Context: an optimization exercise on an open-source flow, tuned for small area, a short achievable clock period and few clock cycles. The choices shown serve that exercise and are no tape-out recipe. RTL that was checked went through simulation tests only; none was proved equivalent to the original. Some runs may be left out. An edit can pass the tests and still lose a function that they never use. The RTL of runs 2 and 3 was laid out without a check of its function.

===== flow/constraint.sdc =====
create_clock -name core_clock -period 10.0 [get_ports {clk}]
set_input_delay 2.0000 -clock core_clock [delete_from_list [all_inputs] [get_ports {clk}]]
set_output_delay 2.0000 -clock core_clock [all_outputs]
set_load 0.01 [all_outputs]

===== flow/config.mk =====
export PLATFORM = sky130hd
export DESIGN_NAME = TPU
export DESIGN_NICKNAME = TPU
export VERILOG_FILES = /design/flow/design.v
export SDC_FILE = /design/flow/constraint.sdc
export NUM_CORES = 4
export LEC_CHECK = 0
export CAP_MARGIN = 20
export CORE_MARGIN = 2
export CORE_UTILIZATION = 40
export SLEW_MARGIN = 20

===== flow/design.v =====
module PE(
    clk,
    rst_n,
    state,
    in_west,  
    in_north,  
    out_east,  
    out_south,
    psum  
);  
    input clk , rst_n;
    input [1:0] state;
    input signed [7:0]  in_west , in_north;
    output reg [7:0] out_east , out_south;
    output wire [31:0] psum;
    reg [31:0] maccout;
    reg [31:0] west_c , north_c;  
    wire signed [31:0] product;
    localparam IDLE = 2'd0;
    localparam READ = 2'd1;
    assign psum = maccout;
    assign product = in_west * in_north;
    always @(posedge clk or negedge rst_n) begin
        if (!rst_n) begin
            maccout <= 0;
            out_east <= 0;
            out_south <= 0;
        end else if (state == READ) begin
            maccout <= maccout + product;
            out_east <= in_west;
            out_south <= in_north;
        end else if (state == IDLE) begin
            maccout <= 0;
        end
    end
endmodule
module systolic_array(
    clk,
    rst_n,
    state,
    datain_h,
    datain_v,
    psum_1,
    psum_2,
    psum_3,
    psum_4
);
    input clk;
    input rst_n;
    input [1:0] state;
    input [31:0] datain_h;
    input [31:0] datain_v;
    output wire [127:0] psum_1;
    output wire [127:0] psum_2;
    output wire [127:0] psum_3;
    output wire [127:0] psum_4;
    wire [31:0] psum [0:15];  
    wire [95:0] dataout_h;
    wire [95:0] dataout_v;
    parameter WRITE = 2'd2;
    assign psum_1 = (state == WRITE)?{psum[0], psum[1], psum[2], psum[3]} : 128'b0;
    assign psum_2 = (state == WRITE)?{psum[4], psum[5], psum[6], psum[7]} : 128'b0;
    assign psum_3 = (state == WRITE)?{psum[8], psum[9], psum[10], psum[11]} : 128'b0;
    assign psum_4 = (state == WRITE)?{psum[12], psum[13], psum[14], psum[15]} : 128'b0;
    PE pe1(
        .clk (clk),
        .rst_n (rst_n),
        .state (state),
        .in_west (datain_h[31:24]),
        .in_north (datain_v[31:24]),
        .out_east (dataout_h[7:0]),
        .out_south (dataout_v[7:0]),
        .psum (psum[0])
    );
    PE pe2(
        .clk (clk),
        .rst_n (rst_n),
        .state (state),
        .in_west (dataout_h[7:0]),
        .in_north (datain_v[23:16]),
        .out_east (dataout_h[15:8]),
        .out_south (dataout_v[15:8]),
        .psum (psum[1])
    );
    PE pe3(
        .clk (clk),
        .rst_n (rst_n),
        .state (state),
        .in_west (dataout_h[15:8]),
        .in_north (datain_v[15:8]),
        .out_east (dataout_h[23:16]),
        .out_south (dataout_v[23:16]),
        .psum (psum[2])
    );
    PE pe4(
        .clk (clk),
        .rst_n (rst_n),
        .state (state),
        .in_west (dataout_h[23:16]),
        .in_north (datain_v[7:0]),
        .out_east (),  
        .out_south (dataout_v[31:24]),
        .psum (psum[3])
    );
    PE pe5(
        .clk (clk),
        .rst_n (rst_n),
        .state (state),
        .in_west (datain_h[23:16]),
        .in_north (dataout_v[7:0]),
        .out_east (dataout_h[31:24]),
        .out_south (dataout_v[39:32]),
        .psum (psum[4])
    );
    PE pe6(
        .clk (clk),
        .rst_n (rst_n),
        .state (state),
        .in_west (dataout_h[31:24]),
        .in_north (dataout_v[15:8]),
        .out_east (dataout_h[39:32]),
        .out_south (dataout_v[47:40]),
        .psum (psum[5])
    );
    PE pe7(
        .clk (clk),
        .rst_n (rst_n),
        .state (state),
        .in_west (dataout_h[39:32]),
        .in_north (dataout_v[23:16]),
        .out_east (dataout_h[47:40]),
        .out_south (dataout_v[55:48]),
        .psum (psum[6])
    );
    PE pe8(
        .clk (clk),
        .rst_n (rst_n),
        .state (state),
        .in_west (dataout_h[47:40]),
        .in_north (dataout_v[31:24]),
        .out_east (),
        .out_south (dataout_v[63:56]),
        .psum (psum[7])
    );
    PE pe9(
        .clk (clk),
        .rst_n (rst_n),
        .state (state),
        .in_west (datain_h[15:8]),
        .in_north (dataout_v[39:32]),
        .out_east (dataout_h[55:48]),
        .out_south (dataout_v[71:64]),
        .psum (psum[8])
    );
    PE pe10(
        .clk (clk),
        .rst_n (rst_n),
        .state (state),
        .in_west (dataout_h[55:48]),
        .in_north (dataout_v[47:40]),
        .out_east (dataout_h[63:56]),
        .out_south (dataout_v[79:72]),
        .psum (psum[9])
    );
    PE pe11(
        .clk (clk),
        .rst_n (rst_n),
        .state (state),
        .in_west (dataout_h[63:56]),
        .in_north (dataout_v[55:48]),
        .out_east (dataout_h[71:64]),
        .out_south (dataout_v[87:80]),
        .psum (psum[10])
    );
    PE pe12(
        .clk (clk),
        .rst_n (rst_n),
        .state (state),
        .in_west (dataout_h[71:64]),
        .in_north (dataout_v[63:56]),
        .out_east (),
        .out_south (dataout_v[95:88]),
        .psum (psum[11])
    );
    PE pe13(
        .clk (clk),
        .rst_n (rst_n),
        .state (state),
        .in_west (datain_h[7:0]),
        .in_north (dataout_v[71:64]),
        .out_east (dataout_h[79:72]),
        .out_south (),
        .psum (psum[12])
    );
    PE pe14(
        .clk (clk),
        .rst_n (rst_n),
        .state (state),
        .in_west (dataout_h[79:72]),
        .in_north (dataout_v[79:72]),
        .out_east (dataout_h[87:80]),
        .out_south (),
        .psum (psum[13])
    );
    PE pe15(
        .clk (clk),
        .rst_n (rst_n),
        .state (state),
        .in_west (dataout_h[87:80]),
        .in_north (dataout_v[87:80]),
        .out_east (dataout_h[95:88]),
        .out_south (),
        .psum (psum[14])
    );
    PE pe16(
        .clk (clk),
        .rst_n (rst_n),
        .state (state),
        .in_west (dataout_h[95:88]),
        .in_north (dataout_v[95:88]),
        .out_east (),
        .out_south (),
        .psum (psum[15])
    );
endmodule
module TPU 
#(
    parameter ADDR_BITS=12
)
(
    clk,
    rst_n,
    in_valid,
    K,
    M,
    N,
    busy,
    A_wr_en,
    A_index,
    A_data_in,
    A_data_out,
    B_wr_en,
    B_index,
    B_data_in,
    B_data_out,
    C_wr_en,
    C_index,
    C_data_in,
    C_data_out
);
input clk;
input rst_n;
input            in_valid;
input [7:0]      K;
input [7:0]      M;
input [7:0]      N;
output  reg      busy;
output           A_wr_en;
output [ADDR_BITS-1:0]    A_index;
output [31:0]    A_data_in;
input  [31:0]    A_data_out;
output           B_wr_en;
output [ADDR_BITS-1:0]    B_index;
output [31:0]    B_data_in;
input  [31:0]    B_data_out;
output           C_wr_en;
output [ADDR_BITS-1:0]    C_index;
output [127:0]   C_data_in;
input  [127:0]   C_data_out;
reg [7:0] K_reg, M_reg, N_reg;
wire [1:0] state, n_state;
wire [31:0] counter;
wire [31:0] datain_h, datain_v;
wire [127:0] psum_1, psum_2, psum_3, psum_4;
parameter IDLE = 2'd0;
parameter READ = 2'd1;
parameter WRITE = 2'd2;
parameter FINISH = 2'd3;
always @(posedge clk or negedge rst_n) begin
    if (!rst_n) begin
        busy <= 0;
    end else if (in_valid) begin
        busy <= 1;
    end else if (n_state == FINISH) begin
        busy <= 0;
    end
end
always @(posedge clk) begin
    if(K > 0) begin  
        K_reg <= K;
        M_reg <= M;
        N_reg <= N;
    end
end
data_loader A_loader(
    .clk(clk),
    .rst_n(rst_n),
    .state(state),
    .in_data(A_data_out),
    .K_reg(K_reg), 
    .counter(counter),
    .out_wire(datain_h)
);
data_loader B_loader(
    .clk(clk),
    .rst_n(rst_n),
    .state(state),
    .in_data(B_data_out),
    .K_reg(K_reg),
    .counter(counter),
    .out_wire(datain_v)
);
systolic_array systolic(
    .clk(clk),
    .rst_n(rst_n),
    .state(state),
    .datain_h(datain_h),  
    .datain_v(datain_v),  
    .psum_1(psum_1),
    .psum_2(psum_2),
    .psum_3(psum_3),
    .psum_4(psum_4)
);
controller ctrl(
    .clk(clk),
    .rst_n(rst_n),
    .in_valid(in_valid),
    .busy(busy),
    .K_reg(K_reg),
    .M_reg(M_reg),
    .N_reg(N_reg),
    .psum_1(psum_1),
    .psum_2(psum_2),
    .psum_3(psum_3),
    .psum_4(psum_4),
    .state_wire(state),
    .n_state_wire(n_state),
    .A_wr_en(A_wr_en),
    .B_wr_en(B_wr_en),
    .C_wr_en(C_wr_en),
    .A_data_in(A_data_in),
    .B_data_in(B_data_in),
    .C_data_in(C_data_in),
    .A_index(A_index),
    .B_index(B_index),
    .C_index(C_index),
    .counter_wire(counter)
);
endmodule
module data_loader(
    clk,
    rst_n,
    state,
    in_data,
    K_reg, 
    counter, 
    out_wire
);
    input clk;
    input rst_n;
    input [1:0] state;
    input [31:0] in_data;
    input [7:0] K_reg;
    input [31:0] counter;
    output wire [31:0] out_wire;
    localparam IDLE = 2'b0;
    localparam READ = 2'b1;
    reg [31:0] out;
    reg [7:0] temp_out1;
    reg [15:0] temp_out2;
    reg [23:0] temp_out3;
    reg [31:0] temp_out4;
    assign out_wire = (state==READ)? out : 32'b0;
    always @(posedge clk or negedge rst_n) begin
        if(!rst_n) begin
            temp_out1 <= 0;
            temp_out2 <= 0;
            temp_out3 <= 0;
            temp_out4 <= 0;
            out <= 0;
        end else if(state == IDLE) begin
            temp_out1 <= 0;
            temp_out2 <= 0;
            temp_out3 <= 0;
            temp_out4 <= 0;
            out <= 0;
        end  else if(state == READ) begin
            if(counter < K_reg) begin
                temp_out1 <= in_data[31:24];
                temp_out2 <= {temp_out2[7:0] , in_data[23:16]};  
                temp_out3 <= {temp_out3[15:0] , in_data[15:8]};
                temp_out4 <= {temp_out4[23:0] , in_data[7:0]};
                out <= {in_data[31:24], temp_out2[7:0], temp_out3[15:8], temp_out4[23:16]};  
            end
            else begin
                temp_out1 <= temp_out1 << 8;
                temp_out2 <= temp_out2 << 8;
                temp_out3 <= temp_out3 << 8;
                temp_out4 <= temp_out4 << 8;
                out <= {8'b0, temp_out2[7:0], temp_out3[15:8], temp_out4[23:16]}; 
            end
        end
    end
endmodule
module controller
#(
    parameter ADDR_BITS=12
)
(
    clk,
    rst_n,
    in_valid,
    busy,
    K_reg,
    M_reg,
    N_reg,
    psum_1,
    psum_2,
    psum_3,
    psum_4,
    state_wire,
    n_state_wire,
    A_wr_en,
    B_wr_en,
    C_wr_en,
    A_data_in,
    B_data_in,
    C_data_in,
    A_index,
    B_index,
    C_index,
    counter_wire
);
    input clk;
    input rst_n;
    input in_valid;
    input [7:0] K_reg;
    input [7:0] M_reg;
    input [7:0] N_reg;
    input [127:0] psum_1;
    input [127:0] psum_2;
    input [127:0] psum_3;
    input [127:0] psum_4;
    input busy;
    output wire [1:0] state_wire;
    output wire [1:0] n_state_wire;
    output A_wr_en;
    output B_wr_en;
    output C_wr_en;
    output [31:0] A_data_in;
    output [31:0] B_data_in;
    output [127:0] C_data_in;
    output [ADDR_BITS-1:0] A_index;
    output [ADDR_BITS-1:0] B_index;
    output [ADDR_BITS-1:0] C_index;
    output wire [31:0] counter_wire;
    reg [1:0] state;
    reg [1:0] n_state;
    reg [2:0] out_cycle;  
    reg [7:0] a_offset;
    reg [7:0] b_offset;
    reg [7:0] counter_a;
    reg [7:0] counter_b;
    reg [31:0] counter;
    reg [31:0] counter_out;  
    reg [15:0] idx_a;
    reg [15:0] idx_b;
    reg [15:0] idx_c;
    parameter IDLE = 2'd0;
    parameter READ = 2'd1;
    parameter WRITE = 2'd2;
    parameter FINISH = 2'd3;
    assign state_wire = state;
    assign n_state_wire = n_state;
    assign counter_wire = counter;
    assign A_index = (state==READ)? idx_a : 0;
    assign B_index = (state==READ)?idx_b : 0;
    assign C_index = idx_c;
    always @(posedge clk or negedge rst_n) begin
        if(!rst_n) 
            state <= IDLE;
        else 
            state <= n_state;
    end
    always @(*) begin
        case (state)
            IDLE: 
                n_state = (in_valid || busy) ? READ : IDLE;
            READ: 
                n_state = (counter <= (K_reg + 6)) ? READ : WRITE; 
            WRITE: 
                n_state = (counter_out < out_cycle) ? WRITE : (counter_b == b_offset) ? FINISH : IDLE;
            FINISH: 
                n_state = IDLE;
            default: 
                n_state = IDLE;
        endcase
    end
    always @(*) begin
        a_offset = ((M_reg+3)/4);  
        b_offset = ((N_reg+3)/4);  
    end
    assign A_wr_en = 0;
    assign B_wr_en = 0;
    assign C_wr_en = (n_state == WRITE) ? 1 : 0;
    always @(posedge clk or negedge rst_n) begin
        if(!rst_n) out_cycle <= 0;
        else if(state == busy)
            out_cycle <= ((counter_a == (a_offset - 1) || a_offset == 8'd1) && M_reg[1:0] != 2'b00 ) ? M_reg[1:0] : 4;  
        else
            out_cycle <= out_cycle;
    end
    always @(posedge clk or negedge rst_n) begin
        if(!rst_n) counter <= 0;
        else begin
            if(state == READ)
                counter <= counter + 1;
            else
                counter <= 0;
        end
    end
    always @(posedge clk or negedge rst_n) begin
        if(!rst_n) counter_a <= 0;
        else begin
            if(counter_out == out_cycle-1 && state == WRITE) begin
                if(counter_a < a_offset)
                    counter_a <= counter_a + 1;
                else
                    counter_a <= 1;
            end
        else if(state == FINISH)
            counter_a <= 0;
        end
    end
    always @(posedge clk or negedge rst_n) begin
        if(!rst_n) counter_b <= 0;
        else begin
            if(n_state == IDLE && counter_a == a_offset && busy)
                counter_b <= counter_b + 1;
            else if(state == FINISH)
                counter_b <= 0;
        end
    end
    always @(posedge clk or negedge rst_n) begin
        if(!rst_n) counter_out <= 0;
        else if(state == WRITE)
            counter_out <= counter_out + 1;
        else
            counter_out <= 0;
    end
    always @(posedge clk or negedge rst_n) begin
        if(!rst_n) idx_a <= 15'd0;
        else begin
        if(state == WRITE) begin
            if(n_state==IDLE) begin  
                idx_a <= idx_a + 15'd1;
            end
            else
              idx_a <= idx_a;
        end
        else if(state == IDLE && counter_a == a_offset)begin
            idx_a <= 0;
        end
        else if(state == FINISH)begin
            idx_a <= 15'd0;
        end
        else if(state == READ) begin
            if(counter < K_reg - 1)  
            idx_a <= idx_a + 15'd1;
        end
        else begin
            idx_a <= idx_a;
        end
        end
    end
    always @(posedge clk or negedge rst_n) begin
        if(!rst_n) idx_b <= 0;
        else begin
            if(state == IDLE && busy) begin
                idx_b <= K_reg * counter_b;  
            end
            else if(state == FINISH)begin
                idx_b <= 15'd0;
            end
            else if(state == READ) begin
                if(counter < K_reg )  
                    idx_b <= idx_b + 1;
            end
        end
    end
    always @(posedge clk or negedge rst_n) begin
        if(!rst_n) idx_c <= 0;
        else begin
            if(state == FINISH)
                idx_c <= 0;
            else if(state == WRITE && n_state == WRITE)
                idx_c <= idx_c + 1;
            else
                idx_c <= idx_c;
        end
    end
    assign A_data_in = 0;
    assign B_data_in = 0;
    assign C_data_in = (!rst_n) ? 0 :
                   (counter_out == 2'd0) ? psum_1 :
                   (counter_out == 2'd1) ? psum_2 :
                   (counter_out == 2'd2) ? psum_3 :
                   (counter_out == 2'd3) ? psum_4 : 0;
endmodule

===== flow/run.sh =====
#!/bin/bash
# synth_recipe.tcl (not shown) runs the flow's synth.tcl, then flattens the netlist and writes it again
# the make line also repeats each setting of config.mk as NAME=value (left out here)
make -C /OpenROAD-flow-scripts/flow DESIGN_CONFIG=/design/flow/config.mk WORK_HOME=/design/flow/orfs CLKGATE_MAP_FILE= SYNTH_SCRIPT=/design/flow/synth_recipe.tcl finish

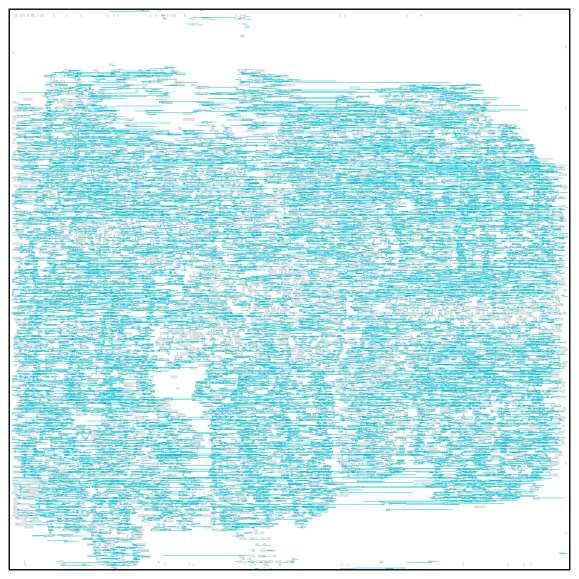
*Met1 routing, run 1*
Cells faint in the background.
longest straight run: 184 um
main direction: horizontal
final wirelength: 299.3 mm
met1 Usage GRT: 30.05%
vias: 85,399

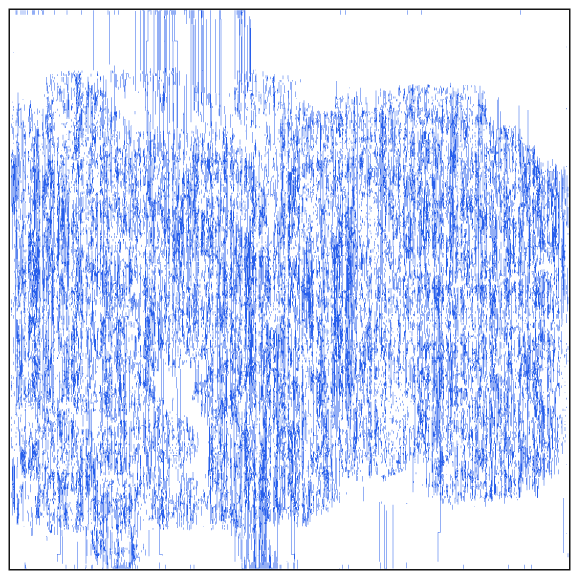
*Met2 routing, run 1*
wire length on this layer: 140 mm
share of all routed wire: 47%
GR Layer Usage met2: 35.28%

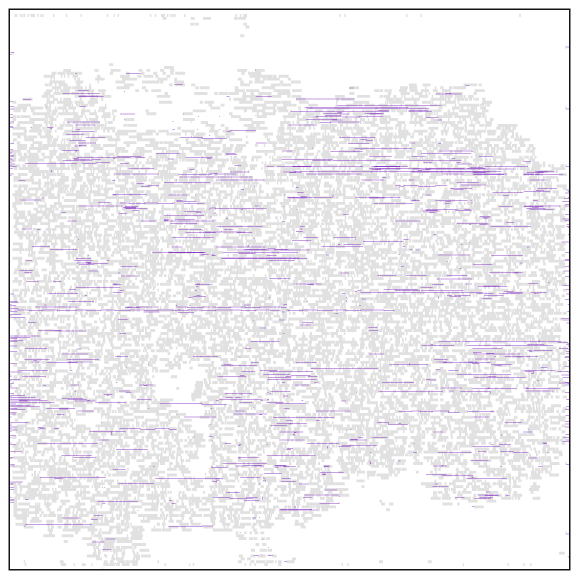
*Metal 3, run 1*
Cells faint in the background.
wire length on this layer: 12,500 um
share of all routed wire: 4.2%
main direction: horizontal
longest straight run: 121 um
nets with wire on the layer: 625

==> results.rst, run 1 <==
.. list-table::
   :header-rows: 1

   * - Metric
     - Value
   * - Status
     - complete, no violations
   * - Non-clock buffers, area share
     - 2.923%
   * - Clock network latency to the later pin of the worst-skew pair
     - 0.84 ns
   * - Area of all placed cells without fillers
     - 0.1196 mm^2
   * - Met3 wirelength from detailed routing
     - 12.50 mm
   * - Area inside the core boundary
     - 0.2710 mm^2
   * - Largest area contributor in the netlist
     - sky130_fd_sc_hd__dfrtp_1
   * - H-tree lvl count
     - 4
   * - CP max-delay cell
     - sky130_fd_sc_hd__xnor2_1
   * - Congestion Overflow GR
     - 0
   * - Fraction of standard cell area in multi-input logic
     - 63.31%
   * - Compound-gate portion of the synthesized area
     - 17.03%
   * - Kind of cell adding the most delay to the critical path
     - compound AO/OA/AOI/OAI gates
   * - Minimum clock period
     - 8.712 ns
   * - Distinct cells, synth
     - 91
   * - GRT met3 Usage
     - 2.229%
   * - Die width
     - 526.0 um
   * - Worst R2R End
     - systolic.pe2.maccout[29]
   * - Seq Cell Count
     - 1,010
   * - Worst hold margin
     - 0.4811 ns
   * - CTS hold repair buffers
     - 0
   * - Number of clock buffers in the layout
     - 192
   * - Wire length of the first global-routing pass
     - 480.2 mm
   * - Share of synthesized cell area in full adder, half adder and majority cells
     - 29.32%
   * - Signed area change from the synthesized netlist to the final layout
     - 9.675%
   * - Top cell type's share of synthesized area
     - 22.63%
   * - Die Outline Area
     - 0.2767 mm^2
   * - Clock tree from TritonCTS
     - built
   * - Met2 wirelength from detailed routing
     - 140.0 mm
   * - Share of synthesized area occupied by flip-flops and latches
     - 23.29%
   * - Inverter count of the layout excluding clock inverters
     - 1,524
   * - GR Util All Layers
     - 21.50%
   * - Non-filler cells in the finished layout
     - 16,072
   * - Total count of max-transition violations in the final report
     - 0
   * - Class of the most critical hold timing path
     - reg -> reg
   * - Number of buffers and inverters on the critical path
     - 3
   * - Number of standard cells after synthesis
     - 12,446
   * - Placement-stage worst setup slack
     - 1.301 ns
   * - Dominant class by area
     - multi-input combinational cells
   * - Instance count after placement with tap cells included
     - 15,827
   * - Post-detailed-route DRC marker count
     - 0
   * - Biggest fanout along the worst timing path
     - 12
   * - Average via count per standard cell
     - 5.314
   * - Storage element area
     - 0.02540 mm^2
   * - Initial antenna violation count
     - 10
   * - #FFs+latches synth
     - 1,010
   * - XOR/XNOR share of the synthesized area
     - 6.259%
   * - TritonRoute pass-1 iters
     - 5
   * - CTS sink count
     - 1,010
Testbench counts for the RTL of run 1, summed over its fixed seeds: cycles 102,343.
==> run 1: kinds of logic after synthesis <==
kind of cell | Yosys count
AND/OR/NAND/NOR | 3682
AO/OA/AOI/OAI | 2840
buffers and inverters | 2126
adder cells (fa/ha/maj) | 1998
flip-flops | 1010
XOR/XNOR | 779
multiplexers | 10
other | 1
==> run 1: cells in the final DEF (no fill, tap or decap), types with 96 or more instances in the layout <==
master	instances
sky130_fd_sc_hd__xor2_1	266
sky130_fd_sc_hd__fa_1	927
sky130_fd_sc_hd__and3_1	372
sky130_fd_sc_hd__ha_1	1071
sky130_fd_sc_hd__o31ai_1	119
sky130_fd_sc_hd__dfrtp_1	984
sky130_fd_sc_hd__a22o_1	201
sky130_fd_sc_hd__clkbuf_16	143
sky130_fd_sc_hd__a21oi_1	580
sky130_fd_sc_hd__nand3_1	229
sky130_fd_sc_hd__inv_1	1522
sky130_fd_sc_hd__a21o_1	309
sky130_fd_sc_hd__and2_1	484
sky130_fd_sc_hd__nand2b_1	122
sky130_fd_sc_hd__o21ai_0	768
sky130_fd_sc_hd__clkdlybuf4s50_1	255
sky130_fd_sc_hd__o211ai_1	96
sky130_fd_sc_hd__nor2_1	402
sky130_fd_sc_hd__nor2b_1	170
sky130_fd_sc_hd__nand2_1	1579
sky130_fd_sc_hd__xnor2_1	498
sky130_fd_sc_hd__o21bai_1	112
sky130_fd_sc_hd__a22oi_1	136
==> run 1: worst max path at each step <==
stage / from / to / slack [ns] / depth (start not counted)
finish: ctrl.state[1] / systolic.pe2.maccout[29] / 1.29 / 30
global route: ctrl.state[1] / systolic.pe4.maccout[31] / 0.77 / 29
CTS: ctrl.state[1] / systolic.pe2.maccout[29] / 1.22 / 30
detailed placement: ctrl.state[1] / systolic.pe2.maccout[29] / 1.30 / 30
global placement: ctrl.state[1] / systolic.pe1.maccout[30] / 1.29 / 27
floorplan: ctrl.state[0] / systolic.pe5.maccout[30] / 1.54 / 30
==> run 1: cells in the mapped netlist (11+ instances only) <==
cell type	number
sky130_fd_sc_hd__a21boi_0	79
sky130_fd_sc_hd__a21o_1	309
sky130_fd_sc_hd__a32o_1	13
sky130_fd_sc_hd__a2111oi_0	17
sky130_fd_sc_hd__o211ai_1	96
sky130_fd_sc_hd__inv_1	1523
sky130_fd_sc_hd__and2_1	486
sky130_fd_sc_hd__and3_1	372
sky130_fd_sc_hd__a221o_1	70
sky130_fd_sc_hd__o21ai_0	768
sky130_fd_sc_hd__clkbuf_1	470
sky130_fd_sc_hd__nand4_1	65
sky130_fd_sc_hd__xor2_1	266
sky130_fd_sc_hd__o311ai_0	13
sky130_fd_sc_hd__a31oi_1	60
sky130_fd_sc_hd__ha_1	1071
sky130_fd_sc_hd__buf_2	36
sky130_fd_sc_hd__o41ai_1	17
sky130_fd_sc_hd__a211o_1	12
sky130_fd_sc_hd__o21bai_1	112
sky130_fd_sc_hd__a22oi_1	136
sky130_fd_sc_hd__nor2_1	405
sky130_fd_sc_hd__a21oi_1	581
sky130_fd_sc_hd__or2_2	25
sky130_fd_sc_hd__a211oi_1	56
sky130_fd_sc_hd__buf_4	79
sky130_fd_sc_hd__buf_1	15
sky130_fd_sc_hd__a221oi_1	11
sky130_fd_sc_hd__edfxtp_1	24
sky130_fd_sc_hd__nor4_1	26
sky130_fd_sc_hd__fa_1	927
sky130_fd_sc_hd__nand2b_1	123
sky130_fd_sc_hd__xnor2_1	513
sky130_fd_sc_hd__o21a_1	75
sky130_fd_sc_hd__nand3_1	229
sky130_fd_sc_hd__nor2b_1	170
sky130_fd_sc_hd__dfrtp_1	986
sky130_fd_sc_hd__o31ai_1	119
sky130_fd_sc_hd__and4_1	23
sky130_fd_sc_hd__nand2_1	1581
sky130_fd_sc_hd__nor3_1	84
sky130_fd_sc_hd__or3_1	43
sky130_fd_sc_hd__a22o_1	201
### Clock wiring as the flow saved it, run 1

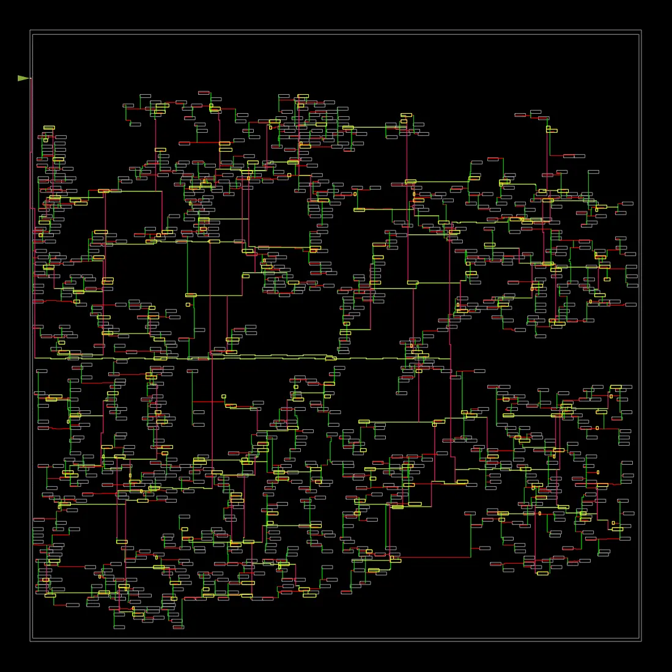

==> run 2: a larger rewrite; changed files in full <==
==> flow/design.v <==
module PE (
    input  wire               clk,
    input  wire signed [7:0]  a,
    input  wire signed [7:0]  b,
    input  wire               acc_en,    
    input  wire               first,     
    output wire [22:0]        acc_out
);
    reg signed [15:0] prod;
    reg signed [22:0] acc;
    always @(posedge clk) begin
        prod <= a * b;
        if (acc_en)
            acc <= (first ? 23'sd0 : acc) + prod;
    end
    assign acc_out = acc;
endmodule
module systolic_array (
    input  wire         clk,
    input  wire [31:0]  a_word,     
    input  wire [31:0]  b_word,     
    input  wire         acc_en,
    input  wire         first,
    input  wire [1:0]   row_sel,    
    output wire [127:0] row_out     
);
    wire [22:0] acc [0:15];
    genvar r, c;
    generate
        for (r = 0; r < 4; r = r + 1) begin : g_row
            for (c = 0; c < 4; c = c + 1) begin : g_col
                PE pe (
                    .clk    (clk),
                    .a      (a_word[31-8*r -: 8]),
                    .b      (b_word[31-8*c -: 8]),
                    .acc_en (acc_en),
                    .first  (first),
                    .acc_out(acc[4*r+c])
                );
            end
        end
        for (c = 0; c < 4; c = c + 1) begin : g_out
            wire [22:0] v = acc[4*row_sel+c];
            assign row_out[127-32*c -: 32] = {{9{v[22]}}, v};
        end
    endgenerate
endmodule
module TPU
#(
    parameter ADDR_BITS = 12
)
(
    input  wire                  clk,
    input  wire                  rst_n,
    input  wire                  in_valid,
    input  wire [7:0]            K,
    input  wire [7:0]            M,
    input  wire [7:0]            N,
    output reg                   busy,
    output wire                  A_wr_en,
    output reg  [ADDR_BITS-1:0]  A_index,
    output wire [31:0]           A_data_in,
    input  wire [31:0]           A_data_out,
    output wire                  B_wr_en,
    output reg  [ADDR_BITS-1:0]  B_index,
    output wire [31:0]           B_data_in,
    input  wire [31:0]           B_data_out,
    output reg                   C_wr_en,
    output reg  [ADDR_BITS-1:0]  C_index,
    output wire [127:0]          C_data_in,
    input  wire [127:0]          C_data_out
);
    assign A_wr_en   = 1'b0;
    assign B_wr_en   = 1'b0;
    assign A_data_in = 32'd0;
    assign B_data_in = 32'd0;
    reg [7:0] k_m1;      
    reg [5:0] ab_m1;     
    reg [1:0] mrow_m1;   
    reg        issuing;      
    reg [1:0]  gap;          
    reg        draining;     
    reg [7:0]  krem;         
    reg [5:0]  arem;         
    reg [5:0]  brem;         
    reg [ADDR_BITS-1:0] bbase;   
    wire start = in_valid & ~busy;
    wire issue = start | (busy & issuing);
    wire [7:0] cur_krem = busy ? krem : K - 8'd1;
    wire [5:0] cur_arem = busy ? arem : (M - 8'd1) >> 2;
    wire [5:0] cur_brem = busy ? brem : (N - 8'd1) >> 2;
    wire [1:0] cur_mrow = busy ? mrow_m1 : (M[1:0] - 2'd1);
    wire last_k = (cur_krem == 8'd0);
    wire last_a = (cur_arem == 6'd0);
    wire last_b = (cur_brem == 6'd0);
    wire fin    = last_k & last_a & last_b;
    wire [1:0] rows_m1 = last_a ? cur_mrow : 2'd3;
    wire first_k = start | (krem == k_m1);
    always @(posedge clk or negedge rst_n) begin
        if (!rst_n) begin
            k_m1     <= 8'd0;
            ab_m1    <= 6'd0;
            mrow_m1  <= 2'd0;
            issuing  <= 1'b0;
            gap      <= 2'd0;
            draining <= 1'b0;
            krem     <= 8'd0;
            arem     <= 6'd0;
            brem     <= 6'd0;
            bbase    <= {ADDR_BITS{1'b0}};
            A_index  <= {ADDR_BITS{1'b0}};
            B_index  <= {ADDR_BITS{1'b0}};
        end else begin
            if (start) begin
                k_m1    <= K - 8'd1;
                ab_m1   <= (M - 8'd1) >> 2;
                mrow_m1 <= M[1:0] - 2'd1;
                arem    <= cur_arem;
                brem    <= cur_brem;
                issuing <= 1'b1;
            end
            if (issue) begin
                if (!last_k) begin
                    krem    <= cur_krem - 8'd1;
                    A_index <= A_index + 1'b1;
                    B_index <= B_index + 1'b1;
                end else begin
                    krem <= start ? K - 8'd1 : k_m1;
                    if (fin) begin
                        issuing  <= 1'b0;
                        draining <= 1'b1;
                        A_index  <= {ADDR_BITS{1'b0}};
                        B_index  <= {ADDR_BITS{1'b0}};
                        bbase    <= {ADDR_BITS{1'b0}};
                    end else begin
                        issuing <= (rows_m1 == 2'd0);
                        gap     <= rows_m1;
                        if (last_a) begin
                            arem    <= start ? (M - 8'd1) >> 2 : ab_m1;
                            brem    <= cur_brem - 6'd1;
                            A_index <= {ADDR_BITS{1'b0}};
                            B_index <= B_index + 1'b1;
                            bbase   <= B_index + 1'b1;
                        end else begin
                            arem    <= cur_arem - 6'd1;
                            brem    <= cur_brem;
                            A_index <= A_index + 1'b1;
                            B_index <= bbase;
                        end
                    end
                end
            end else if (gap != 2'd0) begin
                gap <= gap - 2'd1;
                if (gap == 2'd1)
                    issuing <= 1'b1;
            end
            if (draining & ~busy)
                draining <= 1'b0;
        end
    end
    reg [31:0] a_word, b_word;
    always @(posedge clk) begin
        a_word <= A_data_out;
        b_word <= B_data_out;
    end
    reg       v0, f0, l0, z0;
    reg [1:0] r0;
    reg       v1, f1, l1, z1;
    reg [1:0] r1;
    always @(posedge clk or negedge rst_n) begin
        if (!rst_n) begin
            v0 <= 1'b0; f0 <= 1'b0; l0 <= 1'b0; z0 <= 1'b0; r0 <= 2'd0;
            v1 <= 1'b0; f1 <= 1'b0; l1 <= 1'b0; z1 <= 1'b0; r1 <= 2'd0;
        end else begin
            v0 <= issue; f0 <= first_k; l0 <= last_k; z0 <= fin; r0 <= rows_m1;
            v1 <= v0;    f1 <= f0;      l1 <= l0;     z1 <= z0;  r1 <= r0;
        end
    end
    reg [1:0] wrow;      
    reg [1:0] wlast;     
    reg       wfin;      
    systolic_array array (
        .clk    (clk),
        .a_word (a_word),
        .b_word (b_word),
        .acc_en (v1),
        .first  (f1),
        .row_sel(wrow),
        .row_out(C_data_in)
    );
    always @(posedge clk or negedge rst_n) begin
        if (!rst_n) begin
            busy    <= 1'b0;
            C_wr_en <= 1'b0;
            C_index <= {ADDR_BITS{1'b0}};
            wrow    <= 2'd0;
            wlast   <= 2'd0;
            wfin    <= 1'b0;
        end else begin
            if (start)
                busy <= 1'b1;
            if (C_wr_en) begin
                C_index <= C_index + 1'b1;
                wrow    <= wrow + 2'd1;
                if (wrow == wlast) begin
                    C_wr_en <= 1'b0;
                    if (wfin) begin
                        busy    <= 1'b0;
                        C_index <= {ADDR_BITS{1'b0}};
                    end
                end
            end
            if (v1 & l1) begin
                C_wr_en <= 1'b1;
                wrow    <= 2'd0;
                wlast   <= r1;
                wfin    <= z1;
            end
        end
    end
endmodule
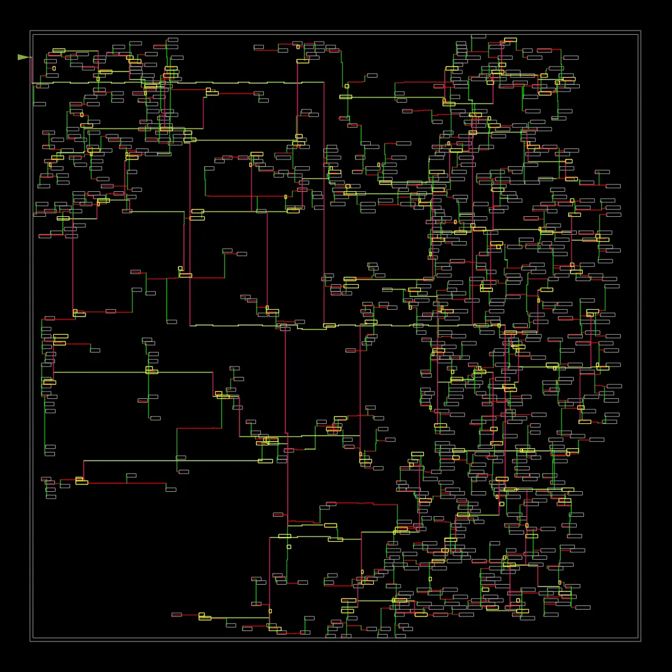
*Clock wiring as the flow saved it, run 2*
number of clock buffers inserted by TritonCTS: 102
clock network latency to the later pin of the worst-skew pair: 0.77 ns
Seq Cell Count: 794
CTS sink count: 794

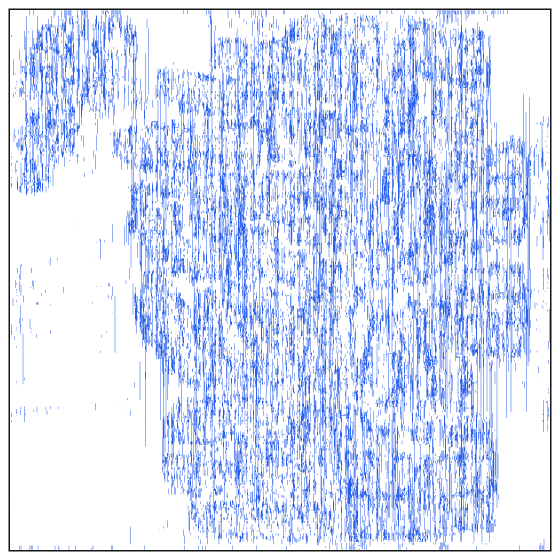
*Met2 routing, run 2*
final wirelength: 232.6 mm
vias: 63,443
GR Layer Usage met2: 32.16%

==> results.rst, run 2 <==
.. list-table::
   :header-rows: 1

   * - Metric
     - Value
   * - Register bank with the most flops
     - array.g_row.g_col.pe.acc
   * - Share of synthesized area occupied by flip-flops and latches
     - 23.62% (was 23.29%)
   * - GR Util All Layers
     - 21.55% (was 21.50%)
   * - Kind of cell adding the most delay to the critical path
     - buffers and inverters (was compound AO/OA/AOI/OAI gates)
   * - Total number of cells along the worst setup path
     - 7 (was 30)
   * - Number of enable flip-flop cells after synthesis
     - 368 (was 24)
   * - Clock transition at the registers of the reported paths
     - 0.06 ns (about the same)
   * - Path depth of the worst reg2reg path
     - 15 (was 30)
   * - Top cell type's share of synthesized area
     - 21.07% (was 22.63%)
   * - Most common cell after layout, fill and taps aside
     - sky130_fd_sc_hd__inv_1 (was sky130_fd_sc_hd__nand2_1)
   * - Worst setup skew after layout
     - 0.02838 ns (was 0.06512 ns)
   * - Clock Tree Buf Depth
     - 3 (was 4)
   * - Sum of net half-perimeters after detailed placement
     - 176.2 mm (was 224.1 mm)
   * - Capturing element type of the critical path
     - primary output (was flip-flop)
   * - Maximum clock frequency
     - 0.1509 GHz (was 0.1148 GHz)
   * - Clock tree from TritonCTS
     - built (unchanged)
   * - Total count of max-transition violations in the final report
     - 0 (unchanged)
   * - H-tree lvl count
     - 3 (was 4)
   * - Congestion Overflow GR
     - 0 (unchanged)
   * - Biggest cell delay along the critical path
     - 0.67 ns (was 0.74 ns)
   * - Wire length of the first global-routing pass
     - 366.0 mm (was 480.2 mm)
   * - Global placement routability congestion
     - 0.8781 (was 0.8869)
   * - Sum of negative setup slack
     - 0 ns (unchanged)
   * - Top flop regs
     - array.g_row.g_col.pe.acc x368, array.g_row.g_col.pe.prod x256
   * - Largest net degree at the start of global routing
     - 153 (was 180)
   * - CP dominant cell by count
     - sky130_fd_sc_hd__buf_4
   * - Status
     - complete, no violations (unchanged)
   * - Data arrival time of the critical path
     - 4.63 ns (was 9.44 ns)
   * - Count of nets left with antenna violations after detail routing
     - 0 (unchanged)
   * - CP Launch Type
     - flip-flop (unchanged)
   * - Category of the critical setup timing path
     - reg -> out (was reg -> reg)
   * - #FFs+latches synth
     - 794 (was 1,010)
   * - Fin. Hold Viols
     - 0 (unchanged)
   * - CP max-delay cell
     - sky130_fd_sc_hd__clkdlybuf4s50_1 (was sky130_fd_sc_hd__xnor2_1)
   * - Minimum clock period
     - 6.625 ns (was 8.712 ns)
   * - Cell with the most instances after synthesis
     - sky130_fd_sc_hd__inv_1 (was sky130_fd_sc_hd__nand2_1)
   * - Clock root buffer master
     - sky130_fd_sc_hd__clkbuf_16 (unchanged)
   * - Launching point of the worst reg2reg path
     - b_word[23] (was ctrl.state[1])
   * - Biggest fanout along the worst timing path
     - 38 (was 12)
   * - Main area contributors after synthesis
     - sky130_fd_sc_hd__fa_1, sky130_fd_sc_hd__edfxtp_1, sky130_fd_sc_hd__ha_1 (was sky130_fd_sc_hd__dfrtp_1, sky130_fd_sc_hd__fa_1, sky130_fd_sc_hd__ha_1)
   * - Setup-violating endpoint count in the final report
     - 0 (unchanged)
   * - Nets@finish
     - 11,207 (was 14,617)
   * - Ordered list of cells on the worst path
     - inv_1, ha_4, buf_4, buf_4, a222oi_1, mux2i_1, clkdlybuf4s50_1
   * - Signed area change from the synthesized netlist to the final layout
     - 10.13% (was 9.675%)
   * - Detailed router's first-iteration violation count
     - 4,684 (was 5,341)
   * - Initial cell density of the core
     - 40.19% (was 40.23%)
   * - Worst slew margin
     - 27.39% (was 25.94%)
   * - Largest area contributor in the netlist
     - sky130_fd_sc_hd__fa_1 (was sky130_fd_sc_hd__dfrtp_1)
   * - Hold Crit Depth
     - 0 (was 1)
   * - Initial antenna violation count
     - 40 (was 10)
   * - Average via count per standard cell
     - 5.212 (was 5.314)
   * - Area inside the core boundary
     - 0.2119 mm^2 (was 0.2710 mm^2)
   * - TritonRoute pass-1 iters
     - 9 (was 5)
   * - RSZ-0062 raised after global routing
     - false (unchanged)
   * - CTS hold repair buffers
     - 0 (unchanged)
   * - Primary FF master, synth
     - sky130_fd_sc_hd__edfxtp_1 (was sky130_fd_sc_hd__dfrtp_1)
   * - Number of standard cells after synthesis
     - 9,158 (was 12,446)
   * - Fraction of registers with async set or reset after synthesis
     - 13.35% (was 97.62%)
   * - Resized cells post-CTS
     - 0 (unchanged)
   * - Worst setup startpoint
     - wrow[0] (was ctrl.state[1])
   * - Post-detailed-route DRC marker count
     - 0 (unchanged)
   * - Wire length per cell after detailed routing
     - 19.11 um (was 18.63 um)
   * - Class of the most critical hold timing path
     - reg -> reg (unchanged)
   * - Number of buffers and inverters on the critical path
     - 4 (was 3)
   * - Ranking of synthesized cells by instance count
     - sky130_fd_sc_hd__inv_1, sky130_fd_sc_hd__fa_1, sky130_fd_sc_hd__ha_1 (was sky130_fd_sc_hd__nand2_1, sky130_fd_sc_hd__inv_1, sky130_fd_sc_hd__ha_1)
   * - Number of filler instances in the final layout
     - 20,444 (was 26,617)
   * - Synth Warn #
     - 3 (was 5)
   * - Commonest cells after routing, fill and taps aside
     - sky130_fd_sc_hd__inv_1, sky130_fd_sc_hd__fa_1, sky130_fd_sc_hd__ha_1, sky130_fd_sc_hd__and2_1, sky130_fd_sc_hd__nand2_1 (was sky130_fd_sc_hd__nand2_1, sky130_fd_sc_hd__inv_1, sky130_fd_sc_hd__ha_1, sky130_fd_sc_hd__dfrtp_1, sky130_fd_sc_hd__fa_1)
   * - Number of violations of the max-capacitance limit
     - 0 (unchanged)
   * - Distinct cells, synth
     - 88 (was 91)
   * - Min-delay src
     - v0 (was A_loader.temp_out2[0])
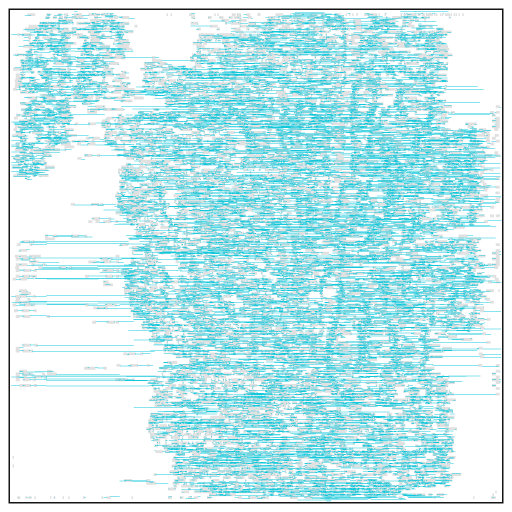
*Met1 routing, run 2*
Cells faint in the background.
longest straight run: 117 um
wire length on this layer: 110 mm
met1 Usage GRT: 31.28%

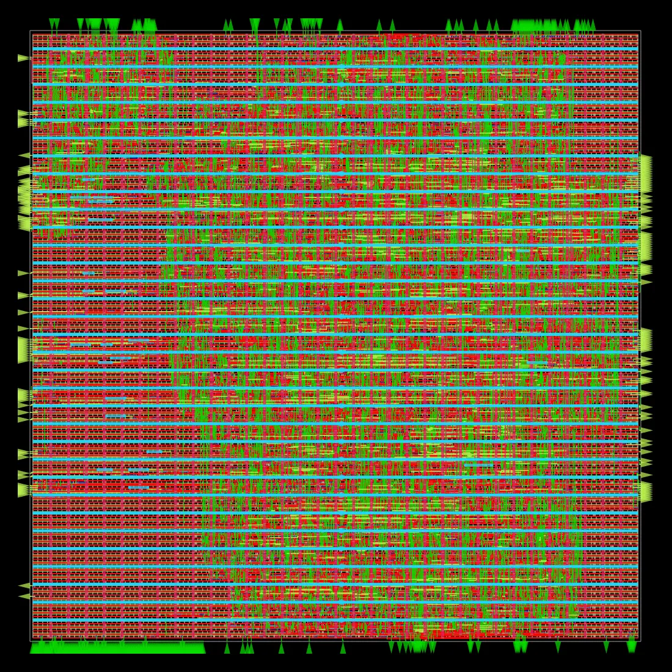
*Top view of the die, run 2*
Die Outline Area: 0.2166 mm^2
utilization of the core after routing: 44.26%
die width: 465.4 um
Rows: 169
area of all placed cells without fillers: 0.09377 mm^2

[run 2: cell count changes in the layout (fill, tap and decap cells not counted), moves of 246 or more]
cell,change
sky130_fd_sc_hd__ha_1,-246
sky130_fd_sc_hd__o21ai_0,-481
sky130_fd_sc_hd__nand2_1,-1020
sky130_fd_sc_hd__and3_1,-323
sky130_fd_sc_hd__dfxtp_1,+319
sky130_fd_sc_hd__dfrtp_1,-880
sky130_fd_sc_hd__nor2b_1,+252
sky130_fd_sc_hd__edfxtp_1,+344
[run 2: worst register-to-register path, stage by stage, from the launching register on]
cell and delay [ns]:
sky130_fd_sc_hd__dfxtp_1 0.31, sky130_fd_sc_hd__buf_4 0.27, sky130_fd_sc_hd__clkinv_1 0.78, sky130_fd_sc_hd__nor2_1 0.36
sky130_fd_sc_hd__fa_1 0.47, sky130_fd_sc_hd__fa_1 0.46, sky130_fd_sc_hd__fa_1 0.49, sky130_fd_sc_hd__inv_1 0.05
sky130_fd_sc_hd__fa_1 0.48, sky130_fd_sc_hd__inv_1 0.04, sky130_fd_sc_hd__ha_1 0.29, sky130_fd_sc_hd__a21boi_0 0.18
sky130_fd_sc_hd__o311a_1 0.35, sky130_fd_sc_hd__nor2_1 0.16, sky130_fd_sc_hd__a21oi_1 0.10, sky130_fd_sc_hd__xnor2_1 0.75
[run 2: cell type report]
type	instances	area (um^2)	area share, %
multi-input cells	6492	57690	61.53
well taps	2821	3530	3.764
repair buffers	349	3283	3.501
inverters	1524	5720	6.100
flip-flops and latches	794	20120	21.45
clock buffers	133	2840	3.029
diodes	1	2.502	0.002669
clock inverters	59	584.3	0.6231
[run 2: metrics by stage]
| step | utilization (%) | hold slack [ns] | std cells | cell area (um^2) | worst slack (ns) |
|---|---|---|---|---|---|
| after floorplan | - | 0.3312 | 9223 | 85390 | 0.4375 |
| after global placement | 42.63 | 0.3322 | 11979 | 90320 | 4.143 |
| after detailed placement | 42.63 | 0.3347 | 11979 | 90320 | 4.102 |
| after CTS | 44.25 | 0.3451 | 12171 | 93750 | 3.252 |
| after global routing | 44.26 | 0.3490 | 12172 | 93770 | 3.137 |
| final | 44.26 | 0.3388 | 12173 | 93770 | 3.375 |
[run 2: logic make-up (layout without fill, tap and decap cells)]
| kind of cell | count (synthesis) | in the layout | synth area share (%) |
|---|---|---|---|
| adders and majority gates | 1725 | 1725 | 33.25 |
| xor gates and xnor gates | 583 | 583 | 5.997 |
| AOI/OAI and AO/OA | 1421 | 1421 | 11.04 |
| muxes | 55 | 55 | 0.6657 |
| DFF | 794 | 794 | 23.62 |
| other | 1 | 67 | 0.004404 |
| buffers and inverters | 1937 | 2065 | 9.011 |
| and+or+nand+nor | 2642 | 2642 | 16.42 |
[run 2: worst paths after layout]
path / endpoint / slack, ns
worst max-delay path: C_data_in[121] / 3.37
worst min-delay path: v1 / 0.34
worst min register to register: v1 / 0.34
min in group asynchronous: brem[5] / 1.18
worst max register to register: array.g_row[1].g_col[1].pe.prod[15] / 4.28
max in group asynchronous: f1 / 7.41
[run 2: metal layers]
| layer | global-route usage (%) | routed length, um | vias to the layer above | share of wire, % |
|---|---|---|---|---|
| met2 | 32.16 | 98190 | 1785 | 42 |
| met1 | 31.28 | 109500 | 31379 | 47 |
| met4 | 6.169 | 6554 | 44 | 2.8 |
| li1 | - | - | 29916 | - |
| met3 | 4.550 | 18090 | 319 | 7.8 |
| met5 | 0 | 270 | - | 0.12 |
### Metal 3, run 2

Cells faint in the background.
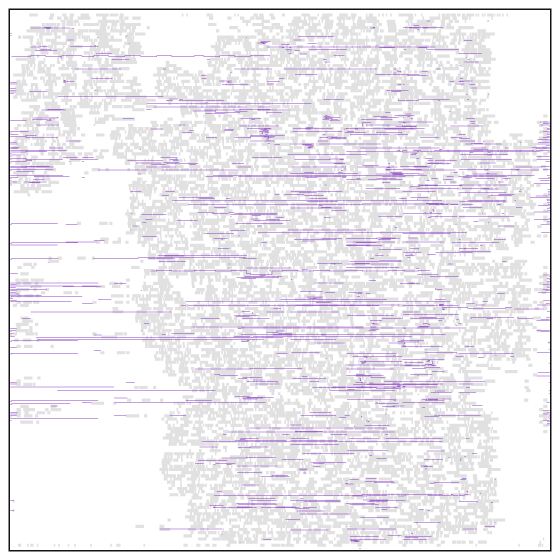

==> run 3: a larger rewrite; changed files in full <==
==> flow/design.v <==
module PE (
    input  wire        clk,
    input  wire [7:0]  a,
    input  wire [7:0]  b,
    input  wire        first,
    input  wire [7:0]  kc,
    output wire [22:0] acc_out
);
    reg  [22:0] acc;
    wire [22:0] acc_g = first ? {kc, 15'd0} : acc;
    wire pp0_0;
    wire pp0_1;
    wire pp0_2;
    wire pp0_3;
    wire pp0_4;
    wire pp0_5;
    wire pp0_6;
    wire pp0_7;
    wire pp1_0;
    wire pp1_1;
    wire pp1_2;
    wire pp1_3;
    wire pp1_4;
    wire pp1_5;
    wire pp1_6;
    wire pp1_7;
    wire pp2_0;
    wire pp2_1;
    wire pp2_2;
    wire pp2_3;
    wire pp2_4;
    wire pp2_5;
    wire pp2_6;
    wire pp2_7;
    wire pp3_0;
    wire pp3_1;
    wire pp3_2;
    wire pp3_3;
    wire pp3_4;
    wire pp3_5;
    wire pp3_6;
    wire pp3_7;
    wire pp4_0;
    wire pp4_1;
    wire pp4_2;
    wire pp4_3;
    wire pp4_4;
    wire pp4_5;
    wire pp4_6;
    wire pp4_7;
    wire pp5_0;
    wire pp5_1;
    wire pp5_2;
    wire pp5_3;
    wire pp5_4;
    wire pp5_5;
    wire pp5_6;
    wire pp5_7;
    wire pp6_0;
    wire pp6_1;
    wire pp6_2;
    wire pp6_3;
    wire pp6_4;
    wire pp6_5;
    wire pp6_6;
    wire pp6_7;
    wire pp7_0;
    wire pp7_1;
    wire pp7_2;
    wire pp7_3;
    wire pp7_4;
    wire pp7_5;
    wire pp7_6;
    wire pp7_7;
    wire s1;
    wire c2;
    wire s3;
    wire c4;
    wire s5;
    wire c6;
    wire s7;
    wire c8;
    wire s9;
    wire c10;
    wire s11;
    wire c12;
    wire s13;
    wire c14;
    wire s15;
    wire c16;
    wire s17;
    wire c18;
    wire s19;
    wire c20;
    wire s21;
    wire c22;
    wire s23;
    wire c24;
    wire s25;
    wire c26;
    wire s27;
    wire c28;
    wire s29;
    wire c30;
    wire s31;
    wire c32;
    wire s33;
    wire c34;
    wire s35;
    wire c36;
    wire s37;
    wire c38;
    wire s39;
    wire c40;
    wire s41;
    wire c42;
    wire s43;
    wire c44;
    wire s45;
    wire c46;
    wire s47;
    wire c48;
    wire s49;
    wire c50;
    wire s51;
    wire c52;
    wire s53;
    wire c54;
    wire s55;
    wire c56;
    wire s57;
    wire c58;
    wire s59;
    wire c60;
    wire s61;
    wire c62;
    wire s63;
    wire c64;
    wire s65;
    wire c66;
    wire s67;
    wire c68;
    wire s69;
    wire c70;
    wire s71;
    wire c72;
    wire s73;
    wire c74;
    wire s75;
    wire c76;
    wire s77;
    wire c78;
    wire s79;
    wire c80;
    wire s81;
    wire c82;
    wire s83;
    wire c84;
    wire s85;
    wire c86;
    wire s87;
    wire c88;
    wire s89;
    wire c90;
    wire s91;
    wire c92;
    wire s93;
    wire c94;
    wire s95;
    wire c96;
    wire s97;
    wire c98;
    wire s99;
    wire c100;
    wire s101;
    wire c102;
    wire s103;
    wire c104;
    wire s105;
    wire c106;
    wire s107;
    wire c108;
    wire s109;
    wire c110;
    wire s111;
    wire c112;
    assign pp0_0 = a[0] & b[0];
    assign pp0_1 = a[0] & b[1];
    assign pp0_2 = a[0] & b[2];
    assign pp0_3 = a[0] & b[3];
    assign pp0_4 = a[0] & b[4];
    assign pp0_5 = a[0] & b[5];
    assign pp0_6 = a[0] & b[6];
    assign pp0_7 = ~(a[0] & b[7]);
    assign pp1_0 = a[1] & b[0];
    assign pp1_1 = a[1] & b[1];
    assign pp1_2 = a[1] & b[2];
    assign pp1_3 = a[1] & b[3];
    assign pp1_4 = a[1] & b[4];
    assign pp1_5 = a[1] & b[5];
    assign pp1_6 = a[1] & b[6];
    assign pp1_7 = ~(a[1] & b[7]);
    assign pp2_0 = a[2] & b[0];
    assign pp2_1 = a[2] & b[1];
    assign pp2_2 = a[2] & b[2];
    assign pp2_3 = a[2] & b[3];
    assign pp2_4 = a[2] & b[4];
    assign pp2_5 = a[2] & b[5];
    assign pp2_6 = a[2] & b[6];
    assign pp2_7 = ~(a[2] & b[7]);
    assign pp3_0 = a[3] & b[0];
    assign pp3_1 = a[3] & b[1];
    assign pp3_2 = a[3] & b[2];
    assign pp3_3 = a[3] & b[3];
    assign pp3_4 = a[3] & b[4];
    assign pp3_5 = a[3] & b[5];
    assign pp3_6 = a[3] & b[6];
    assign pp3_7 = ~(a[3] & b[7]);
    assign pp4_0 = a[4] & b[0];
    assign pp4_1 = a[4] & b[1];
    assign pp4_2 = a[4] & b[2];
    assign pp4_3 = a[4] & b[3];
    assign pp4_4 = a[4] & b[4];
    assign pp4_5 = a[4] & b[5];
    assign pp4_6 = a[4] & b[6];
    assign pp4_7 = ~(a[4] & b[7]);
    assign pp5_0 = a[5] & b[0];
    assign pp5_1 = a[5] & b[1];
    assign pp5_2 = a[5] & b[2];
    assign pp5_3 = a[5] & b[3];
    assign pp5_4 = a[5] & b[4];
    assign pp5_5 = a[5] & b[5];
    assign pp5_6 = a[5] & b[6];
    assign pp5_7 = ~(a[5] & b[7]);
    assign pp6_0 = a[6] & b[0];
    assign pp6_1 = a[6] & b[1];
    assign pp6_2 = a[6] & b[2];
    assign pp6_3 = a[6] & b[3];
    assign pp6_4 = a[6] & b[4];
    assign pp6_5 = a[6] & b[5];
    assign pp6_6 = a[6] & b[6];
    assign pp6_7 = ~(a[6] & b[7]);
    assign pp7_0 = ~(a[7] & b[0]);
    assign pp7_1 = ~(a[7] & b[1]);
    assign pp7_2 = ~(a[7] & b[2]);
    assign pp7_3 = ~(a[7] & b[3]);
    assign pp7_4 = ~(a[7] & b[4]);
    assign pp7_5 = ~(a[7] & b[5]);
    assign pp7_6 = ~(a[7] & b[6]);
    assign pp7_7 = a[7] & b[7];
    HA ha1 (.a(pp0_6), .b(pp1_5), .s(s1), .co(c2));
    FA fa1 (.a(pp0_7), .b(pp1_6), .ci(pp2_5), .s(s3), .co(c4));
    HA ha2 (.a(pp3_4), .b(pp4_3), .s(s5), .co(c6));
    FA fa2 (.a(pp1_7), .b(pp2_6), .ci(pp3_5), .s(s7), .co(c8));
    FA fa3 (.a(pp4_4), .b(pp5_3), .ci(pp6_2), .s(s9), .co(c10));
    FA fa4 (.a(pp2_7), .b(pp3_6), .ci(pp4_5), .s(s11), .co(c12));
    HA ha3 (.a(pp0_4), .b(pp1_3), .s(s13), .co(c14));
    FA fa5 (.a(pp0_5), .b(pp1_4), .ci(pp2_3), .s(s15), .co(c16));
    HA ha4 (.a(pp3_2), .b(pp4_1), .s(s17), .co(c18));
    FA fa6 (.a(s1), .b(pp2_4), .ci(pp3_3), .s(s19), .co(c20));
    FA fa7 (.a(pp4_2), .b(pp5_1), .ci(pp6_0), .s(s21), .co(c22));
    FA fa8 (.a(s3), .b(s5), .ci(pp5_2), .s(s23), .co(c24));
    FA fa9 (.a(pp6_1), .b(pp7_0), .ci(c2), .s(s25), .co(c26));
    FA fa10 (.a(s7), .b(s9), .ci(pp7_1), .s(s27), .co(c28));
    assign s29 = ~(c6 ^ c4);
    assign c30 = c6 | c4;
    FA fa11 (.a(s11), .b(pp5_4), .ci(pp6_3), .s(s31), .co(c32));
    FA fa12 (.a(pp7_2), .b(c8), .ci(c10), .s(s33), .co(c34));
    FA fa13 (.a(pp3_7), .b(pp4_6), .ci(pp5_5), .s(s35), .co(c36));
    FA fa14 (.a(pp6_4), .b(pp7_3), .ci(c12), .s(s37), .co(c38));
    FA fa15 (.a(pp4_7), .b(pp5_6), .ci(pp6_5), .s(s39), .co(c40));
    HA ha5 (.a(pp0_3), .b(pp1_2), .s(s41), .co(c42));
    FA fa16 (.a(s13), .b(pp2_2), .ci(pp3_1), .s(s43), .co(c44));
    FA fa17 (.a(s15), .b(s17), .ci(pp5_0), .s(s45), .co(c46));
    FA fa18 (.a(s19), .b(s21), .ci(c16), .s(s47), .co(c48));
    FA fa19 (.a(s23), .b(s25), .ci(c20), .s(s49), .co(c50));
    FA fa20 (.a(s27), .b(s29), .ci(c24), .s(s51), .co(c52));
    FA fa21 (.a(s31), .b(s33), .ci(c28), .s(s53), .co(c54));
    FA fa22 (.a(s35), .b(s37), .ci(c32), .s(s55), .co(c56));
    FA fa23 (.a(s39), .b(pp7_4), .ci(c36), .s(s57), .co(c58));
    FA fa24 (.a(pp5_7), .b(pp6_6), .ci(pp7_5), .s(s59), .co(c60));
    HA ha6 (.a(pp0_2), .b(pp1_1), .s(s61), .co(c62));
    FA fa25 (.a(s41), .b(pp2_1), .ci(pp3_0), .s(s63), .co(c64));
    FA fa26 (.a(s43), .b(pp4_0), .ci(c42), .s(s65), .co(c66));
    FA fa27 (.a(s45), .b(c14), .ci(c44), .s(s67), .co(c68));
    FA fa28 (.a(s47), .b(c18), .ci(c46), .s(s69), .co(c70));
    FA fa29 (.a(s49), .b(c22), .ci(c48), .s(s71), .co(c72));
    FA fa30 (.a(s51), .b(c26), .ci(c50), .s(s73), .co(c74));
    FA fa31 (.a(s53), .b(c30), .ci(c52), .s(s75), .co(c76));
    FA fa32 (.a(s55), .b(c34), .ci(c54), .s(s77), .co(c78));
    FA fa33 (.a(s57), .b(c38), .ci(c56), .s(s79), .co(c80));
    FA fa34 (.a(s59), .b(c40), .ci(c58), .s(s81), .co(c82));
    FA fa35 (.a(pp6_7), .b(pp7_6), .ci(c60), .s(s83), .co(c84));
    HA ha7 (.a(acc_g[1]), .b(x0[1]), .s(s85), .co(c86));
    FA fa36 (.a(acc_g[2]), .b(x0[2]), .ci(x1[2]), .s(s87), .co(c88));
    FA fa37 (.a(acc_g[3]), .b(x0[3]), .ci(x1[3]), .s(s89), .co(c90));
    FA fa38 (.a(acc_g[4]), .b(x0[4]), .ci(x1[4]), .s(s91), .co(c92));
    FA fa39 (.a(acc_g[5]), .b(x0[5]), .ci(x1[5]), .s(s93), .co(c94));
    FA fa40 (.a(acc_g[6]), .b(x0[6]), .ci(x1[6]), .s(s95), .co(c96));
    FA fa41 (.a(acc_g[7]), .b(x0[7]), .ci(x1[7]), .s(s97), .co(c98));
    FA fa42 (.a(acc_g[8]), .b(x0[8]), .ci(x1[8]), .s(s99), .co(c100));
    FA fa43 (.a(acc_g[9]), .b(x0[9]), .ci(x1[9]), .s(s101), .co(c102));
    FA fa44 (.a(acc_g[10]), .b(x0[10]), .ci(x1[10]), .s(s103), .co(c104));
    FA fa45 (.a(acc_g[11]), .b(x0[11]), .ci(x1[11]), .s(s105), .co(c106));
    FA fa46 (.a(acc_g[12]), .b(x0[12]), .ci(x1[12]), .s(s107), .co(c108));
    FA fa47 (.a(acc_g[13]), .b(x0[13]), .ci(x1[13]), .s(s109), .co(c110));
    FA fa48 (.a(acc_g[14]), .b(x0[14]), .ci(x1[14]), .s(s111), .co(c112));
    reg [14:0] x0, x1;
    always @(posedge clk) begin
        x0 <= {pp7_7, s83, s81, s79, s77, s75, s73, s71, s69, s67, s65, s63, s61, pp0_1, pp0_0};
        x1 <= {c84, c82, c80, c78, c76, c74, c72, c70, c68, c66, c64, c62, pp2_0, pp1_0, 1'b0};
    end
    wire [22:0] sa = {acc_g[22], acc_g[21], acc_g[20], acc_g[19], acc_g[18], acc_g[17], acc_g[16], acc_g[15], s111, s109, s107, s105, s103, s101, s99, s97, s95, s93, s91, s89, s87, s85, acc_g[0]};
    wire [22:0] sb = {1'b0, 1'b0, 1'b0, 1'b0, 1'b0, 1'b0, 1'b0, c112, c110, c108, c106, c104, c102, c100, c98, c96, c94, c92, c90, c88, c86, x1[1], x0[0]};
    always @(posedge clk)
        acc <= sa + sb;
    assign acc_out = acc;
endmodule
module FA (input wire a, input wire b, input wire ci, output wire s, output wire co);
    assign s  = a ^ b ^ ci;
    assign co = (a & b) | (ci & (a ^ b));
endmodule
module HA (input wire a, input wire b, output wire s, output wire co);
    assign s  = a ^ b;
    assign co = a & b;
endmodule
module systolic_array (
    input  wire         clk,
    input  wire [31:0]  a_word,     
    input  wire [31:0]  b_word,     
    input  wire         first,      
    input  wire [31:0]  kc,         
    input  wire [1:0]   row_sel,    
    output wire [91:0]  row_out     
);
    wire [22:0] acc [0:15];
    genvar r, c;
    generate
        for (r = 0; r < 4; r = r + 1) begin : g_row
            for (c = 0; c < 4; c = c + 1) begin : g_col
                PE pe (
                    .clk    (clk),
                    .a      (a_word[31-8*r -: 8]),
                    .b      (b_word[31-8*c -: 8]),
                    .first  (first),
                    .kc     (kc[31-8*r -: 8]),
                    .acc_out(acc[4*r+c])
                );
            end
        end
        for (c = 0; c < 4; c = c + 1) begin : g_out
            assign row_out[91-23*c -: 23] = acc[4*row_sel+c];
        end
    endgenerate
endmodule
module TPU
#(
    parameter ADDR_BITS = 12
)
(
    input  wire                  clk,
    input  wire                  rst_n,
    input  wire                  in_valid,
    input  wire [7:0]            K,
    input  wire [7:0]            M,
    input  wire [7:0]            N,
    output reg                   busy,
    output wire                  A_wr_en,
    output reg  [ADDR_BITS-1:0]  A_index,
    output wire [31:0]           A_data_in,
    input  wire [31:0]           A_data_out,
    output wire                  B_wr_en,
    output reg  [ADDR_BITS-1:0]  B_index,
    output wire [31:0]           B_data_in,
    input  wire [31:0]           B_data_out,
    output reg                   C_wr_en,
    output reg  [ADDR_BITS-1:0]  C_index,
    output wire [127:0]          C_data_in,
    input  wire [127:0]          C_data_out
);
    assign A_wr_en   = 1'b0;
    assign B_wr_en   = 1'b0;
    assign A_data_in = 32'd0;
    assign B_data_in = 32'd0;
    reg [7:0] k_reg, m_reg;
    reg [31:0] kc;           
    reg        issuing;      
    reg [1:0]  gap;          
    reg [7:0]  kp1;          
    reg [7:0]  mrem;         
    reg [7:0]  nrem;         
    reg [ADDR_BITS-1:0] bbase;   
    wire start = in_valid & ~busy;
    wire issue = start | (busy & issuing);
    wire [7:0] cur_m = busy ? mrem : M;
    wire [7:0] cur_n = busy ? nrem : N;
    wire last_k = busy ? (kp1 == k_reg) : (K == 8'd1);
    wire last_a = (cur_m <= 8'd4);
    wire last_b = (cur_n <= 8'd4);
    wire fin    = last_k & last_a & last_b;
    wire [1:0] rows_m1 = last_a ? cur_m[1:0] - 2'd1 : 2'd3;
    wire first_k = start | (kp1 == 8'd1);
    always @(posedge clk or negedge rst_n) begin
        if (!rst_n) begin
            k_reg    <= 8'd0;
            m_reg    <= 8'd0;
            issuing  <= 1'b0;
            gap      <= 2'd0;
            kp1      <= 8'd0;
            mrem     <= 8'd0;
            nrem     <= 8'd0;
            bbase    <= {ADDR_BITS{1'b0}};
            A_index  <= {ADDR_BITS{1'b0}};
            B_index  <= {ADDR_BITS{1'b0}};
        end else begin
            if (start) begin
                k_reg   <= K;
                m_reg   <= M;
                mrem    <= M;
                nrem    <= N;
                issuing <= 1'b1;
            end
            if (issue) begin
                if (!last_k) begin
                    kp1     <= (start ? 8'd1 : kp1) + 8'd1;
                    A_index <= A_index + 1'b1;
                    B_index <= B_index + 1'b1;
                end else begin
                    kp1 <= 8'd1;
                    if (fin) begin
                        issuing  <= 1'b0;
                        A_index  <= {ADDR_BITS{1'b0}};
                        B_index  <= {ADDR_BITS{1'b0}};
                        bbase    <= {ADDR_BITS{1'b0}};
                    end else begin
                        issuing <= (rows_m1 == 2'd0);
                        gap     <= rows_m1;
                        if (last_a) begin
                            mrem    <= start ? M : m_reg;
                            nrem    <= cur_n - 8'd4;
                            A_index <= {ADDR_BITS{1'b0}};
                            B_index <= B_index + 1'b1;
                            bbase   <= B_index + 1'b1;
                        end else begin
                            mrem    <= cur_m - 8'd4;
                            A_index <= A_index + 1'b1;
                            B_index <= bbase;
                        end
                    end
                end
            end else if (gap != 2'd0) begin
                gap <= gap - 2'd1;
                if (gap == 2'd1)
                    issuing <= 1'b1;
            end
        end
    end
    always @(posedge clk) begin
        kc[31:24] <= 8'd0 - k_reg;
        kc[23:16] <= 8'd255 - k_reg;
        kc[15:8]  <= 8'd254 - k_reg;
        kc[7:0]   <= 8'd253 - k_reg;
    end
    reg [31:0] a_word, b_word;
    always @(posedge clk) begin
        a_word <= issue ? A_data_out : 32'd0;
        b_word <= B_data_out;
    end
    reg       v0, f0, l0, z0;
    reg [1:0] r0;
    reg       v1, f1, l1, z1;
    reg [1:0] r1;
    always @(posedge clk or negedge rst_n) begin
        if (!rst_n) begin
            v0 <= 1'b0; f0 <= 1'b0; l0 <= 1'b0; z0 <= 1'b0; r0 <= 2'd0;
            v1 <= 1'b0; f1 <= 1'b0; l1 <= 1'b0; z1 <= 1'b0; r1 <= 2'd0;
        end else begin
            v0 <= issue;    f0 <= issue & first_k;
            l0 <= last_k;   z0 <= fin;  r0 <= rows_m1;
            v1 <= v0;       f1 <= f0;   l1 <= v0 & l0;  z1 <= z0;  r1 <= r0;
        end
    end
    reg        ld;         
    reg [1:0]  ld_row;     
    reg [1:0]  ld_last;    
    reg        ld_fin;     
    reg        c_fin;      
    reg [91:0] c_data;
    wire [91:0] row_out;
    systolic_array array (
        .clk    (clk),
        .a_word (a_word),
        .b_word (b_word),
        .first  (f1),
        .kc     (kc),
        .row_sel(ld_row),
        .row_out(row_out)
    );
    always @(posedge clk)
        c_data <= row_out;
    genvar c;
    generate
        for (c = 0; c < 4; c = c + 1) begin : g_lane
            assign C_data_in[127-32*c -: 32] = {{9{c_data[91-23*c]}}, c_data[91-23*c -: 23]};
        end
    endgenerate
    always @(posedge clk or negedge rst_n) begin
        if (!rst_n) begin
            busy    <= 1'b0;
            ld      <= 1'b0;
            ld_row  <= 2'd0;
            ld_last <= 2'd0;
            ld_fin  <= 1'b0;
            c_fin   <= 1'b0;
            C_wr_en <= 1'b0;
            C_index <= {ADDR_BITS{1'b0}};
        end else begin
            if (start)
                busy <= 1'b1;
            if (C_wr_en) begin
                C_index <= C_index + 1'b1;
                if (c_fin) begin
                    busy    <= 1'b0;
                    C_index <= {ADDR_BITS{1'b0}};
                end
            end
            C_wr_en <= ld;
            c_fin   <= ld & ld_fin & (ld_row == ld_last);
            if (ld) begin
                ld_row <= ld_row + 2'd1;
                if (ld_row == ld_last)
                    ld <= 1'b0;
            end
            if (l1) begin
                ld      <= 1'b1;
                ld_row  <= 2'd0;
                ld_last <= r1;
                ld_fin  <= z1;
            end
        end
    end
endmodule
==> flow/config.mk <==
export PLATFORM = sky130hd
export DESIGN_NAME = TPU
export DESIGN_NICKNAME = TPU
export VERILOG_FILES = /design/flow/design.v
export SDC_FILE = /design/flow/constraint.sdc
export NUM_CORES = 4
export LEC_CHECK = 0
export CAP_MARGIN = 20
export CORE_MARGIN = 2
export CORE_UTILIZATION = 40
export SLEW_MARGIN = 20
export SYNTH_HIERARCHICAL = 1
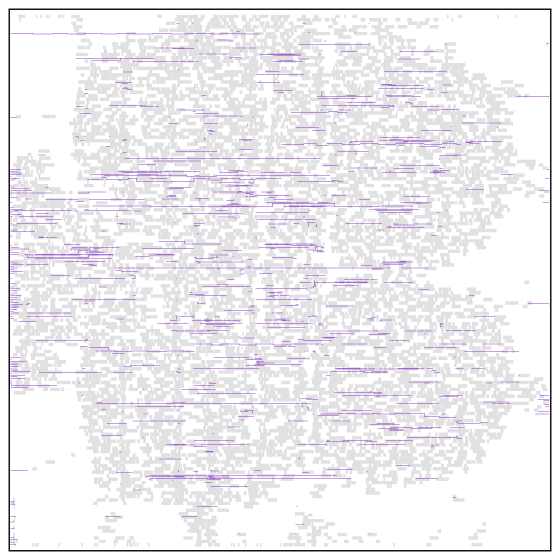
*Metal 3, run 3*
Cells faint in the background.
nets with wire on the layer: 454
main direction: horizontal

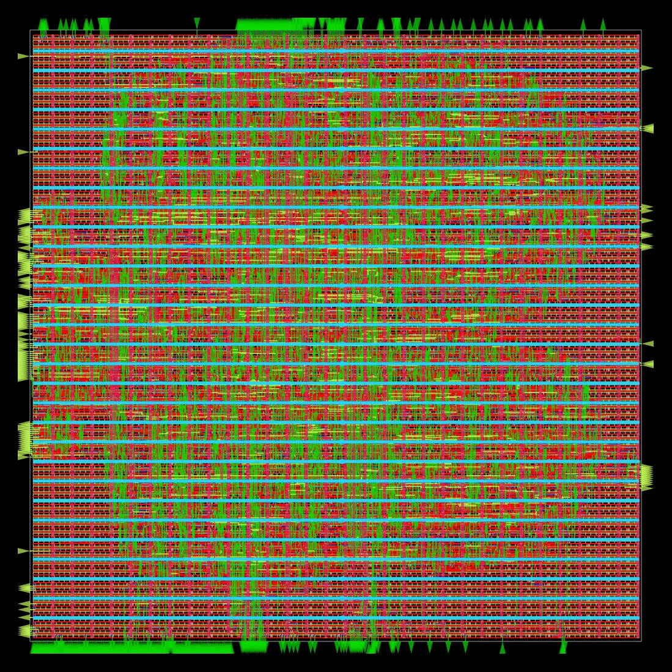
*Top view of the die, run 3*
Rows: 154
Die Outline Area: 0.1808 mm^2
die height: 425.3 um

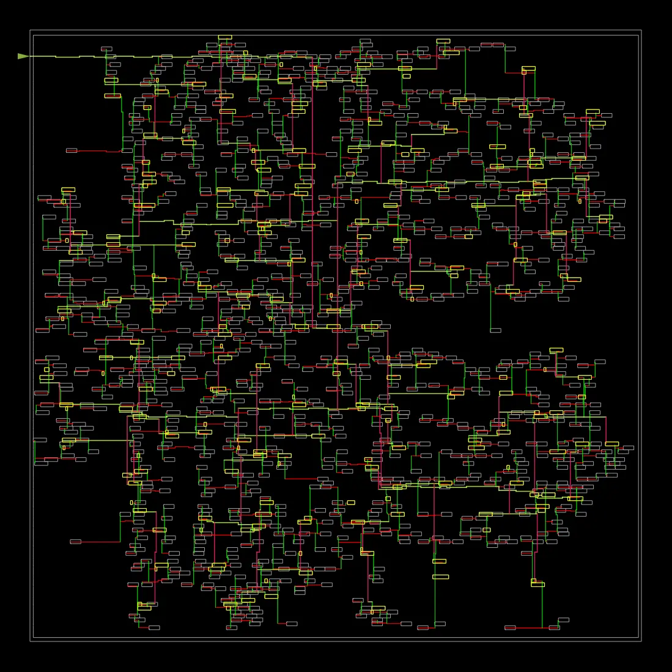
*Clock wiring as the flow saved it, run 3*
worst setup skew after layout: 0.03127 ns
number of clock buffers in the layout: 197
number of clock buffers inserted by TritonCTS: 138
Seq Cell Count: 1,129

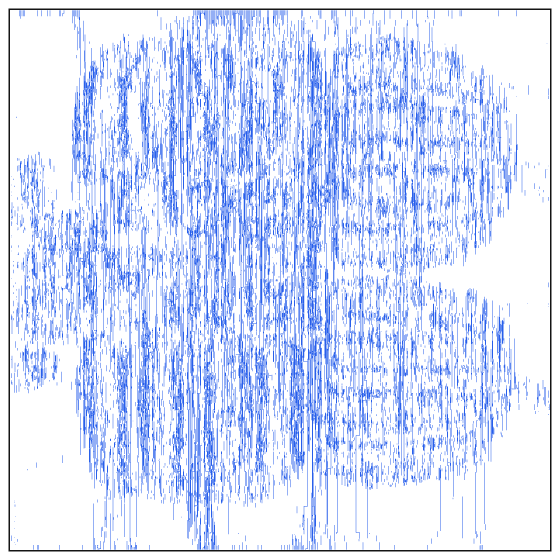
*Met2 routing, run 3*
GR Layer Usage met2: 34.09%
vias: 48,676
final wirelength: 187.7 mm

==> results.rst, run 3 <==
.. list-table::
   :header-rows: 1

   * - Metric
     - Value
   * - Total count of max-transition violations in the final report
     - 0 (unchanged)
   * - Largest area contributor in the netlist
     - sky130_fd_sc_hd__dfxtp_1 (was sky130_fd_sc_hd__fa_1)
   * - Average via count per standard cell
     - 5.301 (was 5.212)
   * - Clock network latency to the later pin of the worst-skew pair
     - 0.79 ns (was 0.77 ns)
   * - Synth Warn #
     - 9 (was 3)
   * - CTS hold repair buffers
     - 0 (unchanged)
   * - CTS sink count
     - 1,129 (was 794)
   * - Maximum clock frequency
     - 0.2060 GHz (was 0.1509 GHz)
   * - Initial cell density of the core
     - 40.26% (was 40.19%)
   * - Ranking of synthesized cells by instance count
     - sky130_fd_sc_hd__dfxtp_1, sky130_fd_sc_hd__and2_1, sky130_fd_sc_hd__fa_1 (was sky130_fd_sc_hd__inv_1, sky130_fd_sc_hd__fa_1, sky130_fd_sc_hd__ha_1)
   * - Area inside the core boundary
     - 0.1763 mm^2 (was 0.2119 mm^2)
   * - Number of standard cells after synthesis
     - 6,449 (was 9,158)
   * - Clock Tree Buf Depth
     - 3 (unchanged)
   * - Number of violations of the max-capacitance limit
     - 0 (unchanged)
   * - Worst R2R End
     - array.g_row[2].g_col[1].pe.acc[19] (was array.g_row[1].g_col[1].pe.prod[15])
   * - Count of nets left with antenna violations after detail routing
     - 0 (unchanged)
   * - Main area contributors after synthesis
     - sky130_fd_sc_hd__dfxtp_1, sky130_fd_sc_hd__fa_1, sky130_fd_sc_hd__and2_1 (was sky130_fd_sc_hd__fa_1, sky130_fd_sc_hd__edfxtp_1, sky130_fd_sc_hd__ha_1)
   * - Worst slew margin
     - 19.93% (was 27.39%)
   * - Launching point of the worst reg2reg path
     - f1 (was b_word[23])
   * - Signed area change from the synthesized netlist to the final layout
     - 13.67% (was 10.13%)
   * - Category of the critical setup timing path
     - reg -> reg (was reg -> out)
   * - Fraction of registers with async set or reset after synthesis
     - 9.832% (was 13.35%)
   * - Flip-flop count of the largest register, all copies and words added
     - 368 (unchanged)
   * - Commonest cells after routing, fill and taps aside
     - sky130_fd_sc_hd__dfxtp_1, sky130_fd_sc_hd__and2_1, sky130_fd_sc_hd__fa_1, sky130_fd_sc_hd__nand2_1, sky130_fd_sc_hd__ha_1 (was sky130_fd_sc_hd__inv_1, sky130_fd_sc_hd__fa_1, sky130_fd_sc_hd__ha_1, sky130_fd_sc_hd__and2_1, sky130_fd_sc_hd__nand2_1)
   * - Data arrival time of the critical path
     - 5.51 ns (was 4.63 ns)
   * - Minimum clock period
     - 4.855 ns (was 6.625 ns)
   * - Clock root buffer master
     - sky130_fd_sc_hd__clkbuf_16 (unchanged)
   * - Sum of negative setup slack
     - 0 ns (unchanged)
   * - #FFs+latches synth
     - 1,129 (was 794)
   * - Cell with the most instances after synthesis
     - sky130_fd_sc_hd__dfxtp_1 (was sky130_fd_sc_hd__inv_1)
   * - Share of synthesized area occupied by flip-flops and latches
     - 32.62% (was 23.62%)
   * - Status
     - complete, no violations (unchanged)
   * - Global placement routability congestion
     - 0.8869 (was 0.8781)
   * - Placement-stage worst setup slack
     - 5.099 ns (was 4.102 ns)
   * - Largest net degree at the start of global routing
     - 122 (was 153)
   * - Distinct cells, synth
     - 84 (was 88)
   * - Wire length per cell after detailed routing
     - 20.44 um (was 19.11 um)
   * - Biggest cell delay along the critical path
     - 0.96 ns (was 0.67 ns)
   * - Primary FF master, synth
     - sky130_fd_sc_hd__dfxtp_1 (was sky130_fd_sc_hd__edfxtp_1)
   * - Fin. Hold Viols
     - 0 (unchanged)
   * - Capturing element type of the critical path
     - flip-flop (was primary output)
   * - H-tree lvl count
     - 4 (was 3)
   * - Path depth of the worst reg2reg path
     - 11 (was 15)
   * - Min setup slack post-route
     - 5.145 ns (was 3.375 ns)
   * - Sum of net half-perimeters after detailed placement
     - 131.9 mm (was 176.2 mm)
   * - Total cell area at the placement stage
     - 0.07583 mm^2 (was 0.09032 mm^2)
   * - Required time of the critical path
     - 10.66 ns (was 8.00 ns)
   * - CP dominant cell by count
     - sky130_fd_sc_hd__a21oi_1 (was sky130_fd_sc_hd__buf_4)
   * - Nets@finish
     - 8,125 (was 11,207)
   * - Register bank with the most flops
     - array.g_row.g_col.pe.acc (unchanged)
   * - Clock tree from TritonCTS
     - built (unchanged)
   * - CP Launch Type
     - flip-flop (unchanged)
   * - Ordered list of cells on the worst path
     - buf_12, nor2b_1, fa_1, ha_1, a21o_1, a21oi_1, a21oi_1, nor4_1, o31ai_1, nand2_1, xor2_1 (was inv_1, ha_4, buf_4, buf_4, a222oi_1, mux2i_1, clkdlybuf4s50_1)
   * - IO Count
     - 451 (unchanged)
   * - Area of all placed cells without fillers
     - 0.08068 mm^2 (was 0.09377 mm^2)
   * - Top flop regs
     - array.g_row.g_col.pe.acc x368, array.g_row.g_col.pe.x0 x240, array.g_row.g_col.pe.x1 x224 (was array.g_row.g_col.pe.acc x368, array.g_row.g_col.pe.prod x256)
   * - Flop-to-flop setup slack
     - 5.14 ns (was 4.28 ns)
   * - Setup-violating endpoint count in the final report
     - 0 (unchanged)
   * - Min-delay src
     - f0 (was v0)
   * - Class of the most critical hold timing path
     - reg -> reg (unchanged)
   * - TritonRoute pass-1 iters
     - 5 (was 9)
   * - Worst hold path endpoint
     - f1 (was v1)
   * - Top cell type's share of synthesized area
     - 28.71% (was 21.07%)
   * - Resized cells post-CTS
     - 0 (unchanged)
   * - RSZ-0062 raised after global routing
     - false (unchanged)
   * - Clock transition at the registers of the reported paths
     - 0.06 ns (about the same)
   * - Transition at the pin with the smallest max-transition slack
     - 1.201 ns (was 1.075 ns)
   * - CP max-delay cell
     - sky130_fd_sc_hd__o31ai_1 (was sky130_fd_sc_hd__clkdlybuf4s50_1)
   * - Post-Synthesis Mean Instance Area
     - 11.01 um^2 (was 9.298 um^2)
   * - Most common cell after layout, fill and taps aside
     - sky130_fd_sc_hd__dfxtp_1 (was sky130_fd_sc_hd__inv_1)
   * - Utilization of the core after routing
     - 45.76% (was 44.26%)
   * - Share of layout cells above drive strength 1
     - 8.516% (was 3.689%)
   * - Initial antenna violation count
     - 11 (was 40)
   * - Detailed router's first-iteration violation count
     - 3,282 (was 4,684)
   * - Number of global-route vias before repair
     - 50,521 (was 64,716)
   * - Post-detailed-route DRC marker count
     - 0 (unchanged)
   * - Count of buffers added by post-CTS timing repair for setup
     - 0 (unchanged)
   * - Wire length of the first global-routing pass
     - 293.2 mm (was 366.0 mm)
   * - Biggest fanout along the worst timing path
     - 116 (was 38)
   * - Die width
     - 425.3 um (was 465.4 um)
   * - Hold Crit Depth
     - 0 (unchanged)
   * - Congestion Overflow GR
     - 0 (unchanged)
   * - Number of enable flip-flop cells after synthesis
     - 0 (was 368)
   * - GR Util All Layers
     - 20.92% (was 21.55%)
[run 3: cell types whose count changed after synthesis, sizes merged, moves of 204 or more]
cell / delta
edfxtp: -368
inv: -1438
nor2: -248
ha: -430
dfxtp: +698
clkbuf: -204
xnor2: -290
[run 3: worst max-delay path: cells and delay by family (launching register included)]
family	cells	cell delay (ns)
AND/OR/NAND/NOR	3	0.48
AO/OA/AOI/OAI	4	1.49
buffers and inverters	1	0.56
flip-flops	1	0.93
adder cells (fa/ha/maj)	2	0.91
XOR/XNOR	1	0.22
[run 3: per-module statistics from Yosys (local to each module, per instance)]
| module | copies in the design | cells | cell area (um^2) | flip-flops and latches |
|---|---|---|---|---|
| PE | 16 | 280 | 2549 | 52 |
| HA | 112 | 1 | 12.51 | 0 |
| systolic_array | 1 | 112 | 2241 | 0 |
| TPU | 1 | 977 | 11180 | 297 |
| FA | 768 | 1 | 20.02 | 0 |
[run 3: kinds of logic (layout without fill, tap and decap cells)]
kind of cell | Yosys count | in the layout | share of synthesized area (%)
AO/OA/AOI/OAI | 854 | 854 | 7.714
adder cells (fa/ha/maj) | 1183 | 1183 | 29.15
multiplexers | 260 | 260 | 5.385
XOR/XNOR | 380 | 380 | 4.699
other | 1 | 75 | 0.005283
AND/OR/NAND/NOR | 2283 | 2283 | 17.74
buffers and inverters | 359 | 679 | 2.688
flip-flops | 1129 | 1129 | 32.62
[run 3: stage by stage]
stage | hold WS, ns | std cells
global route | 0.3570 | 9174
detailed placement | 0.3393 | 8922
finish | 0.3450 | 9183
floorplan | 0.3312 | 6514
CTS | 0.3545 | 9173
global placement | 0.3347 | 8922
[run 3: final cells by class]
type                            count  area (um^2)
Clock inverter                     54        710.7
Multi-Input combinational cell   5026        46170
Sequential cell                  1129        23190
Timing Repair Buffer              340         3248
Fill cell                       16173        95620
Clock buffer                      197         4094
Tap cell                         2340         2928
Inverter                           88        330.3
Antenna cell                        9        22.52
[run 3: how the worst max path moves through the flow]
stage / end / startpoint / slack, ns
detailed placement: A_index[11] / in_valid / 5.10
finish: array.g_row[2].g_col[1].pe.acc[19] / f1 / 5.14
CTS: array.g_row[2].g_col[1].pe.acc[19] / f1 / 5.21
floorplan: array.g_row[0].g_col[0].pe.acc[20] / f1 / 6.00
global route: array.g_row[3].g_col[1].pe.acc[17] / f1 / 4.99
global placement: A_index[11] / in_valid / 5.14
[run 3: metal layers]
metal	vias to the layer above	GRT usage [%]	wire length, um
met2	1306	34.09	87870
met3	297	3.080	10520
li1	22398	-	-
met4	0	8.209	7413
met5	-	0	0
met1	24675	28.01	81850
### Met1 routing, run 3

Cells faint in the background.
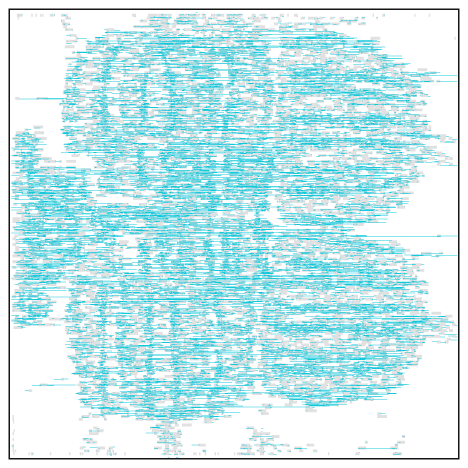

==> inputs of run 4 (changes only) <==
--- a/flow/design.v
+++ b/flow/design.v
@@ -2,11 +2,12 @@
     input  wire        clk,
     input  wire [7:0]  a,
     input  wire [7:0]  b,
-    input  wire        first,
+    input  wire        first_in,  
     input  wire [7:0]  kc,
     output wire [22:0] acc_out
 );
     reg  [22:0] acc;
+    reg         first;
     wire [22:0] acc_g = first ? {kc, 15'd0} : acc;
     wire pp0_0;
     wire pp0_1;
@@ -307,6 +308,7 @@
     FA fa48 (.a(acc_g[14]), .b(x0[14]), .ci(x1[14]), .s(s111), .co(c112));
     reg [14:0] x0, x1;
     always @(posedge clk) begin
+        first <= first_in;
         x0 <= {pp7_7, s83, s81, s79, s77, s75, s73, s71, s69, s67, s65, s63, s61, pp0_1, pp0_0};
         x1 <= {c84, c82, c80, c78, c76, c74, c72, c70, c68, c66, c64, c62, pp2_0, pp1_0, 1'b0};
     end
@@ -342,7 +344,7 @@
                     .clk    (clk),
                     .a      (a_word[31-8*r -: 8]),
                     .b      (b_word[31-8*c -: 8]),
-                    .first  (first),
+                    .first_in(first),
                     .kc     (kc[31-8*r -: 8]),
                     .acc_out(acc[4*r+c])
                 );
@@ -391,15 +393,13 @@
     reg [7:0]  nrem;         
     reg [ADDR_BITS-1:0] bbase;   
     wire start = in_valid & ~busy;
-    wire issue = start | (busy & issuing);
-    wire [7:0] cur_m = busy ? mrem : M;
-    wire [7:0] cur_n = busy ? nrem : N;
-    wire last_k = busy ? (kp1 == k_reg) : (K == 8'd1);
-    wire last_a = (cur_m <= 8'd4);
-    wire last_b = (cur_n <= 8'd4);
+    wire issue = busy & issuing;
+    wire last_k = (kp1 == k_reg);
+    wire last_a = (mrem <= 8'd4);
+    wire last_b = (nrem <= 8'd4);
     wire fin    = last_k & last_a & last_b;
-    wire [1:0] rows_m1 = last_a ? cur_m[1:0] - 2'd1 : 2'd3;
-    wire first_k = start | (kp1 == 8'd1);
+    wire [1:0] rows_m1 = last_a ? mrem[1:0] - 2'd1 : 2'd3;
+    wire first_k = (kp1 == 8'd1);
     always @(posedge clk or negedge rst_n) begin
         if (!rst_n) begin
             k_reg    <= 8'd0;
@@ -412,47 +412,45 @@
             bbase    <= {ADDR_BITS{1'b0}};
             A_index  <= {ADDR_BITS{1'b0}};
             B_index  <= {ADDR_BITS{1'b0}};
-        end else begin
-            if (start) begin
-                k_reg   <= K;
-                m_reg   <= M;
-                mrem    <= M;
-                nrem    <= N;
-                issuing <= 1'b1;
-            end
-            if (issue) begin
-                if (!last_k) begin
-                    kp1     <= (start ? 8'd1 : kp1) + 8'd1;
-                    A_index <= A_index + 1'b1;
-                    B_index <= B_index + 1'b1;
+        end else if (start) begin
+            k_reg   <= K;
+            m_reg   <= M;
+            mrem    <= M;
+            nrem    <= N;
+            kp1     <= 8'd1;
+            issuing <= 1'b1;
+        end else if (issue) begin
+            if (!last_k) begin
+                kp1     <= kp1 + 8'd1;
+                A_index <= A_index + 1'b1;
+                B_index <= B_index + 1'b1;
+            end else begin
+                kp1 <= 8'd1;
+                if (fin) begin
+                    issuing  <= 1'b0;
+                    A_index  <= {ADDR_BITS{1'b0}};
+                    B_index  <= {ADDR_BITS{1'b0}};
+                    bbase    <= {ADDR_BITS{1'b0}};
                 end else begin
-                    kp1 <= 8'd1;
-                    if (fin) begin
-                        issuing  <= 1'b0;
-                        A_index  <= {ADDR_BITS{1'b0}};
-                        B_index  <= {ADDR_BITS{1'b0}};
-                        bbase    <= {ADDR_BITS{1'b0}};
+                    issuing <= (rows_m1 == 2'd0);
+                    gap     <= rows_m1;
+                    if (last_a) begin
+                        mrem    <= m_reg;
+                        nrem    <= nrem - 8'd4;
+                        A_index <= {ADDR_BITS{1'b0}};
+                        B_index <= B_index + 1'b1;
+                        bbase   <= B_index + 1'b1;
                     end else begin
-                        issuing <= (rows_m1 == 2'd0);
-                        gap     <= rows_m1;
-                        if (last_a) begin
-                            mrem    <= start ? M : m_reg;
-                            nrem    <= cur_n - 8'd4;
-                            A_index <= {ADDR_BITS{1'b0}};
-                            B_index <= B_index + 1'b1;
-                            bbase   <= B_index + 1'b1;
-                        end else begin
-                            mrem    <= cur_m - 8'd4;
-                            A_index <= A_index + 1'b1;
-                            B_index <= bbase;
-                        end
+                        mrem    <= mrem - 8'd4;
+                        A_index <= A_index + 1'b1;
+                        B_index <= bbase;
                     end
                 end
-            end else if (gap != 2'd0) begin
-                gap <= gap - 2'd1;
-                if (gap == 2'd1)
-                    issuing <= 1'b1;
             end
+        end else if (gap != 2'd0) begin
+            gap <= gap - 2'd1;
+            if (gap == 2'd1)
+                issuing <= 1'b1;
         end
     end
     always @(posedge clk) begin
@@ -466,18 +464,18 @@
         a_word <= issue ? A_data_out : 32'd0;
         b_word <= B_data_out;
     end
-    reg       v0, f0, l0, z0;
+    reg       f0, l0, z0;
     reg [1:0] r0;
-    reg       v1, f1, l1, z1;
+    reg       l1, z1;
     reg [1:0] r1;
     always @(posedge clk or negedge rst_n) begin
         if (!rst_n) begin
-            v0 <= 1'b0; f0 <= 1'b0; l0 <= 1'b0; z0 <= 1'b0; r0 <= 2'd0;
-            v1 <= 1'b0; f1 <= 1'b0; l1 <= 1'b0; z1 <= 1'b0; r1 <= 2'd0;
+            f0 <= 1'b0; l0 <= 1'b0; z0 <= 1'b0; r0 <= 2'd0;
+            l1 <= 1'b0; z1 <= 1'b0; r1 <= 2'd0;
         end else begin
-            v0 <= issue;    f0 <= issue & first_k;
-            l0 <= last_k;   z0 <= fin;  r0 <= rows_m1;
-            v1 <= v0;       f1 <= f0;   l1 <= v0 & l0;  z1 <= z0;  r1 <= r0;
+            f0 <= issue & first_k;
+            l0 <= issue & last_k;   z0 <= fin;  r0 <= rows_m1;
+            l1 <= l0;               z1 <= z0;   r1 <= r0;
         end
     end
     reg        ld;         
@@ -491,7 +489,7 @@
         .clk    (clk),
         .a_word (a_word),
         .b_word (b_word),
-        .first  (f1),
+        .first  (f0),
         .kc     (kc),
         .row_sel(ld_row),
         .row_out(row_out)
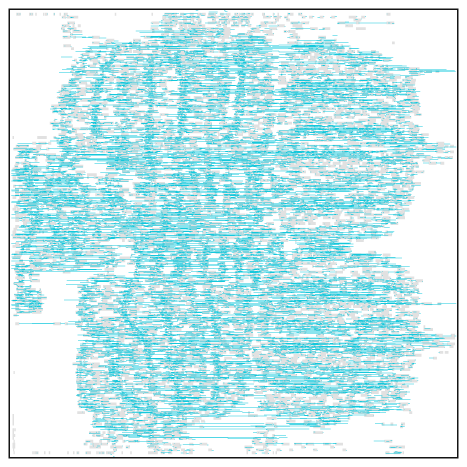
*Met1 routing, run 4*
Cells faint in the background.
longest straight run: 140 um
wire length on this layer: 82.7 mm
share of all routed wire: 44%

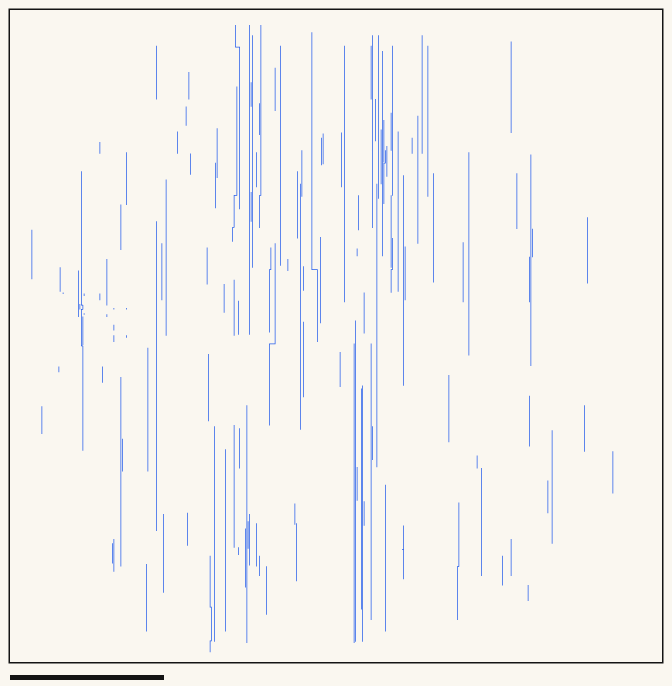
*M4 wires, run 4*
The bar under the picture is 100 um long.
nets with wire on the layer: 84
longest straight run: 209 um
main direction: vertical
wire length on this layer: 7,820 um
share of all routed wire: 4.1%

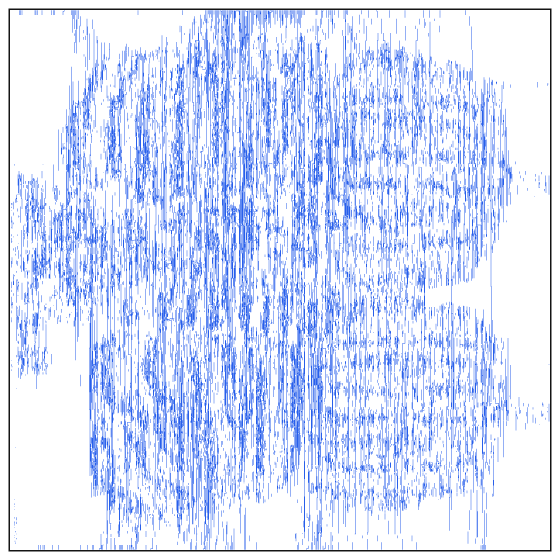
*Met2 routing, run 4*
share of all routed wire: 47%
wire length on this layer: 88.2 mm
nets with wire on the layer: 6,928
main direction: vertical
vias: 48,791
GR Layer Usage met2: 34.46%
final wirelength: 188.8 mm

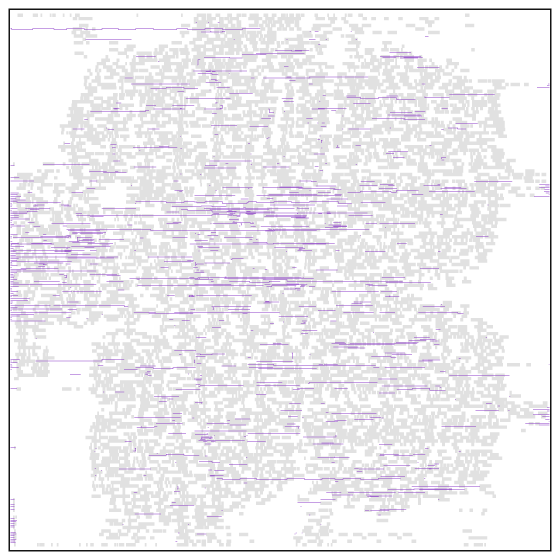
*Metal 3, run 4*
Cells faint in the background.
longest straight run: 107 um
share of all routed wire: 5.3%
nets with wire on the layer: 463
wire length on this layer: 10,000 um
GRT met3 Usage: 3.437%

==> results.rst, run 4 <==
.. list-table::
   :header-rows: 1

   * - Metric
     - Value
   * - Congestion Overflow GR
     - 0 (unchanged)
   * - Nets@finish
     - 8,132 (was 8,125)
   * - Required time of the critical path
     - 8.00 ns (was 10.66 ns)
   * - Average via count per standard cell
     - 5.311 (was 5.301)
   * - Rows
     - 154 (unchanged)
   * - Die Outline Area
     - 0.1800 mm^2 (was 0.1808 mm^2)
   * - Area inside the core boundary
     - 0.1759 mm^2 (was 0.1763 mm^2)
   * - Top Metal Used
     - met5 (was met4)
   * - Worst setup skew after layout
     - 0.03324 ns (was 0.03127 ns)
   * - Primary FF master, synth
     - sky130_fd_sc_hd__dfxtp_1 (unchanged)
   * - Met2 wirelength from detailed routing
     - 88.16 mm (was 87.87 mm)
   * - Main area contributors after synthesis
     - sky130_fd_sc_hd__dfxtp_1, sky130_fd_sc_hd__fa_1, sky130_fd_sc_hd__and2_1 (unchanged)
   * - Largest net degree at the start of global routing
     - 76 (was 122)
   * - Capturing element type of the critical path
     - primary output (was flip-flop)
   * - Wire length on met1
     - 82.69 mm (was 81.85 mm)
   * - Utilization of the core after routing
     - 45.65% (was 45.76%)
   * - Setup-violating endpoint count in the final report
     - 0 (unchanged)
   * - CP Launch Type
     - flip-flop (unchanged)
   * - Fraction of registers with async set or reset after synthesis
     - 9.536% (was 9.832%)
   * - Commonest cells after routing, fill and taps aside
     - sky130_fd_sc_hd__dfxtp_1, sky130_fd_sc_hd__and2_1, sky130_fd_sc_hd__fa_1, sky130_fd_sc_hd__nand2_1, sky130_fd_sc_hd__ha_1 (unchanged)
   * - Area of all placed cells without fillers
     - 0.08031 mm^2 (was 0.08068 mm^2)
   * - Most common cell after layout, fill and taps aside
     - sky130_fd_sc_hd__dfxtp_1 (unchanged)
   * - Share of layout cells above drive strength 1
     - 8.230% (was 8.516%)
   * - CP max-delay cell
     - sky130_fd_sc_hd__dfxtp_1 (was sky130_fd_sc_hd__o31ai_1)
   * - Ordered list of cells on the worst path
     - clkdlybuf4s50_1 (was buf_12, nor2b_1, fa_1, ha_1, a21o_1, a21oi_1, a21oi_1, nor4_1, o31ai_1, nand2_1, xor2_1)
   * - Distinct cells, synth
     - 73 (was 84)
   * - Post-Synthesis Mean Instance Area
     - 10.95 um^2 (was 11.01 um^2)
   * - Detailed router's first-iteration violation count
     - 3,438 (was 3,282)
   * - Minimum clock period
     - 4.370 ns (was 4.855 ns)
   * - Top flop regs
     - array.g_row.g_col.pe.acc x368, array.g_row.g_col.pe.x0 x240, array.g_row.g_col.pe.x1 x224 (unchanged)
   * - Share of synthesized area occupied by flip-flops and latches
     - 33.16% (was 32.62%)
   * - Biggest cell delay along the critical path
     - 0.87 ns (was 0.96 ns)
   * - Count of nets left with antenna violations after detail routing
     - 0 (unchanged)
   * - RSZ-0062 raised after global routing
     - false (unchanged)
   * - Data arrival time of the critical path
     - 2.37 ns (was 5.51 ns)
   * - Number of standard cells after synthesis
     - 6,450 (was 6,449)
   * - Number of global-route vias before repair
     - 50,472 (was 50,521)
   * - H-tree lvl count
     - 4 (unchanged)
   * - Post-detailed-route DRC marker count
     - 0 (unchanged)
   * - Class of the most critical hold timing path
     - reg -> reg (unchanged)
   * - TritonRoute pass-1 iters
     - 6 (was 5)
   * - Total count of max-transition violations in the final report
     - 0 (unchanged)
   * - Sum of negative setup slack
     - 0 ns (unchanged)
   * - Total cell area at the placement stage
     - 0.07553 mm^2 (was 0.07583 mm^2)
   * - Clock root buffer master
     - sky130_fd_sc_hd__clkbuf_16 (unchanged)
   * - Top cell type's share of synthesized area
     - 29.30% (was 28.71%)
   * - Initial cell density of the core
     - 40.17% (was 40.26%)
   * - Status
     - complete, no violations (unchanged)
   * - GR Util All Layers
     - 21.15% (was 20.92%)
   * - Wire length of the first global-routing pass
     - 295.2 mm (was 293.2 mm)
   * - Flip-flop count of the largest register, all copies and words added
     - 368 (unchanged)
   * - Number of violations of the max-capacitance limit
     - 0 (unchanged)
   * - Die width
     - 424.3 um (was 425.3 um)
   * - Non-filler cells in the finished layout
     - 9,187 (was 9,183)
   * - Count of buffers added by post-CTS timing repair for setup
     - 0 (unchanged)
   * - Biggest fanout along the worst timing path
     - 10 (was 116)
   * - #FFs+latches synth
     - 1,143 (was 1,129)
   * - IO Count
     - 451 (unchanged)
   * - Category of the critical setup timing path
     - reg -> out (was reg -> reg)
   * - Die height
     - 424.3 um (was 425.3 um)
   * - Transition at the pin with the smallest max-transition slack
     - 1.147 ns (was 1.201 ns)
   * - Initial antenna violation count
     - 21 (was 11)
   * - Number of clock buffers inserted by TritonCTS
     - 140 (was 138)
   * - Clock network latency to the later pin of the worst-skew pair
     - 0.81 ns (was 0.79 ns)
   * - Instance count after placement with tap cells included
     - 8,926 (was 8,922)
   * - Fin. Hold Viols
     - 0 (unchanged)
   * - Worst hold margin
     - 0.3452 ns (was 0.3450 ns)
   * - Maximum clock frequency
     - 0.2288 GHz (was 0.2060 GHz)
Testbench counts for the RTL of run 4, summed over its fixed seeds: cycles 76,170.
[run 4: layer usage]
metal  GRT usage (%)  vias to the layer above
met4           8.304                       14
met1           28.14                    24754
met2           34.46                     1284
met3           3.437                      320
met5               0                        -
li1                -                    22419
[run 4: final cells by class]
| cell class | instances | area, um^2 |
|---|---|---|
| repair buffers | 344 | 3224 |
| well taps | 2340 | 2928 |
| fillers | 16207 | 95610 |
| multi-input cells | 4996 | 45550 |
| clock inverters | 53 | 641.9 |
| diodes | 6 | 15.01 |
| clock buffers | 202 | 4111 |
| inverters | 103 | 386.6 |
| flip-flops and latches | 1143 | 23450 |
[run 4: worst paths after layout]
kind	cells after the start	slack, ns	from	endpoint
max	1	5.63	c_data[68]	C_data_in[90]
min	0	0.35	l0	l1
max reg2reg	11	6.18	array.g_row[3].g_col[1].pe.first	array.g_row[3].g_col[1].pe.acc[19]
min reg2reg	0	0.35	l0	l1
max in group asynchronous	2	7.39	rst_n	ld_row[1]
min in group asynchronous	1	1.13	rst_n	A_index[1]
[run 4: logic make-up after synthesis]
logic type                 Yosys count  share of synthesized area [%]
muxes                              212                          4.700
xor gates and xnor gates           367                          4.549
DFF                               1143                          33.16
AOI/OAI and AO/OA                  871                          7.811
other                                1                       0.005307
buffers and inverters              376                          2.729
and+or+nand+nor                   2295                          17.74
adders and majority gates         1185                          29.31
[run 4: modules after synthesis, one instance, submodules excluded]
module | times used | flops+latches
FA | 768 | 0
HA | 112 | 0
PE | 16 | 53
TPU | 1 | 295
systolic_array | 1 | 0
### Top view of the die, run 4

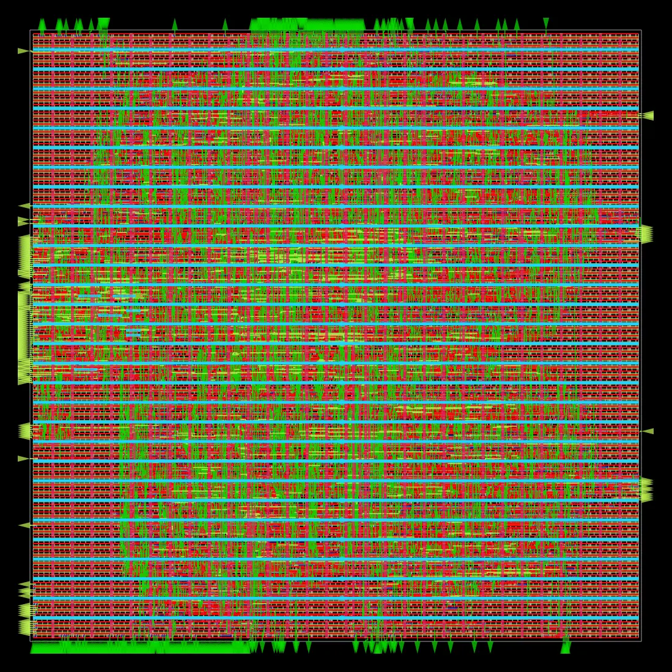

==> inputs of run 5 (changes only) <==
==> flow/flow/run.sh (new file) <==
#!/bin/bash
# Layout: the standard ORFS flow, with timing repair asked to aim for a
# shorter period than the clock the design is constrained and signed off at,
# and the ports buffered with plain buffers.
set -euo pipefail
bash standard.sh \
    SETUP_SLACK_MARGIN=6.5 \
    "BUFFER_PORTS_ARGS=-buffer_cell sky130_fd_sc_hd__buf_4" \
    finish > standard_flow.log 2>&1
==> flow/standard.sh (new file) <==
#!/bin/bash
# synth_recipe.tcl (not shown) runs the flow's synth.tcl, then flattens the netlist and writes it again
# the make line also repeats each setting of config.mk as NAME=value (left out here)
make -C /OpenROAD-flow-scripts/flow DESIGN_CONFIG=/design/flow/config.mk WORK_HOME=/design/flow/orfs CLKGATE_MAP_FILE= SYNTH_SCRIPT=/design/flow/synth_recipe.tcl "${@:-finish}"
removed: flow/run.sh
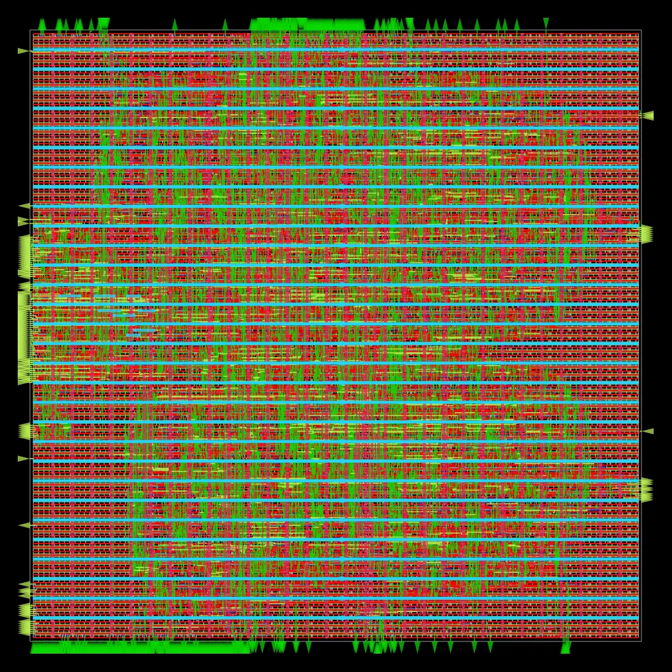
*Top view of the die, run 5*
utilization of the core after routing: 45.68%
non-filler cells in the finished layout: 9,205
die height: 424.3 um

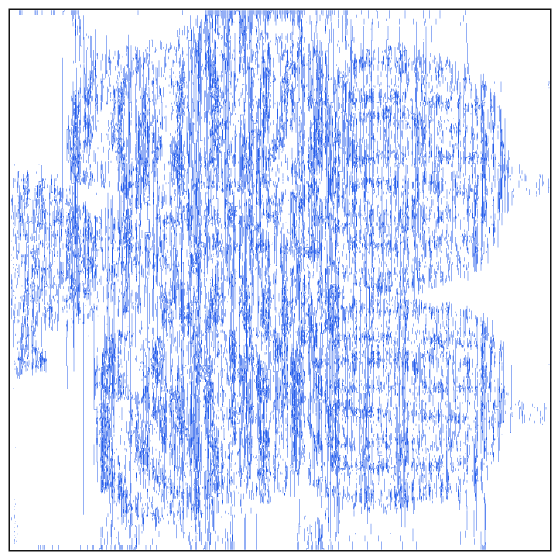
*Met2 routing, run 5*
wire length on this layer: 89.1 mm
longest straight run: 150 um
main direction: vertical
share of all routed wire: 47%
nets with wire on the layer: 7,019
final wirelength: 190.8 mm
GR Layer Usage met2: 34.54%

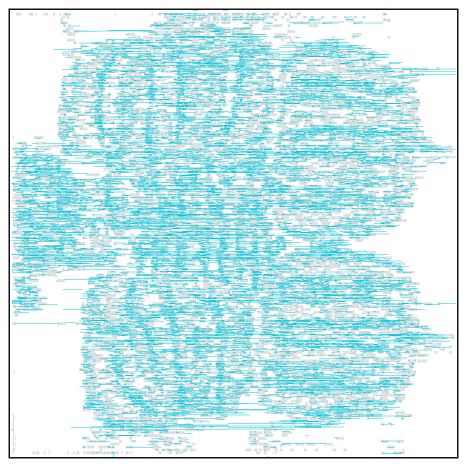
*Met1 routing, run 5*
Cells faint in the background.
main direction: horizontal
longest straight run: 160 um
met1 Usage GRT: 27.71%
vias: 49,115

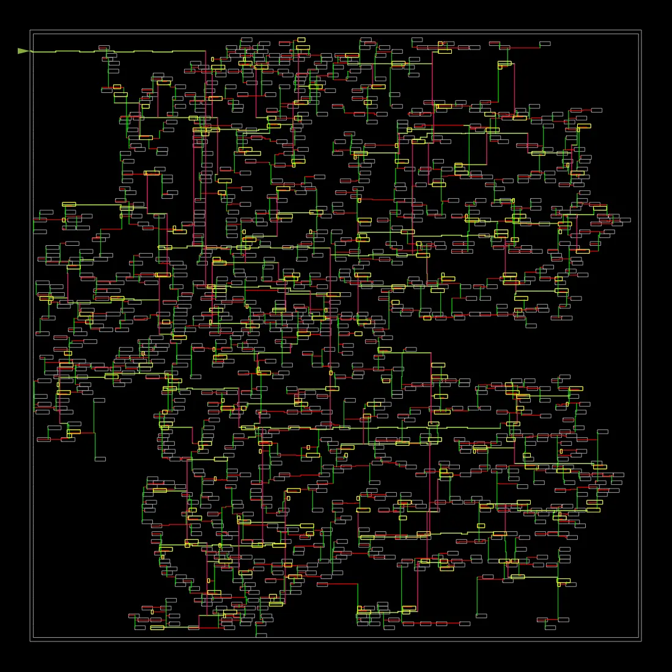
*Clock wiring as the flow saved it, run 5*
number of clock buffers in the layout: 207
Seq Cell Count: 1,143
CTS sink count: 1,143

==> results.rst, run 5 <==
.. list-table::
   :header-rows: 1

   * - Metric
     - Value
   * - CP max-delay cell
     - sky130_fd_sc_hd__dfxtp_4 (was sky130_fd_sc_hd__dfxtp_1)
   * - Clock Tree Buf Depth
     - 3 (unchanged)
   * - H-tree lvl count
     - 4 (unchanged)
   * - TritonRoute pass-1 iters
     - 6 (unchanged)
   * - Wire length of the first global-routing pass
     - 295.6 mm (was 295.2 mm)
   * - Transition at the pin with the smallest max-transition slack
     - 1.140 ns (was 1.147 ns)
   * - CP Launch Type
     - flip-flop (unchanged)
   * - Ordered list of cells on the worst path
     - buf_12, buf_6 (was clkdlybuf4s50_1)
   * - Initial cell density of the core
     - 40.17% (unchanged)
   * - Global placement routability congestion
     - 0.9131 (was 0.9048)
   * - Rows
     - 154 (unchanged)
   * - Register bank with the most flops
     - array.g_row.g_col.pe.acc (unchanged)
   * - Nets@finish
     - 8,150 (was 8,132)
   * - Post-route fraction of the period consumed by the critical path
     - 34.53% (was 43.70%)
   * - Capturing element type of the critical path
     - primary output (unchanged)
   * - Worst setup skew after layout
     - 0.03236 ns (was 0.03324 ns)
   * - Class of the most critical hold timing path
     - reg -> reg (unchanged)
   * - RSZ-0062 raised after global routing
     - true (was false)
   * - Hold Crit Depth
     - 0 (unchanged)
   * - Clock root buffer master
     - sky130_fd_sc_hd__clkbuf_16 (unchanged)
   * - Largest net degree at the start of global routing
     - 78 (was 76)
   * - Biggest fanout along the worst timing path
     - 5 (was 10)
   * - Total count of max-transition violations in the final report
     - 0 (unchanged)
   * - Number of violations of the max-capacitance limit
     - 0 (unchanged)
   * - Path depth of the worst reg2reg path
     - 11 (unchanged)
   * - Fraction of registers with async set or reset after synthesis
     - 9.536% (unchanged)
   * - Share of layout cells above drive strength 1
     - 13.11% (was 8.230%)
   * - Biggest cell delay along the critical path
     - 0.38 ns (was 0.87 ns)
   * - Clock tree from TritonCTS
     - built (unchanged)
   * - Wire length per cell after detailed routing
     - 20.72 um (was 20.55 um)
   * - Number of enable flip-flop cells after synthesis
     - 0 (unchanged)
   * - Post-detailed-route DRC marker count
     - 0 (unchanged)
   * - Synth Warn #
     - 9 (unchanged)
   * - Die width
     - 424.3 um (unchanged)
   * - Category of the critical setup timing path
     - reg -> out (unchanged)
   * - CTS hold repair buffers
     - 0 (unchanged)
   * - Number of filler instances in the final layout
     - 16,204 (was 16,207)
   * - Most common cell after layout, fill and taps aside
     - sky130_fd_sc_hd__dfxtp_1 (unchanged)
   * - Flip-flop count of the largest register, all copies and words added
     - 368 (unchanged)
   * - Commonest cells after routing, fill and taps aside
     - sky130_fd_sc_hd__dfxtp_1, sky130_fd_sc_hd__and2_1, sky130_fd_sc_hd__fa_1, sky130_fd_sc_hd__nand2_1, sky130_fd_sc_hd__ha_1 (unchanged)
   * - Congestion Overflow GR
     - 0 (unchanged)
   * - Number of clock buffers inserted by TritonCTS
     - 138 (was 140)
   * - Die Outline Area
     - 0.1800 mm^2 (unchanged)
   * - Average via count per standard cell
     - 5.336 (was 5.311)
   * - Data arrival time of the critical path
     - 1.45 ns (was 2.37 ns)
   * - GR Util All Layers
     - 21.24% (was 21.15%)
   * - Main area contributors after synthesis
     - sky130_fd_sc_hd__dfxtp_1, sky130_fd_sc_hd__fa_1, sky130_fd_sc_hd__and2_1 (unchanged)
   * - Number of global-route vias before repair
     - 50,800 (was 50,472)
   * - Port bufs
     - 256 (unchanged)
   * - Ranking of synthesized cells by instance count
     - sky130_fd_sc_hd__dfxtp_1, sky130_fd_sc_hd__and2_1, sky130_fd_sc_hd__fa_1 (unchanged)
   * - Post-Synthesis Mean Instance Area
     - 10.95 um^2 (unchanged)
   * - Area of all placed cells without fillers
     - 0.08036 mm^2 (was 0.08031 mm^2)
   * - Signed area change from the synthesized netlist to the final layout
     - 13.73% (was 13.65%)
   * - Share of synthesized area occupied by flip-flops and latches
     - 33.16% (unchanged)
   * - Sum of net half-perimeters after detailed placement
     - 134.9 mm (was 134.4 mm)
   * - Initial antenna violation count
     - 21 (unchanged)
   * - Primary FF master, synth
     - sky130_fd_sc_hd__dfxtp_1 (unchanged)
   * - Minimum clock period
     - 3.453 ns (was 4.370 ns)
   * - Status
     - complete, no violations (unchanged)
   * - Total cell area at the placement stage
     - 0.07492 mm^2 (was 0.07553 mm^2)
   * - Number of standard cells after synthesis
     - 6,450 (unchanged)
   * - Top flop regs
     - array.g_row.g_col.pe.acc x368, array.g_row.g_col.pe.x0 x240, array.g_row.g_col.pe.x1 x224 (unchanged)
   * - Area inside the core boundary
     - 0.1759 mm^2 (unchanged)
   * - IO Count
     - 451 (unchanged)
   * - Largest area contributor in the netlist
     - sky130_fd_sc_hd__dfxtp_1 (unchanged)
   * - Sum of negative setup slack
     - 0 ns (unchanged)
   * - Required time of the critical path
     - 8.00 ns (about the same)
   * - Distinct cells, synth
     - 73 (unchanged)
   * - Clock network latency to the later pin of the worst-skew pair
     - 0.81 ns (about the same)
   * - Fin. Hold Viols
     - 0 (unchanged)
   * - Clock transition at the registers of the reported paths
     - 0.06 ns (about the same)
   * - #FFs+latches synth
     - 1,143 (unchanged)
   * - Maximum clock frequency
     - 0.2896 GHz (was 0.2288 GHz)
   * - Top cell type's share of synthesized area
     - 29.30% (unchanged)
   * - Worst slew margin
     - 23.97% (was 23.53%)
   * - Post-Synthesis Cell Area
     - 0.07066 mm^2 (unchanged)
   * - Count of nets left with antenna violations after detail routing
     - 0 (unchanged)
   * - Cell with the most instances after synthesis
     - sky130_fd_sc_hd__dfxtp_1 (unchanged)
   * - Setup-violating endpoint count in the final report
     - 0 (unchanged)
   * - Detailed router's first-iteration violation count
     - 3,253 (was 3,438)
## run 5: cell counts after synthesis
No cell type changed its count.
## run 5: cells by family after synthesis
family	synth area share, %
simple gates	17.74
other cells	0.005307
xor+xnor	4.549
compound gates	7.811
flops	33.16
fa+ha+maj	29.31
buf+inv	2.729
mux	4.700
## run 5: final timing paths
path / start / end / slack, ns
hold / removal: r0[1] / r1[1] / 0.35
min in group asynchronous: rst_n / bbase[9] / 1.15
setup / recovery: c_data[68] / C_data_in[93] / 6.55
setup reg to reg: array.g_row[2].g_col[1].pe.first / array.g_row[2].g_col[1].pe.acc[20] / 6.62
max in group asynchronous: rst_n / ld_row[0] / 7.69
hold reg to reg: r0[1] / r1[1] / 0.35
## run 5: area by class of cell
| cell class | instances | area [um^2] | area share [%] |
|---|---|---|---|
| repair buffers | 364 | 2955 | 3.677 |
| diodes | 9 | 22.52 | 0.02802 |
| clock inverters | 43 | 501.7 | 0.6243 |
| well taps | 2340 | 2928 | 3.643 |
| inverters | 103 | 386.6 | 0.4811 |
| clock buffers | 207 | 4124 | 5.132 |
| flip-flops and latches | 1143 | 23480 | 29.22 |
| multi-input cells | 4996 | 45960 | 57.19 |
## run 5: worst max-delay path: cells and delay by family, from the launching register on
family | cells | cell delay [ns]
buffers and inverters | 2 | 0.29
DFF | 1 | 0.38
## run 5: timing repair
item | 4_1_cts | 5_1_grt
resized for setup | 38 | 89
cloned | 0 | 2
pin swaps | 0 | 6
setup endpoints to repair | 78 | 99
buffers inserted | 9 | 6
## run 5: Yosys stat by module (local to each module, per instance)
module	flops+latches	cells
systolic_array	0	112
TPU	295	962
PE	53	281
HA	0	1
FA	0	1
## run 5: layer usage
metal	up-vias	global-route usage, %	part of all wire [%]
met4	16	9.603	5.0
met1	24860	27.71	43
met5	-	0	0.049
met3	376	3.612	5.7
li1	22432	-	-
met2	1431	34.54	47
## run 5: per-stage QoR
step | util (%) | worst slack (ns) | std cells | hold WS (ns)
after floorplan | - | 6.752 | 6515 | 0.3312
after global placement | 42.59 | 6.231 | 8929 | 0.3320
after detailed placement | 42.59 | 6.201 | 8929 | 0.3347
after CTS | 45.35 | 6.501 | 9188 | 0.3479
after global routing | 45.67 | 6.498 | 9198 | 0.3556
final | 45.68 | 6.547 | 9205 | 0.3468

==> layout pictures side by side <==
M4 wires.
(a)
The bar under the picture is 200 um long.
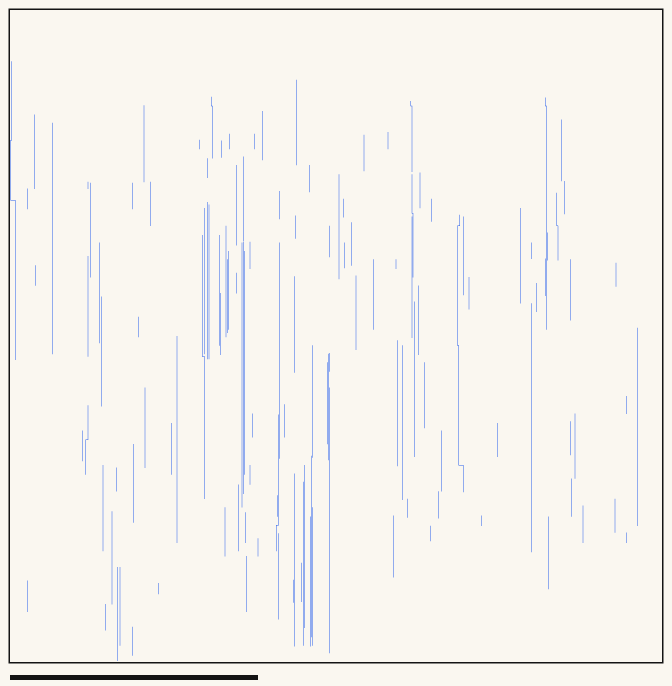
(b)
The bar under the picture is 100 um long.
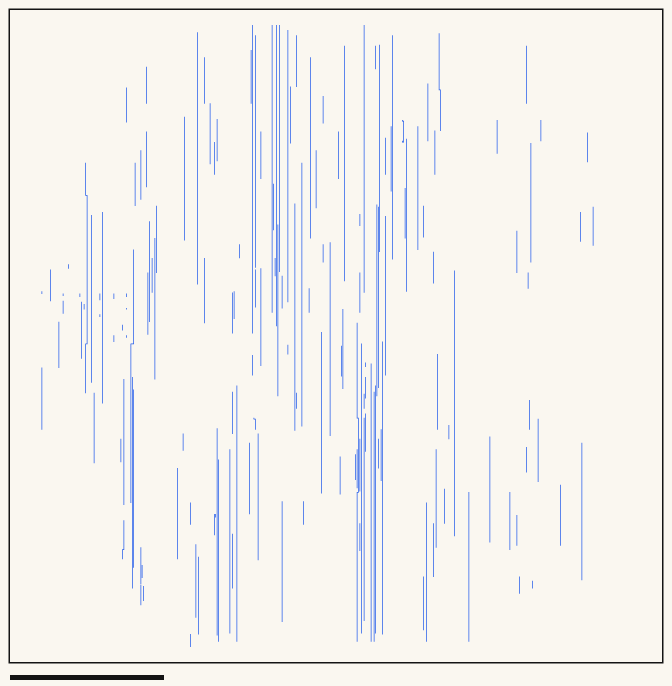
(c)
The bar under the picture is 100 um long.
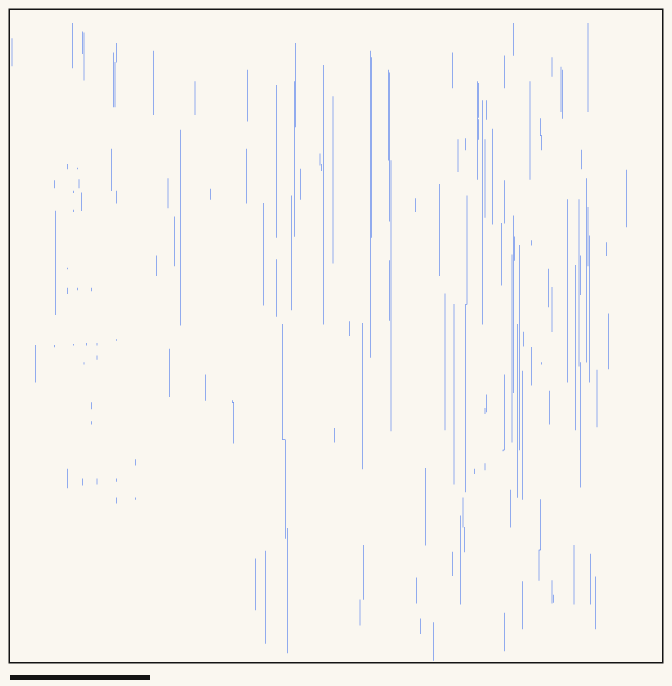
| picture | from |
|---|---|
| (b) | run 5 |
| (c) | run 2 |
| (a) | run 1 |

Key to (b):
longest straight run: 201 um
nets with wire on the layer: 108

-- port drivers added, routing unchanged --
In the flow no input, the clock included, has a driving cell. The finished layouts below were timed again as built, in two steps.
Step 1 sets driving cells, clkbuf_16 on the clock port and buf_2 on the other inputs (assumed; they add their load-dependent delay and slew).
Step 2 moves the port delays by t, midway between the first and last clock arrival at a register: inputs arrive t later, outputs are due t later. That takes back most of the time a late clock gives input paths.
Three values: ideal ports, drivers, drivers and shift; two values: the first two.
run | shift t [ns] | setup WS [ns] | worst setup path at the end | clock arrival spread, ns
run 1 | 0.910 | 1.288 / 1.288 / 1.288 | register to register | 0.069 / 0.068
run 2 | 0.850 | 3.375 / 3.280 / 4.001 | input to register | 0.034 / 0.034
run 3 | 0.860 | 5.145 / 5.145 / 5.119 | input to register | 0.035 / 0.034
run 4 | 0.881 | 5.630 / 5.544 / 6.125 | input to register | 0.036 / 0.036
run 5 | 0.873 | 6.547 / 6.467 / 6.500 | input to register | 0.036 / 0.036
After both steps setup and hold are still met in every run listed. The setup slack of run 5, which loses most, moves by -0.080 ns with the drivers and by -0.047 ns with both steps.
